From an optimization exercise on the open Yosys and OpenROAD flow, aimed at a short achievable clock period and few clock cycles; shortcuts taken in it are not production practice.
Only simulation tests tie the RTL to the original design; equivalence was not proved.
Not every run is shown, and edits may drop behaviour that the tests do not exercise.

==> flow/design.v <==
`timescale 1ns / 1ps
`default_nettype none
module Nbit_reg #(parameter n=1, r=0)
   (input  wire [n-1:0] in,
    output wire [n-1:0] out,
    input  wire         clk,
    input  wire         we,
    input  wire         gwe,
    input  wire         rst
    );
   reg [n-1:0] state;
   assign out = state;
   always @(posedge clk) 
     begin 
       if (gwe & rst) 
         state <= r;
       else if (gwe & we) 
         state <= in; 
     end
endmodule
module gp1(input wire a, b,
           output wire g, p);
   assign g = a & b;
   assign p = a | b;
endmodule
module gp4(input wire [3:0] gin, pin,
           input wire cin,
           output wire gout, pout,
           output wire [2:0] cout);
  assign pout = (&  pin [3:0]);
  assign gout = (gin[0] & pin[1] & pin[2] & pin[3]) |(gin[1] & pin[2] & pin[3])| (gin[2] & pin[3]) | gin[3];
  assign cout[0] = (gin[0] | pin[0] & cin); 
  assign cout[1] = (gin[1] | pin[1] & cout[0]);
  assign cout[2] = (gin[2] | pin[2] & cout[1]);
endmodule
module cla16
  (input wire [15:0]  a, b,
   input wire         cin,
   output wire [15:0] sum);
  wire [15:0] gin, pin;
  genvar i;
  for(i = 0; i < 16; i=i+1) begin
    gp1 g(.a(a[i]), .b(b[i]), .g(gin[i]), .p(pin[i]));
  end
  wire [15:0] cout;
  wire g30_1, p30_1;
  gpn #(4) gf1(.gin(gin[3:0]), .pin(pin[3:0]), .cin(cin), .gout(g30_1), .pout(p30_1), .cout(cout[2:0]));
  assign cout[3] = (cin & p30_1) | g30_1;
  wire g30_2, p30_2;
  gp4 gf2(.gin(gin[7:4]), .pin(pin[7:4]), .cin(cout[3]), .gout(g30_2), .pout(p30_2), .cout(cout[6:4]));
  assign cout[7] = (cout[3] & p30_2) | g30_2;
  wire g30_3, p30_3;
  gp4 gf3(.gin(gin[11:8]), .pin(pin[11:8]), .cin(cout[7]), .gout(g30_3), .pout(p30_3), .cout(cout[10:8]));
  assign cout[11] = (cout[7] & p30_3) | g30_3;
  wire g30_4, p30_4;
  gp4 gf4(.gin(gin[15:12]), .pin(pin[15:12]), .cin(cout[11]), .gout(g30_4), .pout(p30_4), .cout(cout[14:12]));
  assign cout[15] = (cout[11] & p30_4) | g30_4;
  assign sum[0] = a[0] ^ b[0] ^ cin;
  for(i = 1; i < 16; i = i + 1) begin
    assign sum[i] = a[i] ^ b[i] ^ cout[i - 1];
  end
endmodule
module gpn
  #(parameter N = 4)
  (input wire [N-1:0] gin, pin,
   input wire  cin,
   output wire gout, pout,
   output wire [N-2:0] cout);
  assign pout = (&  pin [N - 1:0]);
  wire [N-2: 0] temp;
  genvar i;
  for (i = 0; i < N-1; i = i + 1) begin
    assign temp[i] = gin[i] & (& pin[N-1:i+1]);
  end
  assign gout = (| temp [N-2:0]) | gin[N-1];
  assign cout[0] = (gin[0] | pin[0] & cin); 
  for(i = 0; i < N - 2; i = i + 1) begin
    assign cout[i + 1] = (gin[i + 1] | pin[i + 1] & cout[i]);
  end
endmodule
`timescale 1ns / 1ps
`default_nettype none
module lc4_divider(input  wire [15:0] i_dividend,
                   input  wire [15:0] i_divisor,
                   output wire [15:0] o_remainder,
                   output wire [15:0] o_quotient);
      wire [15:0] temp_rem [16:0];
      wire [15:0] temp_quot [16:0];
      wire [15:0] temp_div [16:0];
      assign temp_rem[0] = 16'b0;
      assign temp_quot[0] = 16'b0;
      assign temp_div[0] = i_dividend;
      genvar i;
      for (i = 0; i < 16; i = i + 1) begin
            lc4_divider_one_iter div_one_iter(.i_dividend(temp_div[i]),
                              .i_divisor(i_divisor),
                              .i_remainder(temp_rem[i]),
                              .i_quotient(temp_quot[i]),
                              .o_dividend(temp_div[i + 1]),
                              .o_remainder(temp_rem[i + 1]),
                              .o_quotient(temp_quot[i + 1]));
      end
      wire divisor_zero_check = (i_divisor == 16'b0);
      assign o_quotient = divisor_zero_check ? 16'b0 : temp_quot[16];
      assign o_remainder = divisor_zero_check ? 16'b0 : temp_rem[16];
endmodule  
module lc4_divider_one_iter(input  wire [15:0] i_dividend,
                            input  wire [15:0] i_divisor,
                            input  wire [15:0] i_remainder,
                            input  wire [15:0] i_quotient,
                            output wire [15:0] o_dividend,
                            output wire [15:0] o_remainder,
                            output wire [15:0] o_quotient);
      wire zerocheck = 0 == i_divisor;
      assign o_dividend = i_dividend << 1;
      wire [15:0] div_shift_t, a_comp_t, prequot, preremainder, tempquot, remshift;
      assign remshift = i_remainder << 1;
      assign div_shift_t = (i_dividend >> 15) & 1'b1;
      assign a_comp_t =  div_shift_t | remshift;
      wire select_t = a_comp_t < i_divisor;
      assign preremainder = (select_t ? a_comp_t : (a_comp_t - i_divisor));
      assign o_remainder = zerocheck ? 16'b0 : preremainder;
      assign tempquot = i_quotient << 1;
      assign prequot = (select_t ? tempquot : tempquot | 1'b1);
      assign o_quotient = zerocheck ? 16'b0 : prequot;
endmodule
`timescale 1ns / 1ps
`default_nettype none
module cla_input_rs (  
      input wire [15:0] insn,
      input wire [15:0] pc,
      input wire [15:0] r1,
      output wire [15:0] rs
);
      assign rs = (insn[15:12] == 4'd1) | (insn[15:12] == 4'd6) | (insn[15:12] == 4'd7) ? r1 : pc;
endmodule
module cla_input_rt (  
      input wire [15:0] insn,
      input wire [15:0] r2,
      input wire [15:0] imm11,
      input wire [15:0] imm5,
      input wire [15:0] uimm7,
      input wire [15:0] imm9,
      input wire [15:0] imm6,
      output wire [15:0] rt
);
      wire [15:0] mux1, mux2;
      assign mux1 = (insn[5:4] == 2'b00) ? r2 : ((insn[5:4] == 2'b01) ? ~r2 : imm5);
      assign mux2 = imm9;
      assign rt = (insn[15:12] == 4'b1100) ? imm11 : 
                  ((insn[15:12] == 4'b0001) ? mux1 : 
                   (insn[15:12] == 4'b0010) ? uimm7 :
                   (insn[15:12] == 4'b0000) ? mux2 :
                   (insn[15:12] == 4'b0110 | insn[15:12] == 4'b0111) ? imm6:
                   16'b0
                  );
endmodule
module cla_input_ci (
      input wire [15:0] insn,
      output wire cin
);
      wire mux_top = (insn[5:3] == 3'b010) ? ((insn[15:12] == 4'b0001) ? 1 : 0) : 0;
      wire mux_bot = (insn[15:12] == 4'b0000 | insn[15:12] == 4'b0100 | insn[15:12] == 4'b1100 | insn[15:12] == 4'b1111) ? 1 : 0;
      assign cin = mux_top | mux_bot;
endmodule
module comparators (
      input wire [15:0] insn,
      input wire [15:0] r1,
      input wire [15:0] r2,
      input wire [15:0] imm7,
      input wire [15:0] uimm7,
      output wire [15:0] comp_out
);
      wire [15:0] mux_rs = (insn[8:7] == 2'b00 | insn[8:7] == 2'b10) ? $signed(r1) : r1; 
      wire [15:0] mux_rt = (insn[8:7] == 2'b00) ? $signed(r2) : 
                        (insn[8:7] == 2'b01) ? r2 :
                        (insn[8:7] == 2'b10) ? imm7 :
                        uimm7;
      wire signed [15:0] signed_comp_out = ($signed(mux_rs) > $signed(mux_rt)) ? 16'b1 : ($signed(mux_rs) == $signed(mux_rt)) ? 16'b0 : 16'hFFFF;
      wire [15:0] unsigned_comp_out = (mux_rs > mux_rt) ? 16'b1 : (mux_rs == mux_rt) ? 16'b0 : 16'hFFFF;
      assign comp_out = (insn[8:7] == 2'b00 | insn[8:7] == 2'b10) ? signed_comp_out : unsigned_comp_out;
endmodule
module lc4_alu(input  wire [15:0] i_insn,
               input wire [15:0]  i_pc,
               input wire [15:0]  i_r1data,
               input wire [15:0]  i_r2data,
               output wire [15:0] o_result);
      wire [15:0] imm5, imm6, imm7, imm9, imm11, uimm4, uimm7, uimm8;
      assign uimm4 = {12'b0, i_insn[3:0]};
      assign uimm7 = {9'b0, i_insn[6:0]};
      assign uimm8 = {8'b0, i_insn[7:0]};
      assign imm5 = {{12{i_insn[4]}}, i_insn[3:0]};
      assign imm6 = {{11{i_insn[5]}}, i_insn[4:0]};
      assign imm7 = {{10{i_insn[6]}}, i_insn[5:0]};
      assign imm9 = {{8{i_insn[8]}}, i_insn[7:0]};
      assign imm11 = {{6{i_insn[10]}}, i_insn[9:0]};
      wire cla_cin;
      wire [15:0] cla_rt, cla_rs;
      cla_input_ci get_cin(.insn(i_insn), .cin(cla_cin));
      cla_input_rs get_rs(.insn(i_insn), .pc(i_pc), .r1(i_r1data), .rs(cla_rs));
      cla_input_rt get_rt(.insn(i_insn), .r2(i_r2data), .imm11(imm11), .imm5(imm5), .uimm7(uimm7), .imm9(imm9), .imm6(imm6), .rt(cla_rt));
      wire [15:0] cla_output;
      cla16 get_cla_out(.a(cla_rs), .b(cla_rt), .cin(cla_cin), .sum(cla_output));
      wire [15:0] mult_out = i_r1data * i_r2data;
      wire [15:0] div_out, mod_out;
      lc4_divider div(.i_dividend(i_r1data), .i_divisor(i_r2data), .o_remainder(mod_out), .o_quotient(div_out));
      wire [15:0] math_mux = (i_insn[5:3] == 3'b011) ? div_out : (i_insn[5:3] == 3'b001) ? mult_out : cla_output;
      wire [15:0] comp_result;
      comparators get_comp(.insn(i_insn), .r1(i_r1data), .r2(i_r2data), .imm7(imm7), .uimm7(uimm7), .comp_out(comp_result));
      wire signed [15:0] sra_temp = $signed(i_r1data) >>> uimm4;
      wire [15:0] shift_result = (i_insn[5:4] == 2'b00) ? (i_r1data << uimm4) : 
                              (i_insn[5:4] == 2'b01) ? sra_temp : 
                              (i_insn[5:4] == 2'b10) ? (i_r1data >> uimm4) : 
                              mod_out;
      wire [15:0] hiconst = (i_r1data & 8'hFF) | (uimm8 << 8);
      wire [15:0] trap = 16'h8000 | uimm8;
      wire [15:0] basic_log = (i_insn[5:3] == 3'b000) ? i_r1data & i_r2data :
                              (i_insn[5:3] == 3'b001) ? ~i_r1data :
                              (i_insn[5:3] == 3'b010) ? i_r1data | i_r2data :
                              (i_insn[5:3] == 3'b011) ? i_r1data ^ i_r2data :
                              i_r1data & imm5;
      wire [15:0] jsr_out =  (i_insn[11] == 1) ? ((i_pc & 16'h8000) | (i_insn[10:0] << 4)) : i_r1data;
      wire [15:0] jmp_out = (i_insn[11] == 1) ? cla_output : i_r1data;
      assign o_result =  (i_insn[15:12] == 4'b0100) ? jsr_out : 
                        (i_insn[15:12] == 4'b0101) ? basic_log : 
                        (i_insn[15:12] == 4'b1101) ? hiconst : 
                        (i_insn[15:12] == 4'b1111) ? trap :  
                        (i_insn[15:12] == 4'b1001) ? imm9 : 
                        (i_insn[15:12] == 4'b1010) ? shift_result : 
                        (i_insn[15:12] == 4'b0010) ? comp_result : 
                        (i_insn[15:12] == 4'b0001) ? math_mux : 
                        (i_insn[15:12] == 4'b1100) ? jmp_out : 
                        (i_insn[15:12] == 4'b0000) ? cla_output : 
                        (i_insn[15:12] == 4'b0110) ? cla_output : 
                        (i_insn[15:12] == 4'b0111) ? cla_output :
                        (i_insn[15:12] == 4'b1000) ? i_r1data : 
                        16'b0;
endmodule
`timescale 1ns / 1ps
`default_nettype none
module lc4_decoder(input  wire [15:0] insn,                
                   output wire [ 2:0] r1sel,               
                   output wire        r1re,                
                   output wire [ 2:0] r2sel,               
                   output wire        r2re,                
                   output wire [ 2:0] wsel,                
                   output wire        regfile_we,          
                   output wire        nzp_we,              
                   output wire        select_pc_plus_one,  
                   output wire        is_load,             
                   output wire        is_store,            
                   output wire        is_branch,           
                   output wire        is_control_insn      
                   );
   wire [3:0] opcode = insn[15:12];
   assign     is_branch = (opcode == 4'b0000 & insn != 0);
   wire       is_arith = (opcode == 4'b0001);
   wire       is_add = (is_arith & (insn[5:3] == 3'b000));
   wire       is_mul = (is_arith & (insn[5:3] == 3'b001));
   wire       is_sub = (is_arith & (insn[5:3] == 3'b010));
   wire       is_div = (is_arith & (insn[5:3] == 3'b011));
   wire       is_addi = (is_arith & insn[5]);
   wire       is_compare = (opcode == 4'b0010);
   wire       is_cmp = (is_compare & (insn[8:7] == 2'b00));
   wire       is_cmpu = (is_compare & (insn[8:7] == 2'b01));
   wire       is_cmpi = (is_compare & (insn[8:7] == 2'b10));
   wire       is_cmpiu = (is_compare & (insn[8:7] == 2'b11));
   wire       is_jsr = (insn[15:11] == 5'b01001);
   wire       is_jsrr = (insn[15:11] == 5'b01000);
   wire       is_logic = (opcode == 4'b0101);
   wire       is_and = (is_logic & (insn[5:3] == 3'b000));
   wire       is_not = (is_logic & (insn[5:3] == 3'b001));
   wire       is_or = (is_logic & (insn[5:3] == 3'b010));
   wire       is_xor = (is_logic & (insn[5:3] == 3'b011));
   wire       is_andi = (is_logic & insn[5]);
   wire       is_ldr = (opcode == 4'b0110);
   wire       is_str = (opcode == 4'b0111);
   wire       is_rti = (opcode == 4'b1000);
   wire       is_const = (opcode == 4'b1001);
   wire       is_shift = (opcode == 4'b1010);
   wire       is_sll = (is_shift & (insn[5:4] == 2'b00));
   wire       is_sra = (is_shift & (insn[5:4] == 2'b01));
   wire       is_srl = (is_shift & (insn[5:4] == 2'b10));
   wire       is_mod = (is_shift & (insn[5:4] == 2'b11));
   wire       is_jmpr = (insn[15:11] == 5'b11000);
   wire       is_jmp = (insn[15:11] == 5'b11001);
   wire       is_hiconst = (opcode == 4'b1101);
   wire       is_trap = (opcode == 4'b1111);
   assign r1sel = (is_compare | is_hiconst) ? insn[11:9] :   
                  (is_rti) ? 3'd7 : insn[8:6];
   assign r1re = is_arith | 
                 is_compare | 
                 is_jsrr | 
                 is_logic | 
                 is_ldr | 
                 is_str | 
                 is_rti | 
                 is_shift | 
                 is_jmpr |
                 is_hiconst
                 ;
   assign r2sel = (is_str) ? insn[11:9] : insn[2:0];  
   assign r2re = is_add | is_mul |  is_sub | is_div |
                 is_cmp | is_cmpu |
                 is_and | is_or | is_xor |
                 is_str |
                 is_mod;
   assign wsel = (is_jsr | is_jsrr | is_trap) ? 3'd7 : insn[11:9];   
   assign regfile_we = is_arith | is_jsr | is_jsrr | is_logic | is_ldr | is_const | is_shift | is_hiconst | is_trap;
   assign nzp_we = regfile_we | is_compare;
   assign select_pc_plus_one = is_trap | is_jsrr | is_jsr;
   assign is_load = is_ldr;
   assign is_store = is_str;
   assign is_control_insn =  is_jsr | is_jsrr | is_rti | is_jmpr | is_jmp | is_trap;
endmodule
`timescale 1ns / 1ps
`default_nettype none
module lc4_regfile #(parameter n = 16)
   (input  wire         clk,
    input  wire         gwe,
    input  wire         rst,
    input  wire [  2:0] i_rs,       
    output wire [n-1:0] o_rs_data,  
    input  wire [  2:0] i_rt,       
    output wire [n-1:0] o_rt_data,  
    input  wire [  2:0] i_rd,       
    input  wire [n-1:0] i_wdata,    
    input  wire         i_rd_we     
    );
    wire [8:0] registers_write_q;
    wire [16:0] o_data_temp [8:0];
    genvar i;
    for (i = 0; i < 8; i=i+1) begin
        assign registers_write_q[i] = (i_rd == i) & i_rd_we;
        Nbit_reg #(16, 0) thing_register(.in(i_wdata), .out(o_data_temp[i]), .clk(clk), .we(registers_write_q[i]), .gwe(gwe), .rst(rst));
    end
    assign o_rs_data = i_rs == 0 ? o_data_temp[0] :
                       i_rs == 1 ? o_data_temp[1] :
                       i_rs == 2 ? o_data_temp[2] :
                       i_rs == 3 ? o_data_temp[3] :
                       i_rs == 4 ? o_data_temp[4] :
                       i_rs == 5 ? o_data_temp[5] :
                       i_rs == 6 ? o_data_temp[6] :
                       o_data_temp[7];
    assign o_rt_data = i_rt == 0 ? o_data_temp[0] :
                       i_rt == 1 ? o_data_temp[1] :
                       i_rt == 2 ? o_data_temp[2] :
                       i_rt == 3 ? o_data_temp[3] :
                       i_rt == 4 ? o_data_temp[4] :
                       i_rt == 5 ? o_data_temp[5] :
                       i_rt == 6 ? o_data_temp[6] :
                       o_data_temp[7];
endmodule
`timescale 1ns / 1ps
`default_nettype none
module lc4_processor
   (input  wire        clk,                 
    input wire         rst,  
    input wire         gwe,  
    output wire [15:0] o_cur_pc,  
    input wire [15:0]  i_cur_insn,  
    output wire [15:0] o_dmem_addr,  
    input wire [15:0]  i_cur_dmem_data,  
    output wire        o_dmem_we,  
    output wire [15:0] o_dmem_towrite,  
    output wire [1:0]  test_stall,  
    output wire [15:0] test_cur_pc,  
    output wire [15:0] test_cur_insn,  
    output wire        test_regfile_we,  
    output wire [2:0]  test_regfile_wsel,  
    output wire [15:0] test_regfile_data,  
    output wire        test_nzp_we,  
    output wire [2:0]  test_nzp_new_bits,  
    output wire        test_dmem_we,  
    output wire [15:0] test_dmem_addr,  
    output wire [15:0] test_dmem_data,  
    input wire [7:0]   switch_data,  
    output wire [7:0]  led_data  
    );
   wire [15:0]   pc;       
   wire [15:0]   next_pc;  
   wire stall_load = is_load_X && ((r1sel_D_pre == wsel_X && r1re_D_pre) ||
                     ((r2sel_D_pre == wsel_X && r2re_D_pre) && ~is_store_D_pre));
   wire not_stall_q = ~stall_load && (~is_load_X || ~is_branch_D_pre);
   wire branched_q = (is_control_insn_X) || (is_branch_X & nzp_correct);
   wire [15:0] i_cur_insn_F = branched_q ? 16'b0 : i_cur_insn;
   wire [15:0] pc_F = branched_q ? 16'b0 : pc;
   wire [1:0] stall_F = branched_q ? 2'd2 : (not_stall_q ? 2'd0 : 2'd3);
   Nbit_reg #(16, 16'h8200) pc_reg (.in(next_pc), .out(pc), .clk(clk), .we(not_stall_q), .gwe(gwe), .rst(rst));
   wire [15:0] pc_D_pre, i_cur_insn_D_pre;
   Nbit_reg #(16, 16'h8200) pc_reg_D (.in(pc_F), .out(pc_D_pre), .clk(clk), .we(not_stall_q), .gwe(gwe), .rst(rst));
   Nbit_reg #(16, 16'b0) i_cur_insn_reg_D (.in(i_cur_insn_F), .out(i_cur_insn_D_pre), .clk(clk), .we(not_stall_q), .gwe(gwe), .rst(rst));
   wire [1:0] stall_D_pre;
   Nbit_reg #(2, 2'b10) stall_reg_D(.in(stall_F), .out(stall_D_pre), .clk(clk), .we(not_stall_q), .gwe(gwe), .rst(rst));
   wire [2:0] r1sel_D_pre, r2sel_D_pre, wsel_D_pre;
   wire r1re_D_pre, r2re_D_pre, regfile_we_D_pre, nzp_we_D_pre, select_pc_plus_one_D_pre, is_load_D_pre, is_store_D_pre, is_branch_D_pre, is_control_insn_D_pre;
   lc4_decoder decodermain(.insn(i_cur_insn_D_pre),  .r1sel(r1sel_D_pre), .r1re(r1re_D_pre), .r2sel(r2sel_D_pre), .r2re(r2re_D_pre), .wsel(wsel_D_pre), .regfile_we(regfile_we_D_pre), .nzp_we(nzp_we_D_pre), .select_pc_plus_one(select_pc_plus_one_D_pre), .is_load(is_load_D_pre), .is_store(is_store_D_pre), .is_branch(is_branch_D_pre), .is_control_insn(is_control_insn_D_pre));
   wire [15:0] o_rs_data1, o_rt_data1;
   lc4_regfile #(16) theregisterfile(.clk(clk), .gwe(gwe), .rst(rst),
    .i_rs(r1sel_D_pre),       
    .o_rs_data(o_rs_data1),  
    .i_rt(r2sel_D_pre),       
    .o_rt_data(o_rt_data1),  
    .i_rd_we(regfile_we_W),     
    .i_rd(wsel_W),       
    .i_wdata(i_wdata)    
    );
   wire[15:0] o_rs_data = (r1sel_D_pre == wsel_W) && regfile_we_W && r1re_D_pre ? i_wdata : o_rs_data1;
   wire[15:0] o_rt_data = (r2sel_D_pre == wsel_W) && regfile_we_W && r2re_D_pre ? i_wdata : o_rt_data1;
   wire [15:0] pc_plus_1, pc_plus_1_D;
   cla16 cla_one(.a(pc), .b(0), .cin(1), .sum(pc_plus_1));
   Nbit_reg #(16, 16'b0) pc_plus_one_reg_D(.in(pc_plus_1), .out(pc_plus_1_D), .clk(clk), .we(not_stall_q), .gwe(gwe), .rst(rst));
   wire r1re_D, r2re_D, regfile_we_D, nzp_we_D, select_pc_plus_one_D, is_load_D, is_store_D, is_branch_D, is_control_insn_D;
   wire nop_question = branched_q || ~not_stall_q;
   wire [15:0] pc_D = nop_question ? 16'b0 :  pc_D_pre;
   wire[15:0] i_cur_insn_D = nop_question ? 16'b0 :  i_cur_insn_D_pre;
   wire [2:0] r1sel_D,r2sel_D, wsel_D;
   assign r1sel_D = nop_question ? 3'b0 :  r1sel_D_pre;
   assign r2sel_D = nop_question ? 3'b0 :  r2sel_D_pre;
   assign wsel_D = nop_question ? 3'b0 :  wsel_D_pre;
   assign r1re_D = nop_question ? 1'b0 :  r1re_D_pre;
   assign r2re_D = nop_question ? 1'b0 :  r2re_D_pre;
   assign regfile_we_D = nop_question ? 1'b0 :  regfile_we_D_pre;
   assign select_pc_plus_one_D = nop_question ? 1'b0 :  select_pc_plus_one_D_pre;
   assign is_load_D = nop_question ? 1'b0 : is_load_D_pre;
   assign is_store_D = nop_question ? 1'b0 :  is_store_D_pre;
   assign is_branch_D = nop_question ? 1'b0 :  is_branch_D_pre;
   assign is_control_insn_D = nop_question ? 1'b0 :  is_control_insn_D_pre;
   assign nzp_we_D = nop_question ? 1'b0 :  nzp_we_D_pre;
   wire [1:0] stall_D = branched_q ? 2'b10 : (not_stall_q ? stall_D_pre : 2'b11);
   wire [1:0] stall_X;
   wire [2:0] r1sel_X,r2sel_X, wsel_X;
   wire r1re_X, r2re_X, regfile_we_X, nzp_we_X, select_pc_plus_one_X, is_load_X, is_store_X, is_branch_X, is_control_insn_X;
   wire [15:0] pc_X, o_rs_data_X, o_rt_data_X, i_cur_insn_X, pc_plus_1_X;
   Nbit_reg #(2, 2'b10) stall_reg_X(.in(stall_D), .out(stall_X), .clk(clk), .we(1'b1), .gwe(gwe), .rst(rst));
   Nbit_reg #(16, 16'h8200) pc_reg_X (.in(pc_D), .out(pc_X), .clk(clk), .we(1'b1), .gwe(gwe), .rst(rst));
   Nbit_reg #(16, 0) reg_rs_X (.in(o_rs_data), .out(o_rs_data_X), .clk(clk), .we(1'b1), .gwe(gwe), .rst(rst));
   Nbit_reg #(16, 0) reg_rt_X (.in(o_rt_data), .out(o_rt_data_X), .clk(clk), .we(1'b1), .gwe(gwe), .rst(rst));
   Nbit_reg #(16, 16'b0) pc_plus_one_reg_X(.in(pc_plus_1_D), .out(pc_plus_1_X), .clk(clk), .we(1'b1), .gwe(gwe), .rst(rst));
   Nbit_reg #(3, 0) r1sel_reg_X (.in(r1sel_D), .out(r1sel_X), .clk(clk), .we(1'b1), .gwe(gwe), .rst(rst));
   Nbit_reg #(3, 0) r2sel_reg_X (.in(r2sel_D), .out(r2sel_X), .clk(clk), .we(1'b1), .gwe(gwe), .rst(rst));
   Nbit_reg #(3, 0) wsel_reg_X (.in(wsel_D), .out(wsel_X), .clk(clk), .we(1'b1), .gwe(gwe), .rst(rst));
   Nbit_reg #(1, 0) r1re_reg_X (.in(r1re_D), .out(r1re_X), .clk(clk), .we(1'b1), .gwe(gwe), .rst(rst));
   Nbit_reg #(1, 0) r2re_reg_X (.in(r2re_D), .out(r2re_X), .clk(clk), .we(1'b1), .gwe(gwe), .rst(rst));
   Nbit_reg #(1, 0) regfile_we_reg_X (.in(regfile_we_D), .out(regfile_we_X), .clk(clk), .we(1'b1), .gwe(gwe), .rst(rst));
   Nbit_reg #(1, 0) nzp_we_reg_X (.in(nzp_we_D), .out(nzp_we_X), .clk(clk), .we(1'b1), .gwe(gwe), .rst(rst));
   Nbit_reg #(1, 0) select_pc_plus_one_reg_X (.in(select_pc_plus_one_D), .out(select_pc_plus_one_X), .clk(clk), .we(1'b1), .gwe(gwe), .rst(rst));
   Nbit_reg #(1, 0) is_load_reg_X (.in(is_load_D), .out(is_load_X), .clk(clk), .we(1'b1), .gwe(gwe), .rst(rst));
   Nbit_reg #(1, 0) is_store_reg_X (.in(is_store_D), .out(is_store_X), .clk(clk), .we(1'b1), .gwe(gwe), .rst(rst));
   Nbit_reg #(1, 0) is_branch_reg_X (.in(is_branch_D), .out(is_branch_X), .clk(clk), .we(1'b1), .gwe(gwe), .rst(rst));
   Nbit_reg #(1, 0) is_control_insn_reg_X (.in(is_control_insn_D), .out(is_control_insn_X), .clk(clk), .we(1'b1), .gwe(gwe), .rst(rst));
   Nbit_reg #(16, 0) i_cur_insn_reg_X (.in(i_cur_insn_D), .out(i_cur_insn_X), .clk(clk), .we(1'b1), .gwe(gwe), .rst(rst));
   wire [15:0] bypass_r1_1 = (r1sel_X == wsel_W) && regfile_we_W ? i_wdata : o_rs_data_X;
   wire [15:0] bypass_r2_1 = (r2sel_X == wsel_W) && regfile_we_W ? i_wdata : o_rt_data_X;
   wire [15:0] bypass_r1_full = (r1sel_X == wsel_M) && regfile_we_M ? alu_result_M : bypass_r1_1;
   wire [15:0] bypass_r2_full = (r2sel_X == wsel_M) && regfile_we_M ? alu_result_M : bypass_r2_1;
   wire [15:0] alu_result;
   lc4_alu alu_main(.i_insn(i_cur_insn_X), .i_pc(pc_X), .i_r1data(bypass_r1_full), .i_r2data(bypass_r2_full),
               .o_result(alu_result));
   wire [1:0] stall_M;
   Nbit_reg #(2, 2'b10) stall_reg_M(.in(stall_X), .out(stall_M), .clk(clk), .we(1'b1), .gwe(gwe), .rst(rst));
   wire [15:0] pc_M;
   Nbit_reg #(16, 16'h8200) pc_reg_M (.in(pc_X), .out(pc_M), .clk(clk), .we(1'b1), .gwe(gwe), .rst(rst));
   wire [15:0] o_rs_data_M;
   wire [15:0] o_rt_data_M_1;
   wire [15:0] alu_result_M;
   Nbit_reg #(16, 0) reg_rs_M (.in(bypass_r1_full), .out(o_rs_data_M), .clk(clk), .we(1'b1), .gwe(gwe), .rst(rst));
   Nbit_reg #(16, 0) reg_rt_M (.in(bypass_r2_full), .out(o_rt_data_M_1), .clk(clk), .we(1'b1), .gwe(gwe), .rst(rst));
   Nbit_reg #(16, 0) alu_result_reg_M (.in(alu_result), .out(alu_result_M), .clk(clk), .we(1'b1), .gwe(gwe), .rst(rst));
   wire[15:0] pc_plus_1_M;
   Nbit_reg #(16, 16'b0) pc_plus_one_reg_M(.in(pc_plus_1_X), .out(pc_plus_1_M), .clk(clk), .we(1'b1), .gwe(gwe), .rst(rst));
   wire [15:0] i_cur_insn_M;
   wire [2:0] r1sel_M, r2sel_M, wsel_M;
   wire r1re_M, r2re_M, regfile_we_M, nzp_we_M, select_pc_plus_one_M, is_load_M, is_store_M, is_branch_M, is_control_insn_M;
   Nbit_reg #(3, 0) r1sel_reg_M (.in(r1sel_X), .out(r1sel_M), .clk(clk), .we(1'b1), .gwe(gwe), .rst(rst));
   Nbit_reg #(3, 0) r2sel_reg_M (.in(r2sel_X), .out(r2sel_M), .clk(clk), .we(1'b1), .gwe(gwe), .rst(rst));
   Nbit_reg #(3, 0) wsel_reg_M (.in(wsel_X), .out(wsel_M), .clk(clk), .we(1'b1), .gwe(gwe), .rst(rst));
   Nbit_reg #(1, 0) r1re_reg_M (.in(r1re_X), .out(r1re_M), .clk(clk), .we(1'b1), .gwe(gwe), .rst(rst));
   Nbit_reg #(1, 0) r2re_reg_M (.in(r2re_X), .out(r2re_M), .clk(clk), .we(1'b1), .gwe(gwe), .rst(rst));
   Nbit_reg #(1, 0) regfile_we_reg_M (.in(regfile_we_X), .out(regfile_we_M), .clk(clk), .we(1'b1), .gwe(gwe), .rst(rst));
   Nbit_reg #(1, 0) nzp_we_reg_M (.in(nzp_we_X), .out(nzp_we_M), .clk(clk), .we(1'b1), .gwe(gwe), .rst(rst));
   Nbit_reg #(1, 0) select_pc_plus_one_reg_M (.in(select_pc_plus_one_X), .out(select_pc_plus_one_M), .clk(clk), .we(1'b1), .gwe(gwe), .rst(rst));
   Nbit_reg #(1, 0) is_load_reg_M (.in(is_load_X), .out(is_load_M), .clk(clk), .we(1'b1), .gwe(gwe), .rst(rst));
   Nbit_reg #(1, 0) is_store_reg_M (.in(is_store_X), .out(is_store_M), .clk(clk), .we(1'b1), .gwe(gwe), .rst(rst));
   Nbit_reg #(1, 0) is_branch_reg_M (.in(is_branch_X), .out(is_branch_M), .clk(clk), .we(1'b1), .gwe(gwe), .rst(rst));
   Nbit_reg #(1, 0) is_control_insn_reg_M (.in(is_control_insn_X), .out(is_control_insn_M), .clk(clk), .we(1'b1), .gwe(gwe), .rst(rst));
   Nbit_reg #(16, 0) i_cur_insn_reg_M (.in(i_cur_insn_X), .out(i_cur_insn_M), .clk(clk), .we(1'b1), .gwe(gwe), .rst(rst));
   wire [15:0] o_rt_data_M =  regfile_we_W && is_store_M && r2sel_M == wsel_W ? i_wdata : o_rt_data_M_1;
   wire [15:0] o_dmem_towrite_M = is_store_M ? o_rt_data_M : 16'b0;
   wire o_dmem_we_M = is_store_M;
   wire [15:0] o_dmem_addr_M = (is_load_M | is_store_M) ? alu_result_M : 16'b0;
   assign o_dmem_we = o_dmem_we_M;
   assign o_dmem_addr = o_dmem_addr_M;
   assign o_dmem_towrite = o_dmem_towrite_M;
   wire [15:0] i_cur_dmem_data_M = i_cur_dmem_data;
   Nbit_reg #(2, 2'b10) stall_reg_W(.in(stall_M), .out(test_stall), .clk(clk), .we(1'b1), .gwe(gwe), .rst(rst));
   wire [15:0] o_dmem_addr_W, o_dmem_towrite_W, i_cur_dmem_data_W;
   wire o_dmem_we_W;
   Nbit_reg #(16, 0) o_dem_addr_reg_W (.in(o_dmem_addr_M), .out(o_dmem_addr_W), .clk(clk), .we(1'b1), .gwe(gwe), .rst(rst));
   Nbit_reg #(16, 0) o_dem_towrite_reg_W (.in(o_dmem_towrite_M), .out(o_dmem_towrite_W), .clk(clk), .we(1'b1), .gwe(gwe), .rst(rst));
   Nbit_reg #(1, 0) o_dem_we_reg_W (.in(o_dmem_we_M), .out(o_dmem_we_W), .clk(clk), .we(1'b1), .gwe(gwe), .rst(rst));
   Nbit_reg #(16, 0) i_cur_dmem_data_reg_W (.in(i_cur_dmem_data_M), .out(i_cur_dmem_data_W), .clk(clk), .we(1'b1), .gwe(gwe), .rst(rst));
   wire[15:0] pc_plus_1_W;
   Nbit_reg #(16, 16'b0) pc_plus_one_reg_W(.in(pc_plus_1_M), .out(pc_plus_1_W), .clk(clk), .we(1'b1), .gwe(gwe), .rst(rst));
   wire [15:0] pc_W;
   Nbit_reg #(16, 16'h8200) pc_reg_W (.in(pc_M), .out(pc_W), .clk(clk), .we(1'b1), .gwe(gwe), .rst(rst));
   wire [15:0] o_rs_data_W;
   wire [15:0] o_rt_data_W;
   wire [15:0] alu_result_W;
   Nbit_reg #(16, 0) reg_rs_W (.in(o_rs_data_M), .out(o_rs_data_W), .clk(clk), .we(1'b1), .gwe(gwe), .rst(rst));
   Nbit_reg #(16, 0) reg_rt_W (.in(o_rt_data_M), .out(o_rt_data_W), .clk(clk), .we(1'b1), .gwe(gwe), .rst(rst));
   Nbit_reg #(16, 0) alu_result_reg_W (.in(alu_result_M), .out(alu_result_W), .clk(clk), .we(1'b1), .gwe(gwe), .rst(rst));
   wire [15:0] i_cur_insn_W;
   wire [2:0] r1sel_W, r2sel_W, wsel_W;
   wire r1re_W, r2re_W, regfile_we_W, nzp_we_W, select_pc_plus_one_W, is_load_W, is_store_W, is_branch_W, is_control_insn_W;
   Nbit_reg #(3, 0) r1sel_reg_W (.in(r1sel_M), .out(r1sel_W), .clk(clk), .we(1'b1), .gwe(gwe), .rst(rst));
   Nbit_reg #(3, 0) r2sel_reg_W (.in(r2sel_M), .out(r2sel_W), .clk(clk), .we(1'b1), .gwe(gwe), .rst(rst));
   Nbit_reg #(3, 0) wsel_reg_W (.in(wsel_M), .out(wsel_W), .clk(clk), .we(1'b1), .gwe(gwe), .rst(rst));
   Nbit_reg #(1, 0) r1re_reg_W (.in(r1re_M), .out(r1re_W), .clk(clk), .we(1'b1), .gwe(gwe), .rst(rst));
   Nbit_reg #(1, 0) r2re_reg_W (.in(r2re_M), .out(r2re_W), .clk(clk), .we(1'b1), .gwe(gwe), .rst(rst));
   Nbit_reg #(1, 0) regfile_we_reg_W (.in(regfile_we_M), .out(regfile_we_W), .clk(clk), .we(1'b1), .gwe(gwe), .rst(rst));
   Nbit_reg #(1, 0) nzp_we_reg_W (.in(nzp_we_M), .out(nzp_we_W), .clk(clk), .we(1'b1), .gwe(gwe), .rst(rst));
   Nbit_reg #(1, 0) select_pc_plus_one_reg_W (.in(select_pc_plus_one_M), .out(select_pc_plus_one_W), .clk(clk), .we(1'b1), .gwe(gwe), .rst(rst));
   Nbit_reg #(1, 0) is_load_reg_W (.in(is_load_M), .out(is_load_W), .clk(clk), .we(1'b1), .gwe(gwe), .rst(rst));
   Nbit_reg #(1, 0) is_store_reg_W (.in(is_store_M), .out(is_store_W), .clk(clk), .we(1'b1), .gwe(gwe), .rst(rst));
   Nbit_reg #(1, 0) is_branch_reg_W (.in(is_branch_M), .out(is_branch_W), .clk(clk), .we(1'b1), .gwe(gwe), .rst(rst));
   Nbit_reg #(1, 0) is_control_insn_reg_W (.in(is_control_insn_M), .out(is_control_insn_W), .clk(clk), .we(1'b1), .gwe(gwe), .rst(rst));
   Nbit_reg #(16, 0) i_cur_insn_reg_W (.in(i_cur_insn_M), .out(i_cur_insn_W), .clk(clk), .we(1'b1), .gwe(gwe), .rst(rst));
   wire [15:0] nzp_new_bits_input = is_control_insn_X ? pc_plus_1_X : alu_result;
   wire [2:0] nzp_new_bits = ($signed(nzp_new_bits_input) == 0) ? 3'b010 : 
                        ($signed(nzp_new_bits_input) > 0) ? 3'b001 :
                        3'b100;
   wire nzp_from_load = is_load_M && ~(nzp_we_X && ~is_load_X);
   wire [2:0] nzp_load_bits = ($signed(i_cur_dmem_data) == 0) ? 3'b010 :
                              ($signed(i_cur_dmem_data) > 0) ? 3'b001 :
                              3'b100;
   wire [2:0] nzp_reg_in = nzp_from_load ? nzp_load_bits : nzp_new_bits;
   wire [2:0] nzp_new_bits_M;
   Nbit_reg #(3, 0) nzp_reg_M (.in(nzp_new_bits), .out(nzp_new_bits_M), .clk(clk), .we(1'b1), .gwe(gwe), .rst(rst));
   wire [2:0] nzp_new_bits_W;
   Nbit_reg #(3, 0) nzp_reg_W (.in(nzp_new_bits_M), .out(nzp_new_bits_W), .clk(clk), .we(1'b1), .gwe(gwe), .rst(rst));
   wire nzp_correct = i_cur_insn_X[11] == 1 & nzp_old_bits == 3'b100 | 
                     i_cur_insn_X[10] == 1 & nzp_old_bits == 3'b010 |
                     i_cur_insn_X[9] == 1 & nzp_old_bits == 3'b001;
   wire [2:0] nzp_old_bits;
   Nbit_reg #(3, 0) nzp_reg (.in(nzp_reg_in), .out(nzp_old_bits), .clk(clk), .we(nzp_we_X | is_load_M), .gwe(gwe), .rst(rst));
   assign next_pc = (branched_q) ? alu_result : pc_plus_1;
   wire [15:0] alu_datamem_output = is_load_W ? i_cur_dmem_data_W : alu_result_W;
   wire [15:0] i_wdata = (select_pc_plus_one_W ? pc_plus_1_W : alu_datamem_output);
   assign test_cur_pc = pc_W;
   assign test_cur_insn = i_cur_insn_W;
   assign test_regfile_wsel = wsel_W;
   assign test_regfile_data = regfile_we_W ? i_wdata : 16'b0;
   assign test_nzp_we = nzp_we_W;
   assign test_dmem_we = is_store_W;
   assign test_nzp_new_bits = is_load_W ? ($signed(i_cur_dmem_data_W) == 0) ? 3'b010 : 
                        ($signed(i_cur_dmem_data_W) > 0) ? 3'b001 :
                        3'b100 : nzp_new_bits_W;
   assign test_dmem_addr = o_dmem_addr_W;
   assign test_dmem_data = is_store_W ? o_dmem_towrite_W : (is_load_W ? i_cur_dmem_data_W : 16'b0);
   assign test_regfile_we = regfile_we_W;
   assign o_cur_pc = pc;
endmodule
`timescale 1ns / 1ps
`default_nettype none
module lc4_core
   (input  wire        clk,
    input  wire        rst,
    output wire [15:0] o_cur_pc,
    input  wire [15:0] i_cur_insn,
    output wire [15:0] o_dmem_addr,
    input  wire [15:0] i_cur_dmem_data,
    output wire        o_dmem_we,
    output wire [15:0] o_dmem_towrite,
    output wire [1:0]  test_stall,
    output wire [15:0] test_cur_pc,
    output wire [15:0] test_cur_insn,
    output wire        test_regfile_we,
    output wire [2:0]  test_regfile_wsel,
    output wire [15:0] test_regfile_data,
    output wire        test_nzp_we,
    output wire [2:0]  test_nzp_new_bits,
    output wire        test_dmem_we,
    output wire [15:0] test_dmem_addr,
    output wire [15:0] test_dmem_data
    );
   wire [7:0] led_unused;
   lc4_processor proc (.clk(clk), .rst(rst), .gwe(1'b1),
                       .o_cur_pc(o_cur_pc), .i_cur_insn(i_cur_insn),
                       .o_dmem_addr(o_dmem_addr), .i_cur_dmem_data(i_cur_dmem_data),
                       .o_dmem_we(o_dmem_we), .o_dmem_towrite(o_dmem_towrite),
                       .test_stall(test_stall), .test_cur_pc(test_cur_pc),
                       .test_cur_insn(test_cur_insn), .test_regfile_we(test_regfile_we),
                       .test_regfile_wsel(test_regfile_wsel), .test_regfile_data(test_regfile_data),
                       .test_nzp_we(test_nzp_we), .test_nzp_new_bits(test_nzp_new_bits),
                       .test_dmem_we(test_dmem_we), .test_dmem_addr(test_dmem_addr),
                       .test_dmem_data(test_dmem_data),
                       .switch_data(8'd0), .led_data(led_unused));
endmodule
==> flow/run.sh <==
#!/bin/bash
# synth_recipe.tcl (not shown) runs the flow's synth.tcl, then flattens the netlist and writes it again
# the make line also repeats each setting of config.mk as NAME=value (left out here)
make -C /OpenROAD-flow-scripts/flow DESIGN_CONFIG=/design/flow/config.mk WORK_HOME=/design/flow/orfs CLKGATE_MAP_FILE= SYNTH_SCRIPT=/design/flow/synth_recipe.tcl finish
==> flow/config.mk <==
export PLATFORM = sky130hd
export DESIGN_NAME = lc4_core
export DESIGN_NICKNAME = lc4_core
export VERILOG_FILES = /design/flow/design.v
export SDC_FILE = /design/flow/constraint.sdc
export NUM_CORES = 4
export LEC_CHECK = 0
export CAP_MARGIN = 20
export CORE_MARGIN = 2
export CORE_UTILIZATION = 40
export SLEW_MARGIN = 20
==> flow/constraint.sdc <==
create_clock -name core_clock -period 40.0 [get_ports {clk}]
set_input_delay 8.0000 -clock core_clock [delete_from_list [all_inputs] [get_ports {clk}]]
set_output_delay 8.0000 -clock core_clock [all_outputs]
set_load 0.01 [all_outputs]
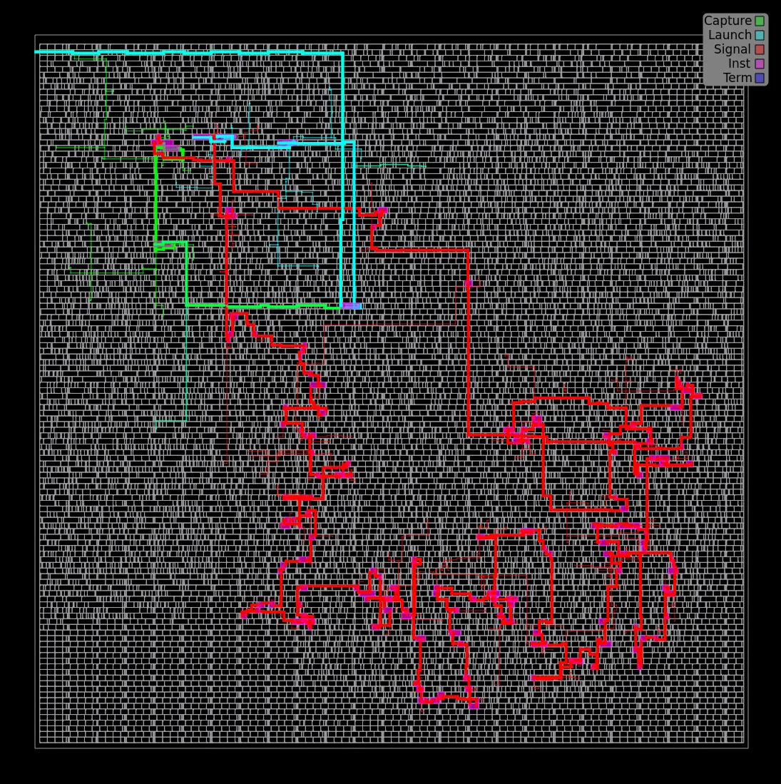
(run_1/worst_path.png)
worst setup margin: 2.39 ns
Final Non-Filler Cells: 7,919
fin crit period: 37.61 ns
setup TNS: 0 ns

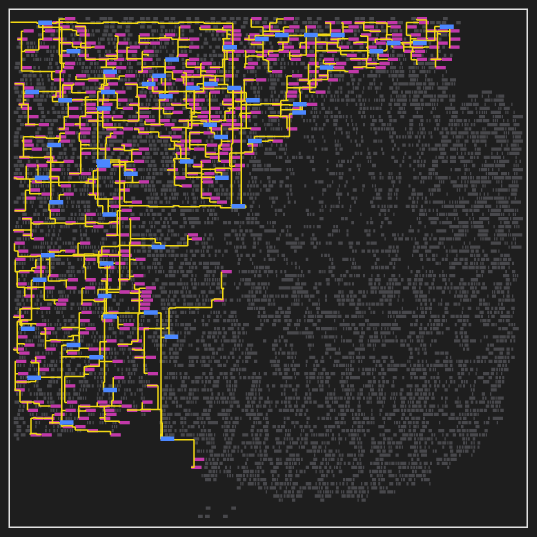
(run_1/clk_routes.png)
Drawn at 1.5 px/um.
[yellow] clock wires | length: 6,560 um
[blue] clock drivers | count: 55
[magenta] flip-flops | count: 515
routed clock nets: 56

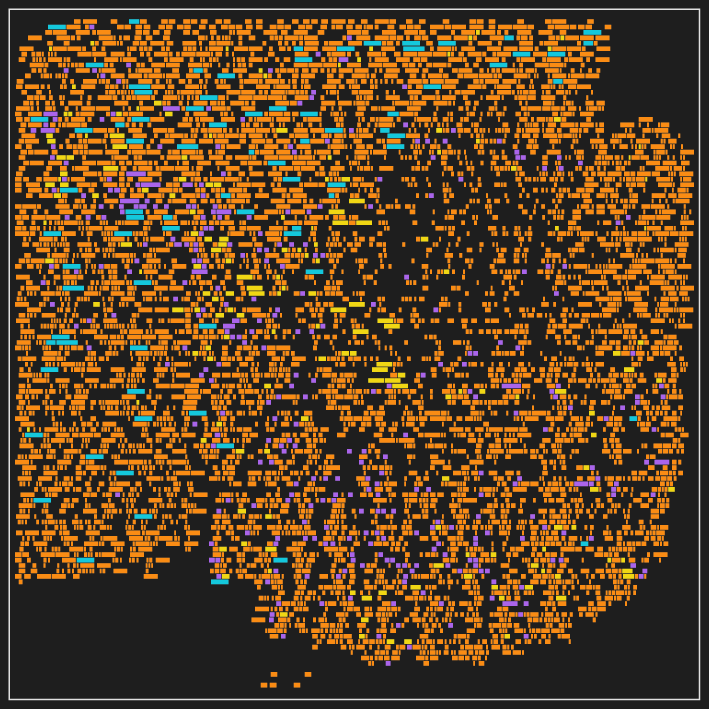
(run_1/sizes.png)
Drawn at 2 px/um.
[purple] _3 and _4 cells | cells: 334 | share: 5.2%
[cyan] _6 and larger | cells: 80 | share: 1.2%
[orange] _0 and _1 cells | cells: 5,812 | share: 91%
[yellow] _2 cells | cells: 175 | share: 2.7%

==> metrics.md, run 1 <==
| Metric | Value |
|---|---|
| Inverters, non-clock | `298` |
| Largest family of logic cells by synthesized area | `compound AO/OA/AOI/OAI gates` |
| Most frequent cells in the layout | `821 x nand2_1, 658 x nor2_1, 523 x a21oi_1` |
| Required time worst endpoint | `40.56 ns` |
| Status | `finished clean` |
| Compound-gate portion of the synthesized area | `25.0%` |
| Die Y | `344 um` |
| Final Max Tran Viols | `0` |
| Worst Setup Slack post-DPL | `-0.280 ns` |
| Hold Vio Cnt, Final | `0` |
| Critical Path Stages | `165` |
| DRC viols | `0` |
| CP Buf/Inv Count | `15` |
| Clock buffer count | `between 70 and 80` |
| # Taps | `about 1,500` |
| Skew final | `between 0.05 and 0.06 ns` |
| Synth-to-Final Area Change | `14.5%` |
| Non-clock buffer share | `7.71%` |
| CTS tree | `built` |
| Most frequent CP cell | `o21ai_0` |
| Total Wirelength | `205,000 um` |
| DR pass1 iterations | `6` |
| Port Buffers | `approximately 170` |
| HPWL after DPL | `150,000 um` |
| R2R Path Start | `proc.is_load_reg_W.state` |
| Crit share post-route | `94.0%` |
| CP max stage cell | `o21ai_1` |
| Multi-input combinational cell area | `33,800 sq um` |
| Sequential share of cell area | `19.4%` |
| GRT Overall Usage | `33.4%` |
| First-pass GRT wire length | `around 300,000 um` |
| Commonest non-fill, non-tap cell in the layout | `nand2_1` |
| Post-Syn Area | `about 46,000 sq um` |
| Relative slew margins | `between 10% and 20%` |
| Mux contribution to synthesized area | `under 10%` |
| Min Hold Slack | `between 0.4 and 0.5 ns` |
| Crit path DAT | `38.16 ns` |
| Ratio of cells with drive above 1 in the final layout | `9.20%` |
| DIE AREA | `119,000 sq um` |
| Max FFs per register | `128` |
| GR Overflow Total | `0` |
| R2R Path End | `proc.nzp_reg.state[1]` |
| Avg Cell Area, Syn | `7.47 sq um` |
| CORE AREA | `115,000 sq um` |
| Biggest register | `proc.theregisterfile.genblk1.thing_register.state` |
| Vias in the first global route | `45,725` |
| Post-synth EDFFs | `0` |
Testbench counts for the RTL of run 1, summed over its fixed seeds: cycles 62,933.
==> run 1: stage by stage <==
step	cells
global placement	7799
floorplan	6212
global route	7913
CTS	7901
detailed placement	7799
finish	7919
==> run 1: worst max-delay path by stage <==
stage	startpoint	end	slack [ns]
detailed placement	proc.is_load_reg_W.state	proc.nzp_reg.state[1]	-0.28
global placement	proc.is_load_reg_W.state	proc.nzp_reg.state[1]	0.16
finish	proc.is_load_reg_W.state	proc.nzp_reg.state[1]	2.39
global route	proc.r2sel_reg_X.state[0]	proc.nzp_reg.state[1]	-0.006
CTS	proc.wsel_reg_W.state[2]	proc.nzp_reg.state[1]	0.05
floorplan	proc.wsel_reg_W.state[2]	proc.nzp_reg.state[1]	1.90
==> run 1: timing repair <==
item	CTS	global route
setup endpoints to repair	4	38
cloned	0	2
buffers inserted	0	10
endpoints found under the hold margin	0	0
gates resized for setup	4	64
hold buffers	0	0
pin swaps	0	7
==> run 2: changes to the inputs <==
--- a/flow/design.v
+++ b/flow/design.v
@@ -586,14 +586,294 @@
     );
-   wire [7:0] led_unused;
-   lc4_processor proc (.clk(clk), .rst(rst), .gwe(1'b1),
-                       .o_cur_pc(o_cur_pc), .i_cur_insn(i_cur_insn),
-                       .o_dmem_addr(o_dmem_addr), .i_cur_dmem_data(i_cur_dmem_data),
-                       .o_dmem_we(o_dmem_we), .o_dmem_towrite(o_dmem_towrite),
-                       .test_stall(test_stall), .test_cur_pc(test_cur_pc),
-                       .test_cur_insn(test_cur_insn), .test_regfile_we(test_regfile_we),
-                       .test_regfile_wsel(test_regfile_wsel), .test_regfile_data(test_regfile_data),
-                       .test_nzp_we(test_nzp_we), .test_nzp_new_bits(test_nzp_new_bits),
-                       .test_dmem_we(test_dmem_we), .test_dmem_addr(test_dmem_addr),
-                       .test_dmem_data(test_dmem_data),
-                       .switch_data(8'd0), .led_data(led_unused));
+   function [2:0] nzp_of(input [15:0] v);
+      nzp_of = v[15] ? 3'b100 : ((v == 16'd0) ? 3'b010 : 3'b001);
+   endfunction
+   reg        rst_q;
+   reg [15:0] pc_f;
+   reg [15:0] ir_raw, pc_raw;
+   reg        v_raw;
+   reg        sel_skid;
+   reg [15:0] skid_insn, skid_pc;
+   reg        skid_v;
+   reg        x_v;
+   reg [15:0] x_insn, x_pc, x_a, x_b;
+   reg        x_byp_a, x_byp_b;
+   reg [2:0]  x_dst;
+   reg        x_we, x_nzpw, x_ld, x_st, x_mul, x_div, x_mod;
+   reg [15:0] x_addr, x_sdata;
+   reg        mem_we;
+   reg        w_v;
+   reg [15:0] w_pc, w_insn, w_res, w_ld, w_addr, w_sdata;
+   reg [2:0]  w_dst;
+   reg        w_we, w_nzpw, w_isld, w_isst;
+   reg        t_v;
+   reg [15:0] t_pc, t_insn, t_data, t_daddr, t_ddata;
+   reg        t_we, t_nzpw, t_dwe;
+   reg [2:0]  t_wsel, t_nzp;
+   reg [15:0] rf0, rf1, rf2, rf3, rf4, rf5, rf6, rf7;
+   reg [2:0]  nzp_r;
+   reg        div_busy;
+   reg [2:0]  div_cnt;
+   reg [15:0] div_rem, div_dq;
+   wire [15:0] w_val = w_isld ? w_ld : w_res;
+   wire [2:0]  w_nzp = nzp_of(w_val);
+   wire [15:0] insn_d = sel_skid ? skid_insn : ir_raw;
+   wire [15:0] pc_d   = sel_skid ? skid_pc   : pc_raw;
+   wire        v_d    = sel_skid ? skid_v    : v_raw;
+   wire [3:0] op_d = insn_d[15:12];
+   wire d_br    = (op_d == 4'd0);
+   wire d_arith = (op_d == 4'd1);
+   wire d_cmp   = (op_d == 4'd2);
+   wire d_jsrx  = (op_d == 4'd4);
+   wire d_jsr   = d_jsrx & insn_d[11];
+   wire d_jsrr  = d_jsrx & ~insn_d[11];
+   wire d_logic = (op_d == 4'd5);
+   wire d_ldr   = (op_d == 4'd6);
+   wire d_str   = (op_d == 4'd7);
+   wire d_rti   = (op_d == 4'd8);
+   wire d_const = (op_d == 4'd9);
+   wire d_shift = (op_d == 4'd10);
+   wire d_jmpx  = (op_d == 4'd12);
+   wire d_jmp   = d_jmpx & insn_d[11];
+   wire d_jmpr  = d_jmpx & ~insn_d[11];
+   wire d_hic   = (op_d == 4'd13);
+   wire d_trap  = (op_d == 4'd15);
+   wire d_mul = d_arith & ~insn_d[5] & (insn_d[4:3] == 2'b01);
+   wire d_div = d_arith & ~insn_d[5] & (insn_d[4:3] == 2'b11);
+   wire d_mod = d_shift & (insn_d[5:4] == 2'b11);
+   wire [2:0] rs_d = (d_cmp | d_hic) ? insn_d[11:9] : (d_rti ? 3'd7 : insn_d[8:6]);
+   wire [2:0] rt_d = d_str ? insn_d[11:9] : insn_d[2:0];
+   wire [2:0] dst_d = (d_jsrx | d_trap) ? 3'd7 : insn_d[11:9];
+   wire we_d   = d_arith | d_logic | d_ldr | d_const | d_shift | d_hic | d_jsrx | d_trap;
+   wire nzpw_d = we_d | d_cmp;
+   reg [15:0] rf_rs, rf_rt;
+   always @(*) begin
+      case (rs_d)
+        3'd0: rf_rs = rf0; 3'd1: rf_rs = rf1; 3'd2: rf_rs = rf2; 3'd3: rf_rs = rf3;
+        3'd4: rf_rs = rf4; 3'd5: rf_rs = rf5; 3'd6: rf_rs = rf6; default: rf_rs = rf7;
+      endcase
+      case (rt_d)
+        3'd0: rf_rt = rf0; 3'd1: rf_rt = rf1; 3'd2: rf_rt = rf2; 3'd3: rf_rt = rf3;
+        3'd4: rf_rt = rf4; 3'd5: rf_rt = rf5; 3'd6: rf_rt = rf6; default: rf_rt = rf7;
+      endcase
+   end
+   wire x_fast = ~(x_ld | x_mul | x_div | x_mod);
+   wire x_wr   = x_v & x_we;
+   wire w_wr   = w_v & w_we;
+   wire rs_x = x_wr & (x_dst == rs_d);
+   wire rt_x = x_wr & (x_dst == rt_d);
+   wire rs_w = w_wr & (w_dst == rs_d);
+   wire rt_w = w_wr & (w_dst == rt_d);
+   wire [15:0] x_res_fast;    
+   wire [15:0] a_for_x = rs_w ? w_val : rf_rs;
+   wire [15:0] b_for_x = rt_w ? w_val : rf_rt;
+   wire [15:0] rsv_d = rs_x ? x_res_fast : a_for_x;
+   wire [15:0] rtv_d = rt_x ? x_res_fast : b_for_x;
+   wire x_nzp_src = x_v & x_nzpw;
+   wire [2:0] nzp_d = x_nzp_src ? nzp_of(x_res_fast) :
+                      ((w_v & w_nzpw) ? w_nzp : nzp_r);
+   wire need_rs_d = d_ldr | d_str | d_jsrr | d_jmpr | d_rti;
+   wire use_nzp_d = d_br & (insn_d[11:9] != 3'b000);
+   wire haz_d = (need_rs_d & rs_x & ~x_fast) |
+                (d_str & rt_x & ~x_fast) |
+                (use_nzp_d & x_nzp_src & ~x_fast);
+   wire x_stall;
+   wire stall_d = v_d & (haz_d | x_stall);
+   wire adv_d   = v_d & ~stall_d;
+   wire [15:0] pc1_d = pc_d + 16'd1;
+   wire [15:0] br_tgt  = pc1_d + {{7{insn_d[8]}}, insn_d[8:0]};
+   wire [15:0] jmp_tgt = pc1_d + {{5{insn_d[10]}}, insn_d[10:0]};
+   wire [15:0] jsr_tgt = {pc_d[15], insn_d[10:0], 4'b0000};
+   wire [15:0] trap_tgt = {8'h80, insn_d[7:0]};
+   wire br_taken = d_br & ((insn_d[11:9] & nzp_d) != 3'b000);
+   wire [15:0] target_d = d_br ? br_tgt :
+                          d_jmp ? jmp_tgt :
+                          d_jsr ? jsr_tgt :
+                          d_trap ? trap_tgt : rsv_d;
+   wire taken_d = br_taken | d_jsrx | d_rti | d_jmpx | d_trap;
+   wire redirect = adv_d & taken_d;
+   wire [15:0] addr_d = rsv_d + {{10{insn_d[5]}}, insn_d[5:0]};
+   wire [15:0] A = x_byp_a ? w_val : x_a;
+   wire [15:0] B = x_byp_b ? w_val : x_b;
+   wire [3:0]  op_x = x_insn[15:12];
+   wire [15:0] imm5 = {{11{x_insn[4]}}, x_insn[4:0]};
+   wire [15:0] sum  = A + (x_insn[5] ? imm5 : B);
+   wire [15:0] diff = A - B;
+   reg  [15:0] arith_r;
+   always @(*) begin
+      if (x_insn[5]) arith_r = sum;
+      else case (x_insn[4:3])
+             2'b00: arith_r = sum;
+             2'b10: arith_r = diff;
+             default: arith_r = sum;
+           endcase
+   end
+   wire [15:0] cmp_b = x_insn[8] ? (x_insn[7] ? {9'd0, x_insn[6:0]} : {{9{x_insn[6]}}, x_insn[6:0]}) : B;
+   wire        cmp_uns = x_insn[7];
+   wire        cmp_eq = (A == cmp_b);
+   wire        cmp_lt = cmp_uns ? (A < cmp_b) : ($signed(A) < $signed(cmp_b));
+   wire [15:0] cmp_r = cmp_eq ? 16'd0 : (cmp_lt ? 16'hFFFF : 16'd1);
+   reg  [15:0] logic_r;
+   always @(*) begin
+      if (x_insn[5]) logic_r = A & imm5;
+      else case (x_insn[4:3])
+             2'b00: logic_r = A & B;
+             2'b01: logic_r = ~A;
+             2'b10: logic_r = A | B;
+             default: logic_r = A ^ B;
+           endcase
+   end
+   wire [3:0] sh = x_insn[3:0];
+   reg  [15:0] shift_r;
+   always @(*) begin
+      case (x_insn[5:4])
+        2'b00: shift_r = A << sh;
+        2'b01: shift_r = $signed(A) >>> sh;
+        default: shift_r = A >> sh;
+      endcase
+   end
+   wire [15:0] pc1_x = x_pc + 16'd1;
+   reg [15:0] fast_r;
+   always @(*) begin
+      case (op_x)
+        4'd1:  fast_r = arith_r;
+        4'd2:  fast_r = cmp_r;
+        4'd5:  fast_r = logic_r;
+        4'd9:  fast_r = {{7{x_insn[8]}}, x_insn[8:0]};
+        4'd10: fast_r = shift_r;
+        4'd13: fast_r = {x_insn[7:0], A[7:0]};
+        default: fast_r = pc1_x;    
+      endcase
+   end
+   assign x_res_fast = fast_r;
+   wire [15:0] prod = A * B;
+   wire div_zero = (B == 16'd0);
+   wire div_small = B[15] | ({1'b0, A} < {B, 1'b0});
+   wire div_fast = div_zero | div_small;
+   wire        ge1 = (A >= B);
+   wire [15:0] q_fast = div_zero ? 16'd0 : {15'd0, ge1};
+   wire [15:0] r_fast = div_zero ? 16'd0 : (ge1 ? (A - B) : A);
+   wire [15:0] s_rem0 = div_busy ? div_rem : 16'd0;
+   wire [15:0] s_dq0  = div_busy ? div_dq  : A;
+   wire [16:0] t1 = {s_rem0, s_dq0[15]};
+   wire        b1 = (t1 >= {1'b0, B});
+   wire [15:0] rem1 = b1 ? (t1[15:0] - B) : t1[15:0];
+   wire [15:0] dq1 = {s_dq0[14:0], b1};
+   wire [16:0] t2 = {rem1, dq1[15]};
+   wire        b2 = (t2 >= {1'b0, B});
+   wire [15:0] rem2 = b2 ? (t2[15:0] - B) : t2[15:0];
+   wire [15:0] dq2 = {dq1[14:0], b2};
+   wire x_dm = x_div | x_mod;
+   wire div_last = div_busy & (div_cnt == 3'd7);
+   assign x_stall = x_v & x_dm & ~div_fast & ~div_last;
+   wire [15:0] q_val = div_fast ? q_fast : dq2;
+   wire [15:0] r_val = div_fast ? r_fast : rem2;
+   wire [15:0] x_result = x_mul ? prod : (x_div ? q_val : (x_mod ? r_val : fast_r));
+   always @(posedge clk) begin
+      rst_q <= rst;
+      if (rst)
+        pc_f <= 16'h8200;
+      else if (redirect)
+        pc_f <= target_d;
+      else if (!stall_d)
+        pc_f <= pc_f + 16'd1;
+      ir_raw <= i_cur_insn;
+      pc_raw <= pc_f;
+      v_raw  <= ~rst & ~redirect;
+      skid_insn <= insn_d;
+      skid_pc   <= pc_d;
+      skid_v    <= v_d;
+      sel_skid  <= ~rst & stall_d;
+      if (rst) begin
+         x_v <= 1'b0;
+         mem_we <= 1'b0;
+      end else if (!x_stall) begin
+         x_v <= adv_d;
+         mem_we <= adv_d & d_str;
+      end else begin
+         mem_we <= 1'b0;
+      end
+      if (!x_stall) begin
+         x_insn  <= insn_d;
+         x_pc    <= pc_d;
+         x_a     <= a_for_x;
+         x_b     <= b_for_x;
+         x_byp_a <= rs_x;
+         x_byp_b <= rt_x;
+         x_dst   <= dst_d;
+         x_we    <= we_d;
+         x_nzpw  <= nzpw_d;
+         x_ld    <= d_ldr;
+         x_st    <= d_str;
+         x_mul   <= d_mul;
+         x_div   <= d_div;
+         x_mod   <= d_mod;
+         x_addr  <= addr_d;
+         x_sdata <= rtv_d;
+      end else begin
+         x_a <= A;
+         x_b <= B;
+         x_byp_a <= 1'b0;
+         x_byp_b <= 1'b0;
+      end
+      if (rst | ~x_stall) begin
+         div_busy <= 1'b0;
+         div_cnt  <= 3'd0;
+      end else begin
+         div_busy <= 1'b1;
+         div_cnt  <= div_busy ? div_cnt + 3'd1 : 3'd1;
+      end
+      div_rem <= rem2;
+      div_dq  <= dq2;
+      w_v    <= ~rst & x_v & ~x_stall;
+      w_pc   <= x_pc;
+      w_insn <= x_insn;
+      w_res  <= x_result;
+      w_ld   <= i_cur_dmem_data;
+      w_dst  <= x_dst;
+      w_we   <= x_we;
+      w_nzpw <= x_nzpw;
+      w_isld <= x_ld;
+      w_isst <= x_st;
+      w_addr <= x_addr;
+      w_sdata <= x_sdata;
+      if (rst_q) begin
+         rf0 <= 16'd0; rf1 <= 16'd0; rf2 <= 16'd0; rf3 <= 16'd0;
+         rf4 <= 16'd0; rf5 <= 16'd0; rf6 <= 16'd0; rf7 <= 16'd0;
+         nzp_r <= 3'b000;
+      end else begin
+         if (w_wr) begin
+            case (w_dst)
+              3'd0: rf0 <= w_val; 3'd1: rf1 <= w_val; 3'd2: rf2 <= w_val; 3'd3: rf3 <= w_val;
+              3'd4: rf4 <= w_val; 3'd5: rf5 <= w_val; 3'd6: rf6 <= w_val; default: rf7 <= w_val;
+            endcase
+         end
+         if (w_v & w_nzpw) nzp_r <= w_nzp;
+      end
+      t_v     <= ~rst & w_v;
+      t_pc    <= w_pc;
+      t_insn  <= w_insn;
+      t_we    <= w_we;
+      t_wsel  <= w_dst;
+      t_data  <= w_we ? w_val : 16'd0;
+      t_nzpw  <= w_nzpw;
+      t_nzp   <= w_nzp;
+      t_dwe   <= w_isst;
+      t_daddr <= (w_isld | w_isst) ? w_addr : 16'd0;
+      t_ddata <= w_isst ? w_sdata : (w_isld ? w_ld : 16'd0);
+   end
+   assign o_cur_pc       = pc_f;
+   assign o_dmem_addr    = x_addr;
+   assign o_dmem_we      = mem_we;
+   assign o_dmem_towrite = x_sdata;
+   assign test_stall        = {1'b0, ~t_v};
+   assign test_cur_pc       = t_pc;
+   assign test_cur_insn     = t_insn;
+   assign test_regfile_we   = t_we;
+   assign test_regfile_wsel = t_wsel;
+   assign test_regfile_data = t_data;
+   assign test_nzp_we       = t_nzpw;
+   assign test_nzp_new_bits = t_nzp;
+   assign test_dmem_we      = t_dwe;
+   assign test_dmem_addr    = t_daddr;
+   assign test_dmem_data    = t_ddata;
 endmodule
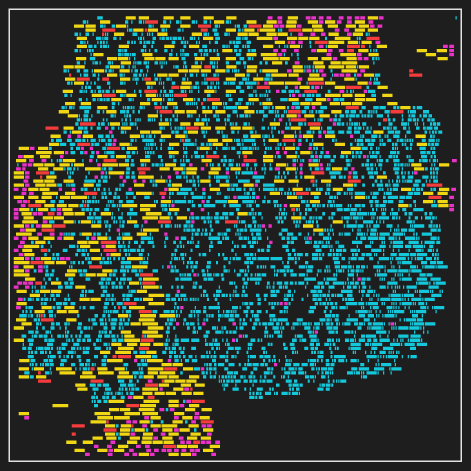
(run_2/placement_by_type.png)
Drawn at 1.5 px/um.
[magenta] other buffers and delay cells | cells: 281
[red] clock drivers and dummy loads | cells: 114
[cyan] combinational and other logic | cells: 3,222
[yellow] flops | cells: 555

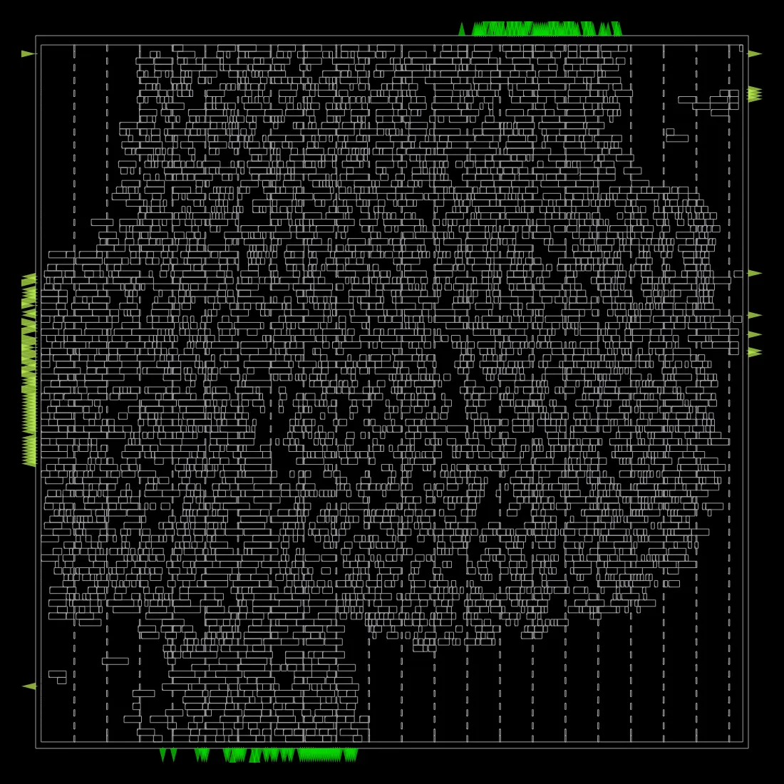
(run_2/placement.png)
Final Non-Filler Cells: 5,328
Seq Cell Count: 555

==> metrics.md, run 2 <==
| Metric | Value |
|---|---|
| Status | `finished clean` |
| Initial Util | `40.4%` |
| Post-Syn Area | `35,100 sq um (-24%)` |
| Crit share post-route | `24.3% (-70 points)` |
| Relative slew margins | `24.0% (+13 points)` |
| Root buf cell | `clkbuf_16` |
| HPWL after DPL | `96,400 um (-36%)` |
| DRC viols | `0 (unchanged)` |
| Critical Path Stages | `1 (-99%)` |
| Worst Setup Slack post-DPL | `29.86 ns (+30.14 ns)` |
| Final Max Tran Viols | `0 (unchanged)` |
| GRT Overall Usage | `29.3% (-4.1 points)` |
| Setup TNS | `0 ns (unchanged)` |
| Required time worst endpoint | `32.00 ns (-8.56 ns)` |
| Skew final | `0.0513 ns (-0.00461 ns)` |
| Crit path to | `o_cur_pc[5]` |
| Setup CP Type | `reg -> out` |
| # hold bufs at CTS | `0 (unchanged)` |
| CTS tree | `built` |
| Most frequent cells in the layout | `477 x dfxtp_1, 461 x nor2_1, 382 x nand2_1` |
| Hold Vio Cnt, Final | `0 (unchanged)` |
| CORE AREA | `86,900 sq um (-24%)` |
| Commonest non-fill, non-tap cell in the layout | `dfxtp_1` |
| Cts repair resizes | `0 (-4)` |
| Yosys Warn Count | `1` |
| R2R Path Start | `w_isld` |
| Ratio of cells with drive above 1 in the final layout | `9.47% (+0.27 points)` |
| Avg Cell Area, Syn | `8.71 sq um (+17%)` |
| Non-clock buffer share | `6.31% (-1.4 points)` |
| Multi-input combinational cell area | `21,400 sq um (-37%)` |
| DR WL/cell | `25.4 um` |
| Sequential share of cell area | `29.4% (+10 points)` |
| Port Buffers | `172 (-0.58%)` |
| Inverters, non-clock | `251 (-16%)` |
| Register area share after synthesis | `about 34%` |
| Post-synth EDFFs | `74 (+74)` |
| Die Y | `300 um (-13%)` |
| Post-CTS Setup Bufs | `0 (unchanged)` |
| TritonCTS buffer count | `60` |
| GR Overflow Total | `0 (unchanged)` |
| Placement-stage cell area | `38,200 sq um` |
| Total Wirelength | `135,000 um (-34%)` |
| DIE AREA | `90,200 sq um (-24%)` |
| CP max stage cell | `clkdlybuf4s50_1` |
| DR pass1 iterations | `7 (+1)` |
| Largest cells by area after synthesis | `dfxtp_1 27%, ha_1 7.9%, edfxtp_1 6.3%` |
| Met2 Usage GRT | `between 40% and 50%` |
| Critical path launch point | `pc_f[5]` |
| Vias in the first global route | `30,188 (-34%)` |
| Clock buffer count | `83 (+11%)` |
| First-pass GRT wire length | `201,000 um (-33%)` |
| # Taps | `1,155 (-24%)` |
| Synth-to-Final Area Change | `14.8%` |
| CP Buf/Inv Count | `1 (-14)` |
| #FFs+latches synth | `about 560` |
| Maximum clock frequency | `~100 MHz` |
| Crit path DAT | `1.73 ns (-36.43 ns)` |
| Met1 GRT Util | `39.7%` |
| Die X-Extent | `300 um` |
| R2R Path End | `w_res[4]` |
| Min Hold Slack | `0.327 ns (-0.0760 ns)` |
| Post-Place Cells | `5,212 (-33%)` |
Testbench counts for the RTL of run 2, summed over its fixed seeds: cycles 57,862.
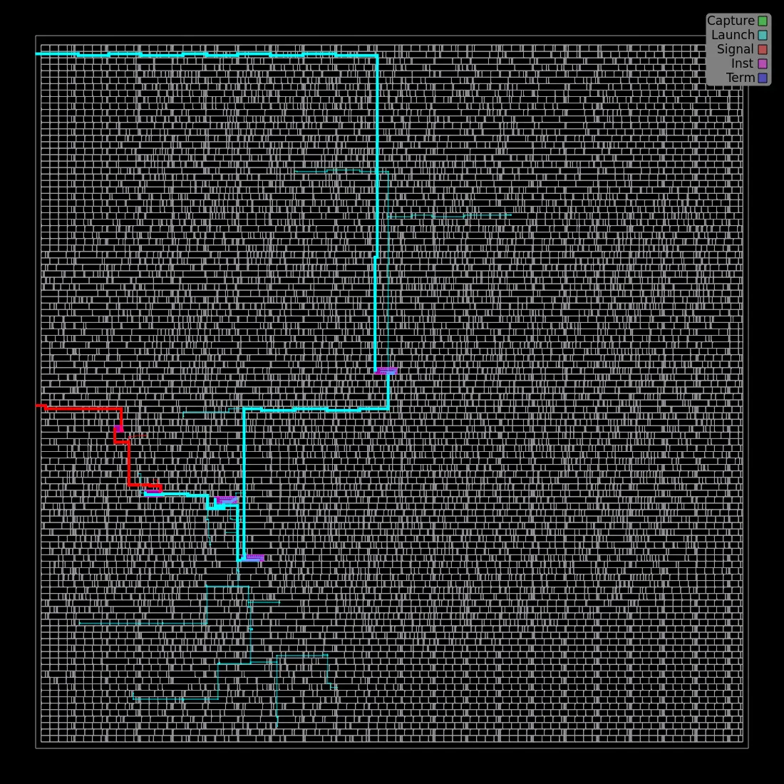
(run_2/worst_path.png)
Final Util: 46.4%
worst setup margin: 30.27 ns
fin crit period: 9.73 ns

==> run 2: how the worst min path moves through the flow <==
| stage | startpoint | to | slack [ns] | cells after the start |
|---|---|---|---|---|
| 4_1_cts | w_pc[11] | t_pc[11] | 0.33 | 0 |
| 3_5_place_dp | w_insn[1] | t_insn[1] | 0.31 | 0 |
| 3_3_place_gp | w_pc[1] | t_pc[1] | 0.31 | 0 |
| 2_1_floorplan | w_insn[0] | t_insn[0] | 0.31 | 0 |
| 6_report | w_insn[10] | t_insn[10] | 0.33 | 0 |
| 5_1_grt | w_insn[10] | t_insn[10] | 0.34 | 0 |
==> run 2: cells by family after synthesis <==
family | share of synthesized area (%)
AO/OA/AOI/OAI | 19.9
XOR/XNOR | 3.89
adder cells (fa/ha/maj) | 12.8
buffers and inverters | 5.70
flip-flops | 33.7
multiplexers | 8.09
other | 0.0107
AND/OR/NAND/NOR | 15.9
==> run 2: routing by layer <==
metal	share of wire (%)	routed length (um)
met1	41	56000
met2	44	59600
met3	9.7	13100
met4	4.9	6570
met5	0.018	25
==> run 3: changes to the inputs <==
==> flow/flow/run.sh (new file) <==
#!/bin/bash
set -euo pipefail
bash standard.sh SETUP_SLACK_MARGIN=30.6 SKIP_GATE_CLONING=1 finish > flow_make.log 2>&1
==> flow/standard.sh (new file) <==
#!/bin/bash
# synth_recipe.tcl (not shown) runs the flow's synth.tcl, then flattens the netlist and writes it again
# the make line also repeats each setting of config.mk as NAME=value (left out here)
make -C /OpenROAD-flow-scripts/flow DESIGN_CONFIG=/design/flow/config.mk WORK_HOME=/design/flow/orfs CLKGATE_MAP_FILE= SYNTH_SCRIPT=/design/flow/synth_recipe.tcl "${@:-finish}"
removed: flow/run.sh
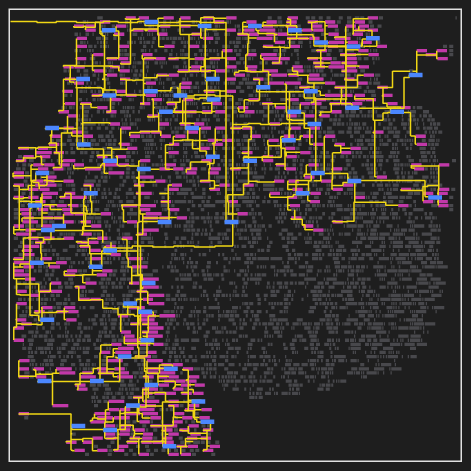
(run_3/clk_routes.png)
Drawn at 1.5 px/um.
[magenta] flip-flops | count: 555
[blue] clock drivers | count: 60
[yellow] clock wires | length: 7,350 um
routed clock nets: 61
flops lie: spread over the die

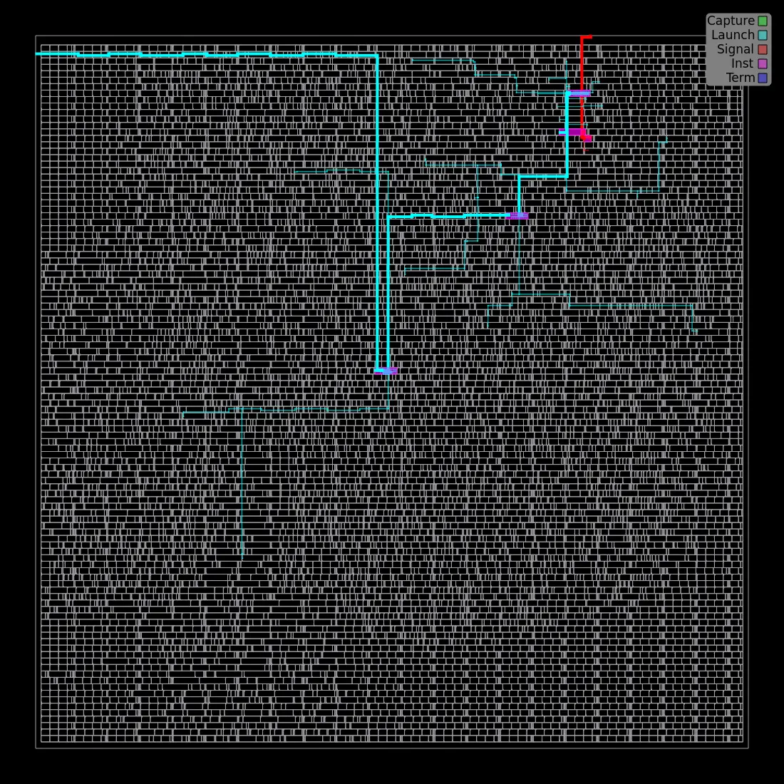
(run_3/worst_path.png)
fin crit period: 9.37 ns
Final Non-Filler Cells: 5,329
Final Util: 46.3%

==> metrics.md, run 3 <==
| Metric | Value |
|---|---|
| Avg Cell Area, Syn | `8.71 sq um (unchanged)` |
| Relative slew margins | `26.0% (+2.0 points)` |
| Sequential share of cell area | `29.5% (+0.13 points)` |
| Die Y | `300 um (unchanged)` |
| Synth-to-Final Area Change | `14.5%` |
| GRT Overall Usage | `29.3% (about the same)` |
| Initial Util | `40.4% (unchanged)` |
| TritonCTS buffer count | `60 (unchanged)` |
| Post-synth EDFFs | `74 (unchanged)` |
| GR Overflow Total | `0 (unchanged)` |
| DR WL/cell | `25.4 um (-0.16%)` |
| Root buf cell | `clkbuf_16` |
| Hold Path Origin | `w_insn[10]` |
| CTS tree | `built` |
| Required time worst endpoint | `32.00 ns (about the same)` |
| Worst setup margin | `30.63 ns (+0.355 ns)` |
| DR pass1 iterations | `6 (-1)` |
| Commonest non-fill, non-tap cell in the layout | `dfxtp_1` |
| Total Wirelength | `135,000 um (-0.14%)` |
| Yosys Warn Count | `1 (unchanged)` |
| Min Hold Slack | `0.327 ns (-0.00000200 ns)` |
| Most frequent cells in the layout | `465 x dfxtp_1, 461 x nor2_1, 382 x nand2_1` |
| DRC viols | `0 (unchanged)` |
| Post-Place Cells | `5,212 (unchanged)` |
| #FFs+latches synth | `555 (unchanged)` |
| Register area share after synthesis | `33.7% (unchanged)` |
| Status | `finished clean` |
| Inverters, non-clock | `251 (unchanged)` |
| WHS Endpoint | `t_insn[10]` |
| Setup TNS | `0 ns (unchanged)` |
| Setup CP Type | `reg -> out` |
| Largest cells by area after synthesis | `dfxtp_1 27%, ha_1 7.9%, edfxtp_1 6.3%` |
| Worst Setup Slack post-DPL | `29.86 ns (unchanged)` |
| Skew final | `0.0517 ns (+0.000441 ns)` |
| Critical Path Stages | `1 (unchanged)` |
| DIE AREA | `90,200 sq um (unchanged)` |
| Post-Syn Area | `35,100 sq um (unchanged)` |
| HPWL after DPL | `96,400 um (unchanged)` |
| Hold Vio Cnt, Final | `0 (unchanged)` |
| Clock buffer count | `83 (unchanged)` |
| Non-clock buffer share | `5.94% (-0.37 points)` |
| Critical path launch point | `x_sdata[10]` |
| Post-CTS Setup Bufs | `0 (unchanged)` |
| Worst hold path depth | `0 (unchanged)` |
| R2R Path End | `x_addr[15]` |
| Crit path to | `o_dmem_towrite[10]` |
| CP max stage cell | `edfxtp_1` |
| # Taps | `1,155 (unchanged)` |
| Port Buffers | `172 (unchanged)` |
| CP Buf/Inv Count | `1 (unchanged)` |
| Multi-input combinational cell area | `21,400 sq um (about the same)` |
| Met2 Usage GRT | `45.5% (about the same)` |
| Die X-Extent | `300 um (unchanged)` |
| CORE AREA | `86,900 sq um (unchanged)` |
| Met3 Use GR | `5.66%` |
| #MultiIn Comb | `2,971` |
| Vias in the first global route | `30,154 (-0.11%)` |
| R2R Path Start | `w_isld` |
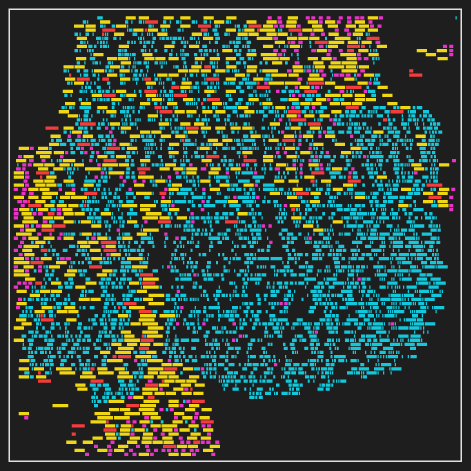
(run_3/placement_by_type.png)
Drawn at 1.5 px/um.
[magenta] other buffers and delay cells | cells: 281
[cyan] combinational and other logic | cells: 3,222
[red] clock drivers and dummy loads | cells: 114
[yellow] flops | cells: 555

-- run 3: what timing repair did --
action / in CTS / in global routing
pin swaps: 0 / 0
gates cloned: 0 / 0
hold buffers: 0 / 0
gates resized for setup: 154 / 18
endpoints found under the setup margin: 142 / 23
hold endpoints to repair: 0 / 0
-- run 3: kinds of logic (layout without fill, tap and decap cells) --
kind of cell / Yosys count / count (layout) / share of synthesized area, %
AO/OA/AOI/OAI: 1046 / 1046 / 19.9
XOR/XNOR: 156 / 156 / 3.89
adder cells (fa/ha/maj): 308 / 308 / 12.8
buffers and inverters: 509 / 646 / 5.70
flip-flops: 555 / 555 / 33.7
multiplexers: 227 / 227 / 8.09
other: 1 / 3 / 0.0107
AND/OR/NAND/NOR: 1233 / 1233 / 15.9
-- run 3: metal layers --
layer | part of all wire, % | wire [um] | vias to the layer above
met5 | 0.019 | 25 | -
met4 | 4.8 | 6500 | 4
met3 | 9.5 | 12800 | 348
met2 | 44 | 59600 | 1684
met1 | 42 | 56200 | 15388
li1 | - | - | 14577
==> run 4: changes to the inputs <==
--- a/flow/design.v
+++ b/flow/design.v
@@ -593,5 +593,21 @@
    reg        v_raw;
+   reg [15:0] pnext_raw;
+   reg        phit_raw;
+   reg [1:0]  pctr_raw;
    reg        sel_skid;
-   reg [15:0] skid_insn, skid_pc;
-   reg        skid_v;
+   reg [15:0] skid_insn, skid_pc, skid_pnext;
+   reg        skid_v, skid_phit;
+   reg [1:0]  skid_pctr;
+   localparam BL = 4;
+   localparam BN = 1 << BL;
+   reg [15:0] btb_tgt [0:BN-1];
+   reg [BL-1:0] btb_tag [0:BN-1];
+   reg [1:0]  btb_ctr [0:BN-1];
+   reg [BN-1:0] btb_ret;
+   reg [BN-1:0] btb_val;
+   reg          u_wr, u_cwr, u_inv, u_ret;
+   reg [BL-1:0] u_idx, u_tag;
+   reg [15:0]   u_tgt;
+   reg [1:0]    u_ctr;
+   reg [15:0] ras0, ras1;
    reg        x_v;
@@ -614,3 +630,3 @@
    reg        div_busy;
-   reg [2:0]  div_cnt;
+   reg [3:0]  div_cnt;
    reg [15:0] div_rem, div_dq;
@@ -621,2 +637,5 @@
    wire        v_d    = sel_skid ? skid_v    : v_raw;
+   wire [15:0] pnext_d = sel_skid ? skid_pnext : pnext_raw;
+   wire        phit_d  = sel_skid ? skid_phit  : phit_raw;
+   wire [1:0]  pctr_d  = sel_skid ? skid_pctr  : pctr_raw;
    wire [3:0] op_d = insn_d[15:12];
@@ -691,4 +710,30 @@
                           d_trap ? trap_tgt : rsv_d;
-   wire taken_d = br_taken | d_jsrx | d_rti | d_jmpx | d_trap;
-   wire redirect = adv_d & taken_d;
+   wire jump_d  = d_jsrx | d_rti | d_jmpx | d_trap;
+   wire taken_d = br_taken | jump_d;
+   wire ctrl_d  = use_nzp_d | jump_d;
+   wire ret_d   = (d_jmpr & (insn_d[8:6] == 3'd7)) | d_rti;
+   wire mis_t = (pnext_d != target_d);
+   wire mis_n = (pnext_d != pc1_d);
+   wire redirect = adv_d & (taken_d ? mis_t : mis_n);
+   wire [15:0] npc_d = taken_d ? target_d : pc1_d;
+   reg  [BL-1:0] idx_f;    
+   function [BL-1:0] hash(input [15:0] p);
+      hash = p[BL-1:0] ^ p[2*BL-1:BL];
+   endfunction
+   wire [BL-1:0] tag_f = pc_f[2*BL-1:BL];
+   wire [15:0]   e_tgt = btb_tgt[idx_f];
+   wire [BL-1:0] e_tag = btb_tag[idx_f];
+   wire [1:0]    e_ctr = btb_ctr[idx_f];
+   wire          e_ret = btb_ret[idx_f];
+   wire hit_f = btb_val[idx_f] & (e_tag == tag_f);
+   wire ptaken_f = hit_f & (e_ret | e_ctr[1]);
+   wire [15:0] pc1_f = pc_f + 16'd1;
+   wire [15:0] pred_f = ptaken_f ? (e_ret ? ras0 : e_tgt) : pc1_f;
+   wire [BL-1:0] idx_d = pc_d[BL-1:0] ^ pc_d[2*BL-1:BL];
+   wire [BL-1:0] tag_d = pc_d[2*BL-1:BL];
+   wire btb_wr  = adv_d & ctrl_d & taken_d;
+   wire btb_cwr = adv_d & ctrl_d & (taken_d | phit_d);
+   wire [1:0] ctr_new = taken_d ? (phit_d ? (pctr_d == 2'b11 ? 2'b11 : pctr_d + 2'd1) : 2'b10)
+                                : (pctr_d == 2'b00 ? 2'b00 : pctr_d - 2'd1);
+   wire btb_inv = adv_d & ~ctrl_d & phit_d;
    wire [15:0] addr_d = rsv_d + {{10{insn_d[5]}}, insn_d[5:0]};
@@ -754,8 +799,12 @@
    wire [15:0] r_fast = div_zero ? 16'd0 : (ge1 ? (A - B) : A);
-   wire [15:0] s_rem0 = div_busy ? div_rem : 16'd0;
-   wire [15:0] s_dq0  = div_busy ? div_dq  : A;
-   wire [16:0] t1 = {s_rem0, s_dq0[15]};
+   wire lt12 = ({4'd0, A[15:4]} < B);
+   wire lt8  = ({8'd0, A[15:8]} < B);
+   wire lt4  = ({12'd0, A[15:12]} < B);
+   wire [15:0] init_rem = lt12 ? {4'd0, A[15:4]} : lt8 ? {8'd0, A[15:8]} : lt4 ? {12'd0, A[15:12]} : 16'd0;
+   wire [15:0] init_dq  = lt12 ? {A[3:0], 12'd0} : lt8 ? {A[7:0], 8'd0} : lt4 ? {A[11:0], 4'd0} : A;
+   wire [3:0]  init_cnt = lt12 ? 4'd2 : lt8 ? 4'd4 : lt4 ? 4'd6 : 4'd8;
+   wire [16:0] t1 = {div_rem, div_dq[15]};
    wire        b1 = (t1 >= {1'b0, B});
    wire [15:0] rem1 = b1 ? (t1[15:0] - B) : t1[15:0];
-   wire [15:0] dq1 = {s_dq0[14:0], b1};
+   wire [15:0] dq1 = {div_dq[14:0], b1};
    wire [16:0] t2 = {rem1, dq1[15]};
@@ -765,3 +814,3 @@
    wire x_dm = x_div | x_mod;
-   wire div_last = div_busy & (div_cnt == 3'd7);
+   wire div_last = div_busy & (div_cnt == 4'd1);
    assign x_stall = x_v & x_dm & ~div_fast & ~div_last;
@@ -772,24 +821,63 @@
       rst_q <= rst;
-      if (rst)
-        pc_f <= 16'h8200;
-      else if (redirect)
-        pc_f <= target_d;
-      else if (!stall_d)
-        pc_f <= pc_f + 16'd1;
-      ir_raw <= i_cur_insn;
-      pc_raw <= pc_f;
-      v_raw  <= ~rst & ~redirect;
-      skid_insn <= insn_d;
-      skid_pc   <= pc_d;
-      skid_v    <= v_d;
-      sel_skid  <= ~rst & stall_d;
-      if (rst) begin
+      if (rst_q) begin
+         pc_f  <= 16'h8200;
+         idx_f <= hash(16'h8200);
+      end else if (redirect) begin
+         pc_f  <= npc_d;
+         idx_f <= hash(npc_d);
+      end else if (!stall_d) begin
+         pc_f  <= pred_f;
+         idx_f <= hash(pred_f);
+      end
+      ir_raw    <= i_cur_insn;
+      pc_raw    <= pc_f;
+      v_raw     <= ~rst_q & ~redirect;
+      pnext_raw <= pred_f;
+      phit_raw  <= hit_f;
+      pctr_raw  <= e_ctr;
+      skid_insn  <= insn_d;
+      skid_pc    <= pc_d;
+      skid_v     <= v_d;
+      skid_pnext <= pnext_d;
+      skid_phit  <= phit_d;
+      skid_pctr  <= pctr_d;
+      sel_skid   <= ~rst_q & stall_d;
+      u_wr  <= btb_wr;
+      u_cwr <= btb_cwr;
+      u_inv <= btb_inv;
+      u_idx <= idx_d;
+      u_tag <= tag_d;
+      u_tgt <= target_d;
+      u_ctr <= ctr_new;
+      u_ret <= ret_d;
+      if (u_wr) begin
+         btb_tgt[u_idx] <= u_tgt;
+         btb_tag[u_idx] <= u_tag;
+      end
+      if (u_cwr)
+         btb_ctr[u_idx] <= u_ctr;
+      if (u_wr)
+         btb_ret[u_idx] <= u_ret;
+      if (rst_q)
+         btb_val <= {BN{1'b0}};
+      else if (u_wr)
+         btb_val[u_idx] <= 1'b1;
+      else if (u_inv)
+         btb_val[u_idx] <= 1'b0;
+      if (rst_q) begin
+         ras0 <= 16'd0;
+         ras1 <= 16'd0;
+      end else if (adv_d & (d_jsrx | d_trap)) begin
+         ras0 <= pc1_d;
+         ras1 <= ras0;
+      end else if (adv_d & ret_d) begin
+         ras0 <= ras1;
+      end
+      if (rst_q)
          x_v <= 1'b0;
-         mem_we <= 1'b0;
-      end else if (!x_stall) begin
+      else if (!x_stall)
          x_v <= adv_d;
-         mem_we <= adv_d & d_str;
-      end else begin
-         mem_we <= 1'b0;
-      end
+      mem_we <= ~rst & ~rst_q & adv_d & d_str;
+      x_addr  <= addr_d;
+      x_sdata <= rtv_d;
       if (!x_stall) begin
@@ -809,4 +897,2 @@
          x_mod   <= d_mod;
-         x_addr  <= addr_d;
-         x_sdata <= rtv_d;
       end else begin
@@ -817,12 +903,17 @@
       end
-      if (rst | ~x_stall) begin
+      if (rst_q | ~x_stall) begin
          div_busy <= 1'b0;
-         div_cnt  <= 3'd0;
       end else begin
          div_busy <= 1'b1;
-         div_cnt  <= div_busy ? div_cnt + 3'd1 : 3'd1;
       end
-      div_rem <= rem2;
-      div_dq  <= dq2;
-      w_v    <= ~rst & x_v & ~x_stall;
+      if (div_busy) begin
+         div_cnt <= div_cnt - 4'd1;
+         div_rem <= rem2;
+         div_dq  <= dq2;
+      end else begin
+         div_cnt <= init_cnt;
+         div_rem <= init_rem;
+         div_dq  <= init_dq;
+      end
+      w_v    <= ~rst_q & x_v & ~x_stall;
       w_pc   <= x_pc;
@@ -851,3 +942,3 @@
       end
-      t_v     <= ~rst & w_v;
+      t_v     <= ~rst & ~rst_q & w_v;
       t_pc    <= w_pc;
==> flow/flow/run.sh (replaced) <==
#!/bin/bash
set -euo pipefail
bash standard.sh SETUP_SLACK_MARGIN=30.8 SKIP_GATE_CLONING=1 MATCH_CELL_FOOTPRINT=0 finish > flow_make.log 2>&1
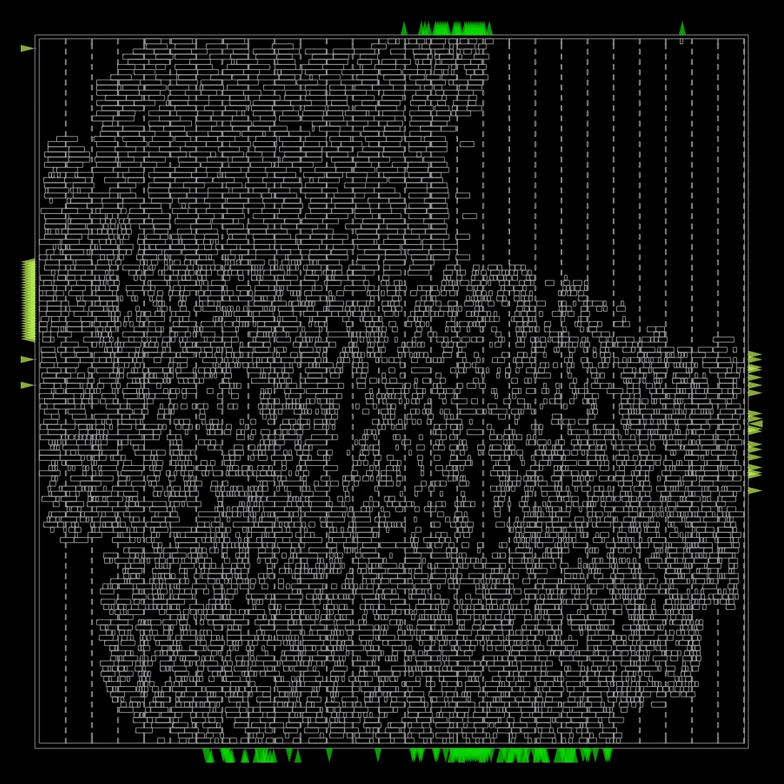
(run_4/placement.png)
sequential share of cell area: 39.4%
Final Util: 46.0%
Fillers: 12,927

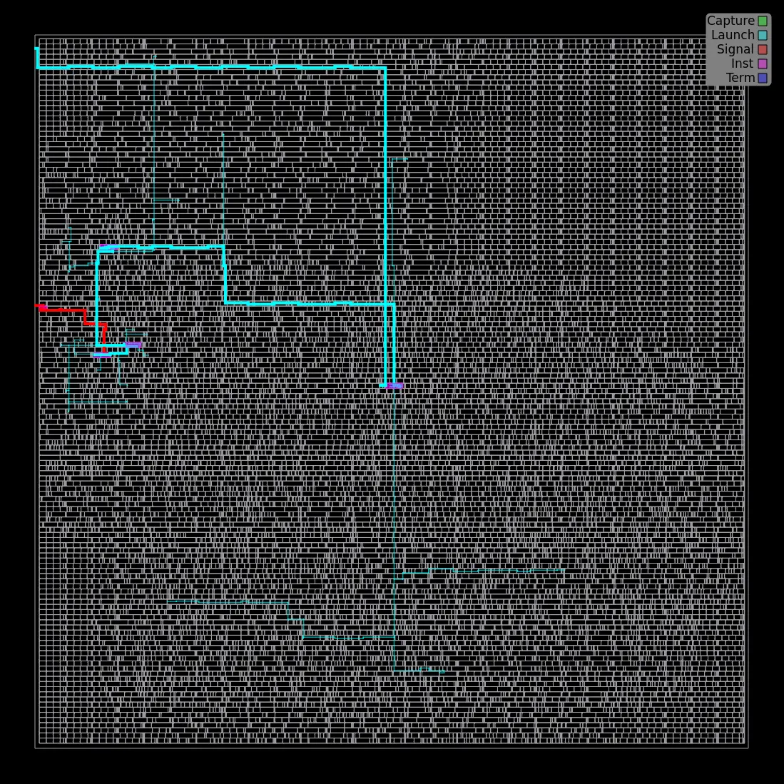
(run_4/worst_path.png)
Final Non-Filler Cells: 7,570
worst setup margin: 30.75 ns

==> metrics.md, run 4 <==
| Metric | Value |
|---|---|
| Multi-input combinational cell area | `28,600 sq um (+33%)` |
| GR Overflow Total | `0 (unchanged)` |
| Root buf cell | `clkbuf_16` |
| Post-Syn Area | `55,800 sq um (+59%)` |
| M1 WL | `87,600 um (+56%)` |
| Top sig layer | `met5` |
| Avg Cell Area, Syn | `10.2 sq um (+17%)` |
| Largest delay contributor family on the critical path | `flip-flops` |
| Largest cells by area after synthesis | `dfxtp_1 23%, edfxtp_1 22%, mux4_2 6.9%` |
| CP Buf/Inv Count | `1 (unchanged)` |
| Die Y | `377 um (+26%)` |
| Initial Util | `40.1% (-0.33 points)` |
| Max Cap Violations | `0` |
| #MultiIn Comb | `3,788 (+27%)` |
| Metal2 WL | `94,700 um (+59%)` |
| Post-Place Cells | `7,335 (+41%)` |
| Most frequent cells in the layout | `552 x dfxtp_1, 529 x nand2_1, 517 x nor2_1` |
| DIE AREA | `142,000 sq um (+58%)` |
| Status | `finished clean` |
| Required time worst endpoint | `32.00 ns (about the same)` |
| Setup CP Type | `reg -> out` |
| TritonCTS buffer count | `107 (+78%)` |
| Synth-to-Final Area Change | `14.6%` |
| DR WL/cell | `28.5 um (+12%)` |
| # Taps | `1,876 (+62%)` |
| Port Buffers | `172 (unchanged)` |
| Fin crit period | `9.25 ns (-0.127 ns)` |
| CORE AREA | `139,000 sq um (+60%)` |
| Met3 Use GR | `5.89% (+0.23 points)` |
| Relative slew margins | `16.3% (-9.7 points)` |
| Most common cell in the synthesized netlist | `dfxtp_1` |
| Met2 Usage GRT | `45.0% (-0.48 points)` |
| Yosys Warn Count | `1 (unchanged)` |
| Commonest non-fill, non-tap cell in the layout | `dfxtp_1` |
| Setup TNS | `0 ns (unchanged)` |
| Die X-Extent | `377 um (+26%)` |
| Non-clock buffer share | `4.51% (-1.4 points)` |
| Hold Vio Cnt, Final | `0 (unchanged)` |
| Post-CTS Setup Bufs | `17 (+17)` |
| GRT Overall Usage | `29.6% (+0.30 points)` |
| Vias in the first global route | `43,348 (+44%)` |
| CP max stage cell | `dfxtp_4` |
| Nonclk buf count | `358` |
| # hold bufs at CTS | `0 (unchanged)` |
| DR pass1 iterations | `8 (+2)` |
| #FFs+latches synth | `1,044 (+88%)` |
| Register area share after synthesis | `44.8% (+11 points)` |
| Total Wirelength | `216,000 um (+60%)` |
| Post-synth EDFFs | `410 (+450%)` |
| DRC viols | `0 (unchanged)` |
| Clock buffer count | `138 (+66%)` |
Testbench counts for the RTL of run 4, summed over its fixed seeds: cycles 54,397.
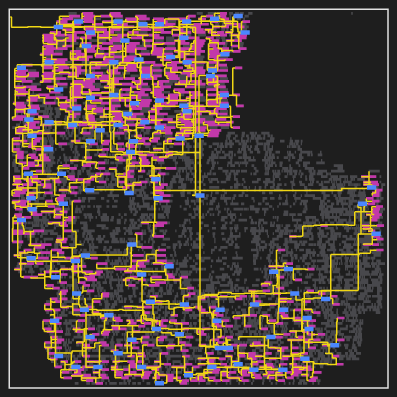
(run_4/clk_routes.png)
Drawn at 1 px/um.
clock latency on the worst-skew pair: 0.78 ns
skew final: 0.0721 ns

[run 4: cell count changes after synthesis, moves of 76 or more]
cell,change
clkbuf_1,+78
dfxtp_1,+153
nor2_1,+76
o21ai_0,+85
edfxtp_1,+336
nand2_1,+147
mux4_2,+137
[run 4: final timing paths]
kind / from / to / cells after the start
worst max-delay path: pc_f[11] / o_cur_pc[11] / 1
worst min-delay path: x_sdata[10] / w_sdata[10] / 0
worst max register to register: w_isld / pc_f[3] / 22
worst min register to register: x_sdata[10] / w_sdata[10] / 0
[run 4: per-stage QoR]
step	setup WS (ns)	instance area [sq um]	hold WS [ns]
detailed placement	29.99	60000	0.312
finish	30.75	63900	0.305
global route	30.72	63900	0.323
floorplan	31.54	55800	0.310
global placement	30.29	59900	0.312
CTS	30.71	63800	0.306
[run 4: cells by family (layout without fill, tap and decap cells)]
group	after synthesis	count (layout)	synth area share [%]
AO/OA/AOI/OAI	1311	1311	15.6
XOR/XNOR	189	189	2.97
adder cells (fa/ha/maj)	343	343	8.85
buffers and inverters	630	852	4.35
flip-flops	1044	1044	44.8
multiplexers	366	366	10.7
other	1	11	0.00672
AND/OR/NAND/NOR	1578	1578	12.7
==> run 5: changes to the inputs <==
--- a/flow/design.v
+++ b/flow/design.v
@@ -618,5 +618,8 @@
    reg [15:0] x_addr, x_sdata;
+   reg        x_defer, x_phit;
+   reg [1:0]  x_pctr;
+   reg [15:0] x_pnext, x_tgt;
    reg        mem_we;
    reg        w_v;
-   reg [15:0] w_pc, w_insn, w_res, w_ld, w_addr, w_sdata;
+   reg [15:0] w_pc, w_insn, w_val, w_addr, w_sdata;
    reg [2:0]  w_dst;
@@ -632,3 +635,3 @@
    reg [15:0] div_rem, div_dq;
-   wire [15:0] w_val = w_isld ? w_ld : w_res;
+   reg [16:0] div_b3;
    wire [2:0]  w_nzp = nzp_of(w_val);
@@ -694,8 +697,10 @@
    wire use_nzp_d = d_br & (insn_d[11:9] != 3'b000);
+   wire defer_d = use_nzp_d & x_nzp_src & x_ld;
    wire haz_d = (need_rs_d & rs_x & ~x_fast) |
                 (d_str & rt_x & ~x_fast) |
-                (use_nzp_d & x_nzp_src & ~x_fast);
+                (use_nzp_d & x_nzp_src & ~x_fast & ~x_ld);
    wire x_stall;
+   wire x_mis;    
    wire stall_d = v_d & (haz_d | x_stall);
-   wire adv_d   = v_d & ~stall_d;
+   wire adv_d   = v_d & ~stall_d & ~x_mis;
    wire [15:0] pc1_d = pc_d + 16'd1;
@@ -716,3 +721,3 @@
    wire mis_n = (pnext_d != pc1_d);
-   wire redirect = adv_d & (taken_d ? mis_t : mis_n);
+   wire redirect = adv_d & ~defer_d & (taken_d ? mis_t : mis_n);
    wire [15:0] npc_d = taken_d ? target_d : pc1_d;
@@ -733,4 +738,4 @@
    wire [BL-1:0] tag_d = pc_d[2*BL-1:BL];
-   wire btb_wr  = adv_d & ctrl_d & taken_d;
-   wire btb_cwr = adv_d & ctrl_d & (taken_d | phit_d);
+   wire btb_wr  = adv_d & ctrl_d & ~defer_d & taken_d;
+   wire btb_cwr = adv_d & ctrl_d & ~defer_d & (taken_d | phit_d);
    wire [1:0] ctr_new = taken_d ? (phit_d ? (pctr_d == 2'b11 ? 2'b11 : pctr_d + 2'd1) : 2'b10)
@@ -779,2 +784,8 @@
    wire [15:0] pc1_x = x_pc + 16'd1;
+   wire x_taken = (x_insn[11:9] & w_nzp) != 3'b000;
+   wire x_dres  = x_v & x_defer;
+   assign x_mis = x_dres & (x_taken ? (x_pnext != x_tgt) : (x_pnext != pc1_x));
+   wire [15:0] x_npc = x_taken ? x_tgt : pc1_x;
+   wire [1:0] x_ctr_new = x_taken ? (x_phit ? (x_pctr == 2'b11 ? 2'b11 : x_pctr + 2'd1) : 2'b10)
+                                  : (x_pctr == 2'b00 ? 2'b00 : x_pctr - 2'd1);
    reg [15:0] fast_r;
@@ -804,11 +815,20 @@
    wire [15:0] init_dq  = lt12 ? {A[3:0], 12'd0} : lt8 ? {A[7:0], 8'd0} : lt4 ? {A[11:0], 4'd0} : A;
-   wire [3:0]  init_cnt = lt12 ? 4'd2 : lt8 ? 4'd4 : lt4 ? 4'd6 : 4'd8;
-   wire [16:0] t1 = {div_rem, div_dq[15]};
-   wire        b1 = (t1 >= {1'b0, B});
-   wire [15:0] rem1 = b1 ? (t1[15:0] - B) : t1[15:0];
-   wire [15:0] dq1 = {div_dq[14:0], b1};
-   wire [16:0] t2 = {rem1, dq1[15]};
-   wire        b2 = (t2 >= {1'b0, B});
-   wire [15:0] rem2 = b2 ? (t2[15:0] - B) : t2[15:0];
-   wire [15:0] dq2 = {dq1[14:0], b2};
+   wire [3:0]  init_cnt = lt12 ? 4'd1 : lt8 ? 4'd2 : lt4 ? 4'd3 : 4'd4;
+   wire [17:0] bx1 = {2'b00, B};
+   wire [17:0] bx2 = {1'b0, B, 1'b0};
+   wire [17:0] bx3 = {1'b0, div_b3};
+   wire [17:0] u1 = {div_rem, div_dq[15:14]};
+   wire [18:0] u1m1 = {1'b0, u1} - {1'b0, bx1};
+   wire [18:0] u1m2 = {1'b0, u1} - {1'b0, bx2};
+   wire [18:0] u1m3 = {1'b0, u1} - {1'b0, bx3};
+   wire [1:0]  q1 = ~u1m3[18] ? 2'd3 : ~u1m2[18] ? 2'd2 : ~u1m1[18] ? 2'd1 : 2'd0;
+   wire [15:0] rem1 = ~u1m3[18] ? u1m3[15:0] : ~u1m2[18] ? u1m2[15:0] : ~u1m1[18] ? u1m1[15:0] : u1[15:0];
+   wire [15:0] dq1 = {div_dq[13:0], q1};
+   wire [17:0] u2 = {rem1, dq1[15:14]};
+   wire [18:0] u2m1 = {1'b0, u2} - {1'b0, bx1};
+   wire [18:0] u2m2 = {1'b0, u2} - {1'b0, bx2};
+   wire [18:0] u2m3 = {1'b0, u2} - {1'b0, bx3};
+   wire [1:0]  q2 = ~u2m3[18] ? 2'd3 : ~u2m2[18] ? 2'd2 : ~u2m1[18] ? 2'd1 : 2'd0;
+   wire [15:0] rem2 = ~u2m3[18] ? u2m3[15:0] : ~u2m2[18] ? u2m2[15:0] : ~u2m1[18] ? u2m1[15:0] : u2[15:0];
+   wire [15:0] dq2 = {dq1[13:0], q2};
    wire x_dm = x_div | x_mod;
@@ -824,2 +844,5 @@
          idx_f <= hash(16'h8200);
+      end else if (x_mis) begin
+         pc_f  <= x_npc;
+         idx_f <= hash(x_npc);
       end else if (redirect) begin
@@ -833,3 +856,3 @@
       pc_raw    <= pc_f;
-      v_raw     <= ~rst_q & ~redirect;
+      v_raw     <= ~rst_q & ~redirect & ~x_mis;
       pnext_raw <= pred_f;
@@ -843,11 +866,22 @@
       skid_pctr  <= pctr_d;
-      sel_skid   <= ~rst_q & stall_d;
-      u_wr  <= btb_wr;
-      u_cwr <= btb_cwr;
-      u_inv <= btb_inv;
-      u_idx <= idx_d;
-      u_tag <= tag_d;
-      u_tgt <= target_d;
-      u_ctr <= ctr_new;
-      u_ret <= ret_d;
+      sel_skid   <= ~rst_q & stall_d & ~x_mis;
+      if (x_dres) begin
+         u_wr  <= x_taken;
+         u_cwr <= x_taken | x_phit;
+         u_inv <= 1'b0;
+         u_idx <= x_pc[BL-1:0] ^ x_pc[2*BL-1:BL];
+         u_tag <= x_pc[2*BL-1:BL];
+         u_tgt <= x_tgt;
+         u_ctr <= x_ctr_new;
+         u_ret <= 1'b0;
+      end else begin
+         u_wr  <= btb_wr;
+         u_cwr <= btb_cwr;
+         u_inv <= btb_inv;
+         u_idx <= idx_d;
+         u_tag <= tag_d;
+         u_tgt <= target_d;
+         u_ctr <= ctr_new;
+         u_ret <= ret_d;
+      end
       if (u_wr) begin
@@ -897,2 +931,7 @@
          x_mod   <= d_mod;
+         x_defer <= defer_d;
+         x_phit  <= phit_d;
+         x_pctr  <= pctr_d;
+         x_pnext <= pnext_d;
+         x_tgt   <= br_tgt;
       end else begin
@@ -916,2 +955,3 @@
          div_dq  <= init_dq;
+         div_b3  <= {1'b0, B} + {B, 1'b0};
       end
@@ -920,4 +960,3 @@
       w_insn <= x_insn;
-      w_res  <= x_result;
-      w_ld   <= i_cur_dmem_data;
+      w_val  <= x_ld ? i_cur_dmem_data : x_result;
       w_dst  <= x_dst;
@@ -952,3 +991,3 @@
       t_daddr <= (w_isld | w_isst) ? w_addr : 16'd0;
-      t_ddata <= w_isst ? w_sdata : (w_isld ? w_ld : 16'd0);
+      t_ddata <= w_isst ? w_sdata : (w_isld ? w_val : 16'd0);
    end
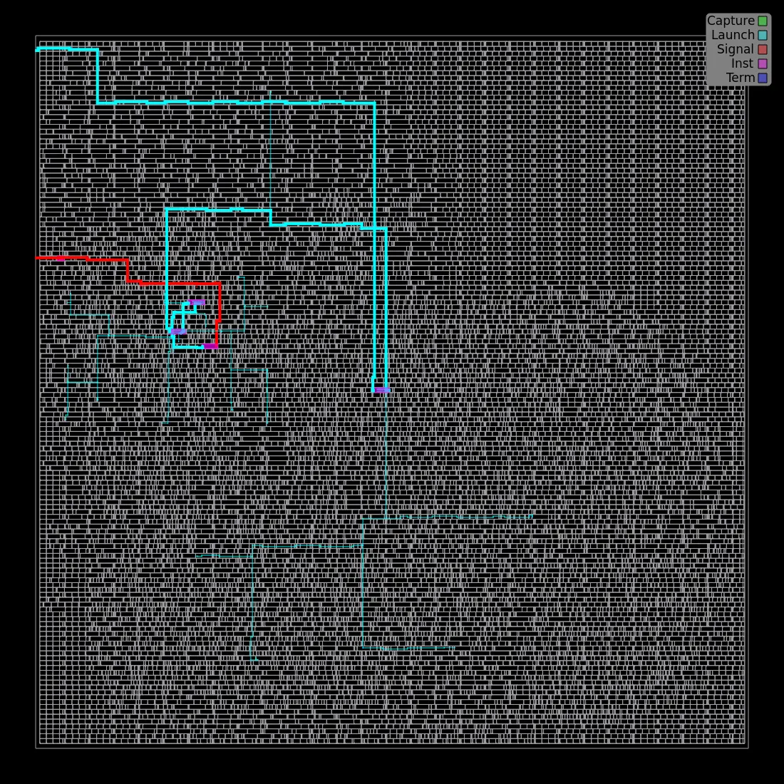
(run_5/worst_path.png)
Final Util: 45.8%
worst setup margin: 30.66 ns
fin crit period: 9.34 ns
Final Non-Filler Cells: 8,542

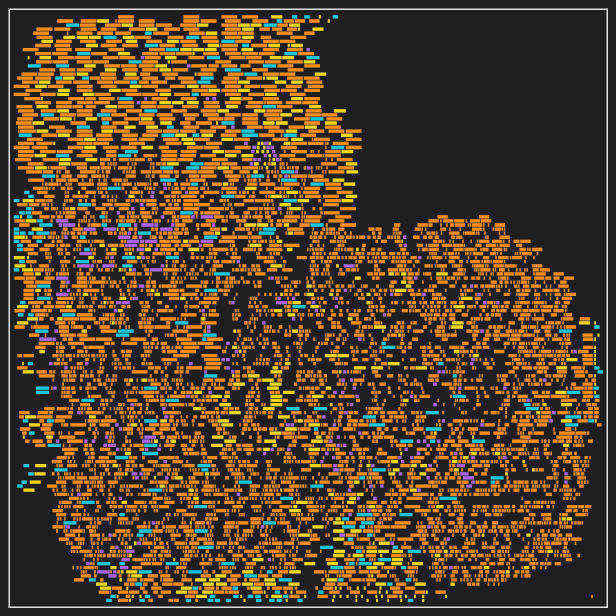
(run_5/sizes.png)
Drawn at 1.5 px/um.
Finished Cell Area: 70,500 sq um
Synth-to-Final Area Change: 13.7%
nonclk buf count: 367

==> metrics.md, run 5 <==
| Metric | Value |
|---|---|
| Status | `finished clean` |
| Post-Syn Area | `62,000 sq um (+11%)` |
| DR pass1 iterations | `8 (unchanged)` |
| Placement-stage cell area | `66,300 sq um (+11%)` |
| Most common cell in the synthesized netlist | `nand2_1` |
| Setup TNS | `0 ns (unchanged)` |
| Post-synth EDFFs | `463 (+13%)` |
| Commonest non-fill, non-tap cell in the layout | `nand2_1` |
| CP Buf/Inv Count | `1 (unchanged)` |
| #FFs+latches synth | `1,085 (+3.9%)` |
| Fillers | `14,417 (+12%)` |
| Die Y | `398 um (+5.4%)` |
| DR WL/cell | `27.1 um (-4.7%)` |
| Clk slew on worst S/H paths | `0.06 ns` |
| Cell taking the most area after synthesis | `edfxtp_1` |
| Synth top area share | `22.4%` |
| Metal2 WL | `100,000 um (+5.8%)` |
| GRT Overall Usage | `28.6% (-1.0 points)` |
| Required time worst endpoint | `32.00 ns (about the same)` |
| Min Hold Slack | `0.324 ns (+0.0188 ns)` |
| Worst Setup Slack post-DPL | `30.51 ns (+0.518 ns)` |
| Register area share after synthesis | `42.5% (-2.3 points)` |
| Setup CP Type | `reg -> out` |
| Root buf cell | `clkbuf_16` |
| # hold bufs at CTS | `0 (unchanged)` |
| Total Wirelength | `232,000 um (+7.5%)` |
| Avg Cell Area, Syn | `9.91 sq um (-3.0%)` |
| Relative slew margins | `14.5% (-1.9 points)` |
| Met3 Use GR | `7.49% (+1.6 points)` |
| Port Buffers | `172 (unchanged)` |
| Initial Util | `40.2% (+0.13 points)` |
| Met3 wire len | `24,600 um` |
| M1 WL | `95,500 um (+9.1%)` |
| CP max stage cell | `dfxtp_4` |
| Die X-Extent | `398 um (+5.4%)` |
| Clock latency on the worst-skew pair | `0.81 ns (+0.03 ns)` |
| GR Overflow Total | `0 (unchanged)` |
| Gr busiest metal | `met2` |
| Skew final | `0.0984 ns (+0.0263 ns)` |
| Hold Vio Cnt, Final | `0 (unchanged)` |
| DIE AREA | `158,000 sq um (+11%)` |
| Largest cells by area after synthesis | `edfxtp_1 22%, dfxtp_1 20%, ha_1 7.0%` |
| TritonCTS buffer count | `114 (+6.5%)` |
| Vias in the first global route | `48,497 (+12%)` |
| Top sig layer | `met5` |
| Met2 Usage GRT | `42.8% (-2.2 points)` |
| Largest delay contributor family on the critical path | `flip-flops` |
| Max Cap Violations | `0 (unchanged)` |
| Post-Place Cells | `8,289 (+13%)` |
| DRC viols | `0 (unchanged)` |
| Yosys Warn Count | `1 (unchanged)` |
| Most frequent cells in the layout | `808 x nand2_1, 530 x dfxtp_1, 466 x a21oi_1` |
Testbench counts for the RTL of run 5, summed over its fixed seeds: cycles 53,495.
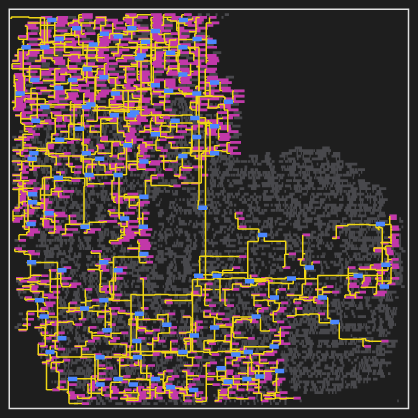
(run_5/clk_routes.png)
Drawn at 1 px/um.
[blue] clock drivers | count: 114
[yellow] clock wires | length: 13,600 um
[magenta] flip-flops | count: 1,085
routed clock nets: 115

==> run 5: layout make-up <==
type	instances	area [sq um]	share of cell area, %
multi-input combinational	4461	33100	47.0
sequential	1085	26500	37.6
clock buffer	156	3220	4.57
timing repair buffer	367	3020	4.28
tap	2044	2560	3.63
inverter	355	1330	1.89
clock inverter	62	692	0.982
antenna	12	30.0	0.0426
==> run 5: final timing paths <==
kind,from,to,depth (start not counted)
max,pc_f[4],o_cur_pc[4],1
min,w_pc[10],t_pc[10],0
max reg2reg,w_val[4],pc_f[6],23
min reg2reg,w_pc[10],t_pc[10],0
==> run 5: cell families after synthesis <==
family	after synthesis	share of synthesized area, %
compound gates	1512	15.6
xor+xnor	265	3.74
fa+ha+maj	437	9.92
buf+inv	711	4.56
flops	1085	42.5
mux	445	10.7
other cells	1	0.00605
simple gates	1801	13.0
==> run 5: timing repair <==
item / CTS / global route
endpoints found under the setup margin: 152 / 148
pin swaps: 0 / 2
gates resized for setup: 518 / 92
endpoints found under the hold margin: 0 / 0
setup buffers: 14 / 7
gates cloned: 0 / 0
--- run 6: outline of the changes from run 5 ---
flow/design.v: 1009 -> 1105 lines; modules unchanged: 15
  lc4_core: edited, 444 -> 469 lines
  lc4_fadd: new, 29 lines
  lc4_mul16: new, 42 lines
==> module lc4_fadd as of run 6 <==
module lc4_fadd #(parameter W = 16)
   (input  wire [W-1:0] a,
    input  wire [W-1:0] b,
    input  wire         ci,
    output wire [W-1:0] s,
    output wire         co);
   localparam L = (W > 16) ? 5 : (W > 8) ? 4 : (W > 4) ? 3 : 2;
   wire [W-1:0] p0 = a ^ b;
   wire [W-1:0] g [0:L];
   wire [W-1:0] p [0:L];
   assign g[0] = (a & b) | {{(W-1){1'b0}}, p0[0] & ci};
   assign p[0] = p0;
   genvar k, i;
   generate
      for (k = 1; k <= L; k = k + 1) begin : lv
         for (i = 0; i < W; i = i + 1) begin : bt
            if (i >= (1 << (k-1))) begin : m
               assign g[k][i] = g[k-1][i] | (p[k-1][i] & g[k-1][i - (1 << (k-1))]);
               assign p[k][i] = p[k-1][i] & p[k-1][i - (1 << (k-1))];
            end else begin : c
               assign g[k][i] = g[k-1][i];
               assign p[k][i] = p[k-1][i];
            end
         end
      end
   endgenerate
   assign s  = p0 ^ {g[L][W-2:0], ci};
   assign co = g[L][W-1];
endmodule
==> module lc4_mul16 as of run 6 <==
module lc4_mul16
   (input  wire [15:0] a,
    input  wire [15:0] b,
    output wire [15:0] y);
   wire [16:0] bb = {b, 1'b0};
   wire [15:0] row [0:8];
   wire [15:0] corr;
   genvar i;
   generate
      for (i = 0; i < 8; i = i + 1) begin : booth
         wire b0 = bb[2*i];
         wire b1 = bb[2*i+1];
         wire b2 = bb[2*i+2];
         wire one = b1 ^ b0;
         wire two = (b2 & ~b1 & ~b0) | (~b2 & b1 & b0);
         wire neg = b2 & ~(b1 & b0);
         wire [15:0] mag = one ? a : (two ? {a[14:0], 1'b0} : 16'd0);
         wire [15:0] sel = mag ^ {16{neg}};
         assign row[i] = sel << (2*i);
         assign corr[2*i] = neg;
         assign corr[2*i+1] = 1'b0;
      end
   endgenerate
   assign row[8] = corr;
   function [31:0] csa(input [15:0] x, input [15:0] y, input [15:0] z);
      reg [15:0] s, c;
      begin
         s = x ^ y ^ z;
         c = (x & y) | (x & z) | (y & z);
         csa = {s, c[14:0], 1'b0};
      end
   endfunction
   wire [31:0] l1a = csa(row[0], row[1], row[2]);
   wire [31:0] l1b = csa(row[3], row[4], row[5]);
   wire [31:0] l1c = csa(row[6], row[7], row[8]);
   wire [31:0] l2a = csa(l1a[31:16], l1a[15:0], l1b[31:16]);
   wire [31:0] l2b = csa(l1b[15:0], l1c[31:16], l1c[15:0]);
   wire [31:0] l3a = csa(l2a[31:16], l2a[15:0], l2b[31:16]);
   wire [31:0] l4a = csa(l3a[31:16], l3a[15:0], l2b[15:0]);
   wire co_unused;
   lc4_fadd #(16) fin (.a(l4a[31:16]), .b(l4a[15:0]), .ci(1'b0), .s(y), .co(co_unused));
endmodule
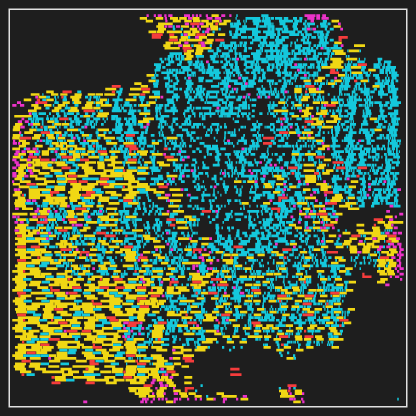
(run_6/placement_by_type.png)
Drawn at 1 px/um.
[magenta] other buffers and delay cells | cells: 347
[cyan] combinational and other logic | cells: 4,724
[yellow] flops | cells: 1,100
[red] clock drivers and dummy loads | cells: 220

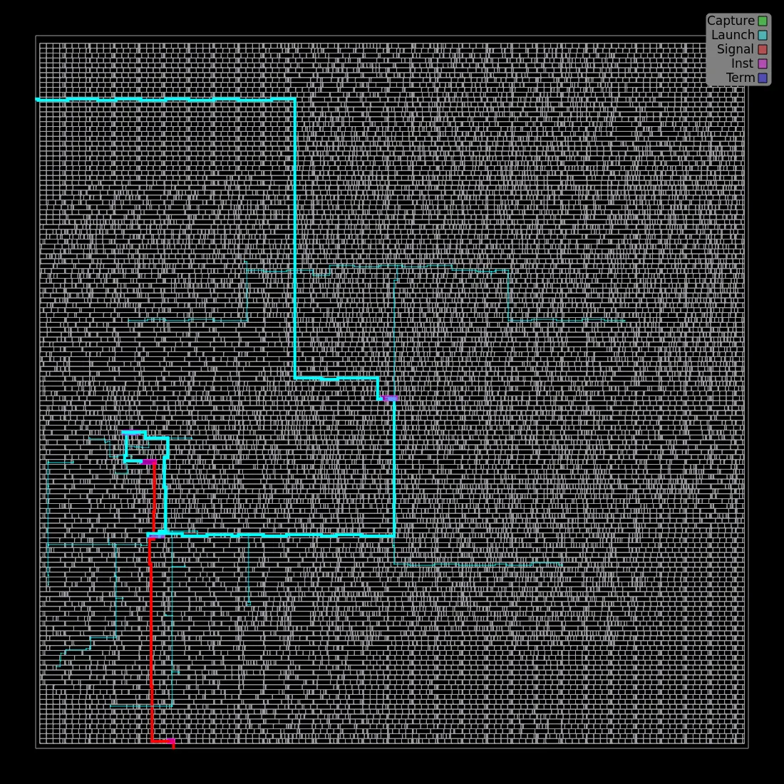
(run_6/worst_path.png)
Final Non-Filler Cells: 8,428
Final Util: 45.9%
fin crit period: 9.32 ns

==> metrics.md, run 6 <==
| Metric | Value |
|---|---|
| Cells on worst reg2reg path | `23 (unchanged)` |
| CP Buf/Inv Count | `1 (unchanged)` |
| Simple-gate share of the synthesized area | `12.6% (-0.41 points)` |
| Worst hold path depth | `0 (unchanged)` |
| Skew final | `0.0734 ns (-0.0250 ns)` |
| Met2 Usage GRT | `45.2% (+2.4 points)` |
| # hold bufs at CTS | `0 (unchanged)` |
| Vias in the first global route | `48,724 (+0.47%)` |
| CP max stage cell | `dfxtp_4` |
| Multi-input combinational cell area | `32,400 sq um (-2.1%)` |
| Post-synthesis xor/xnor area fraction | `4.75% (+1.0 points)` |
| Setup TNS | `0 ns (unchanged)` |
| Gr busiest metal | `met2` |
| Yosys Warn Count | `5 (+4)` |
| Post-synth EDFFs | `478 (+3.2%)` |
| Mux contribution to synthesized area | `10.8% (+0.14 points)` |
| Hold Path Origin | `w_pc[6]` |
| DIE AREA | `157,000 sq um (-0.86%)` |
| Most common cell in the synthesized netlist | `nand2_1` |
| Cell taking the most area after synthesis | `edfxtp_1` |
| Largest delay contributor family on the critical path | `flip-flops` |
| M1 WL | `92,100 um (-3.6%)` |
| Largest family of logic cells by synthesized area | `compound AO/OA/AOI/OAI gates` |
| Synth top area share | `23.4% (+0.93 points)` |
| HPWL after DPL | `165,000 um` |
| FF+latch area | `27,000 sq um (+1.6%)` |
| Largest cells by area after synthesis | `edfxtp_1 23%, dfxtp_1 20%, ha_1 6.7%` |
| Met3 Use GR | `5.94% (-1.5 points)` |
| DRC viols | `0 (unchanged)` |
| Clk slew on worst S/H paths | `0.07 ns (about the same)` |
| Setup CP Type | `reg -> out` |
| Initial Util | `40.4% (+0.12 points)` |
| Avg Cell Area, Syn | `9.92 sq um (+0.14%)` |
| Post-Place Cells | `8,184 (-1.3%)` |
| Status | `finished clean` |
| GR Overflow Total | `0 (unchanged)` |
| Most frequent cells in the layout | `774 x nand2_1, 535 x dfxtp_1, 512 x a21oi_1` |
| Total Wirelength | `231,000 um (-0.36%)` |
| Required time worst endpoint | `32.00 ns (about the same)` |
| #FFs+latches synth | `1,100 (+1.4%)` |
| Max Cap Violations | `0 (unchanged)` |
| Critical Path Stages | `1 (unchanged)` |
| R2R Path End | `pc_f[9]` |
| Metal2 WL | `105,000 um (+4.4%)` |
| Hold Vio Cnt, Final | `0 (unchanged)` |
| Top sig layer | `met5` |
| Worst Setup Slack post-DPL | `30.76 ns (+0.258 ns)` |
| WHS Endpoint | `t_pc[6]` |
| Die Y | `396 um (-0.43%)` |
| Relative slew margins | `17.2% (+2.7 points)` |
| Post-Syn Area | `61,400 sq um (-0.87%)` |
| R2R Path Start | `sel_skid` |
| Crit path to | `o_cur_pc[4]` |
| Die X-Extent | `396 um (-0.43%)` |
| Min Hold Slack | `0.320 ns (-0.00376 ns)` |
| Adder-cell share of the synthesized area | `8.18% (-1.7 points)` |
| DR WL/cell | `27.4 um (+0.99%)` |
| Met3 wire len | `20,200 um (-18%)` |
| DR pass1 iterations | `6 (-2)` |
Testbench counts for the RTL of run 6, summed over its fixed seeds: cycles 53,495.
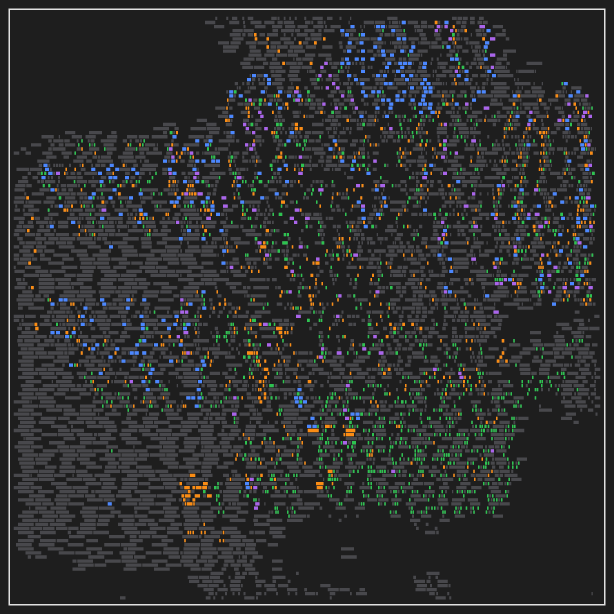
(run_6/logic_types.png)
Drawn at 1.5 px/um.
[green] NAND gates | cells: 974
[blue] XOR/XNOR gates | cells: 333
[purple] AND-OR and OR-AND gates | cells: 157
[orange] NOR gates | cells: 635

run 6: cell count changes in the layout (fill, tap and decap cells not counted), sizes merged, moves of 17 or more:
cell	delta
inv	-78
xnor2	+48
a21oi	+45
fa	-45
a22oi	+40
nand2	-33
a31oi	-31
clkbuf	-24
nor3	+20
xor2	+20
ha	-18
o21ai	+17
o221ai	+17
run 6: stage by stage:
stage                     area (sq um)  util (%)
after floorplan                  61400         -
after global placement           65700      43.1
after detailed placement         65700      43.1
after CTS                        69700      45.8
after global routing             69900      45.9
final                            69900      45.9
run 6: timing repair:
action,CTS,global route
setup endpoints to repair,139,169
resized for setup,548,62
setup buffers,17,0
run 6: layout make-up:
cell class / instances / area share (%)
diodes: 7 / 0.0251
clock buffers: 150 / 4.69
clock inverters: 70 / 1.18
repair buffers: 347 / 4.09
well taps: 2030 / 3.63
inverters: 275 / 1.48
flip-flops and latches: 1100 / 38.6
multi-input cells: 4449 / 46.4

==> gallery <==
Logic cells by family.
image #1
Drawn at 2 px/um.
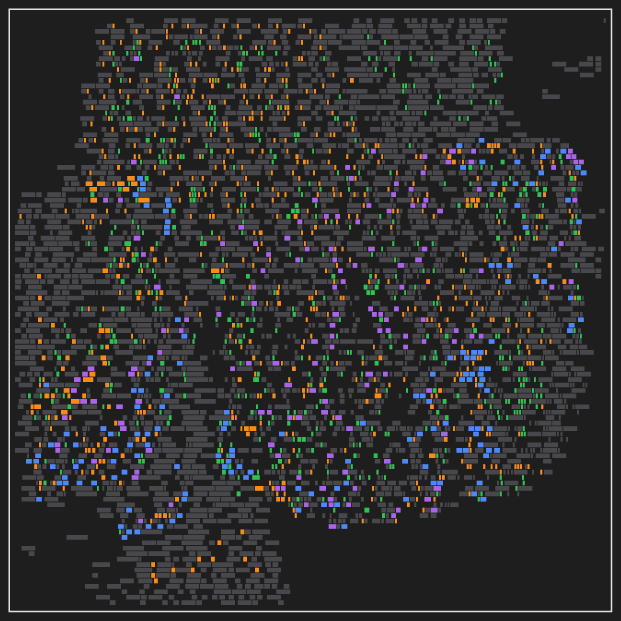
image #2
Drawn at 1.5 px/um.
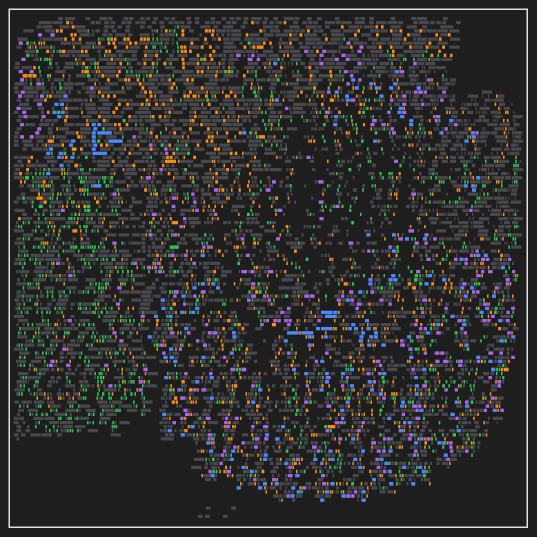
image #3
Drawn at 1.5 px/um.
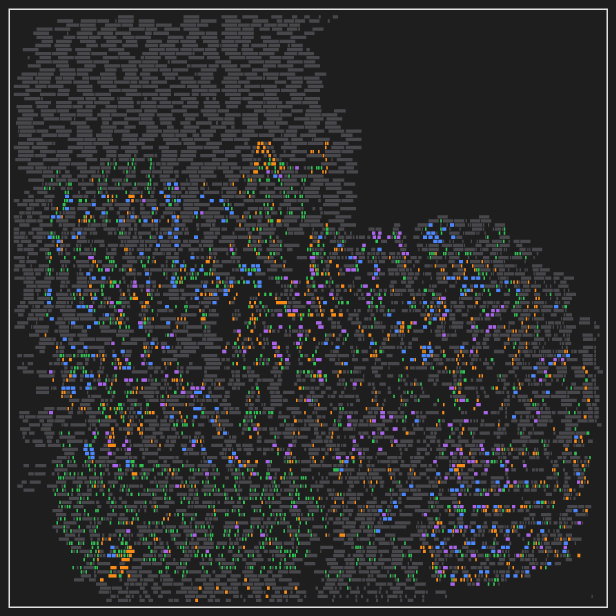
image #4
Drawn at 1.5 px/um.
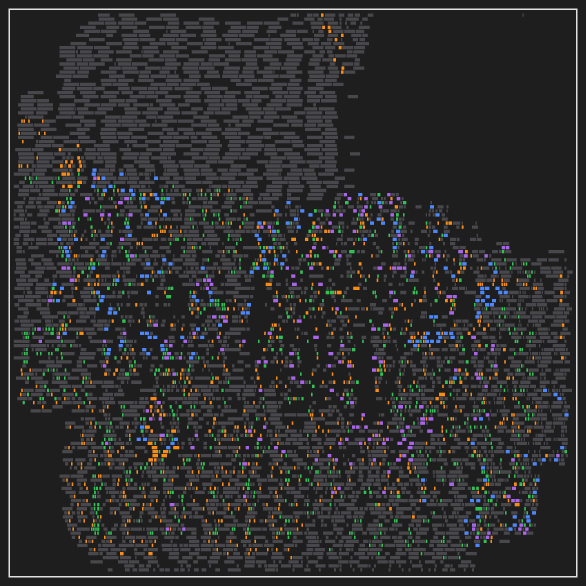
- fewest cells: image #1
run 3: image #1
run 5: image #3
run 1: image #2
run 4: image #4


==> notes/layouts.md <==
Pictures saved along the way, in no particular order.

Placed cells, one colour a class.
(a)
Drawn at 1 px/um.
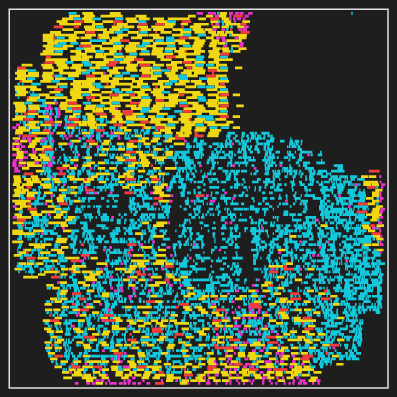
(b)
Drawn at 1 px/um.
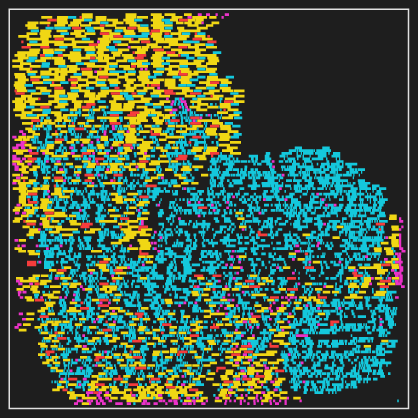
(c)
Drawn at 1.5 px/um.
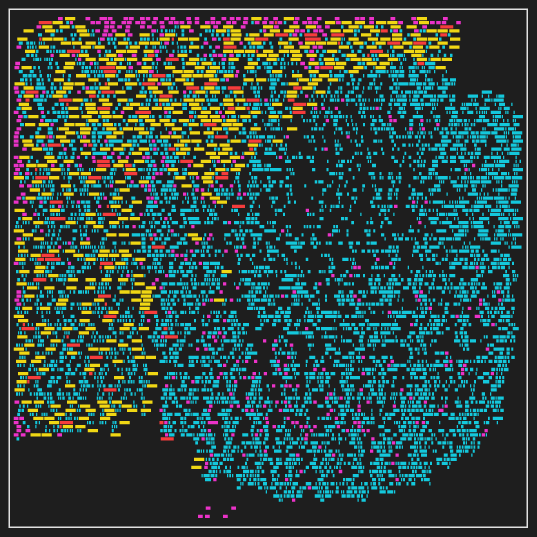
- run 5 = (b)
- run 4 = (a)
- run 1 = (c)
- fewest sequential cells: (c)
- smallest die: (c)

-- what the ideal ports hide --
The flow's constraints put no driver on any port. The routed layouts listed below were extracted and timed again, unchanged, in two steps. Step 1 (the two cells are an assumption about what drives the block):
set clk [get_ports {clk}]
set_driving_cell -lib_cell sky130_fd_sc_hd__clkbuf_16 $clk
set_driving_cell -lib_cell sky130_fd_sc_hd__buf_2 [delete_from_list [all_inputs] $clk]
Step 2 also shifts input and output timing later by t, the mid clock arrival at the registers, as if the neighbouring blocks saw the same clock. Slacks: no drivers / after step 1 / after step 2; pairs: no drivers / after step 1.
run | t (ns) | slack for setup (ns) | slew at the worst register clock pin (ns)
run 1 | 0.692 | 2.394 / 2.394 / 2.394 | 0.07 / 0.07
run 2 | 0.728 | 30.273 / 30.201 / 29.765 | 0.07 / 0.07
run 3 | 0.729 | 30.627 / 30.556 / 30.077 | 0.07 / 0.07
run 4 | 0.825 | 30.754 / 30.673 / 31.062 | 0.07 / 0.07
run 5 | 0.844 | 30.659 / 30.574 / 30.654 | 0.07 / 0.07
run 6 | 0.857 | 30.682 / 30.601 / 30.723 | 0.07 / 0.07
After both steps every run listed still meets setup and hold. For run 3, which loses most, drivers alone change the setup slack by -0.071 ns; drivers and shift together by -0.550 ns.
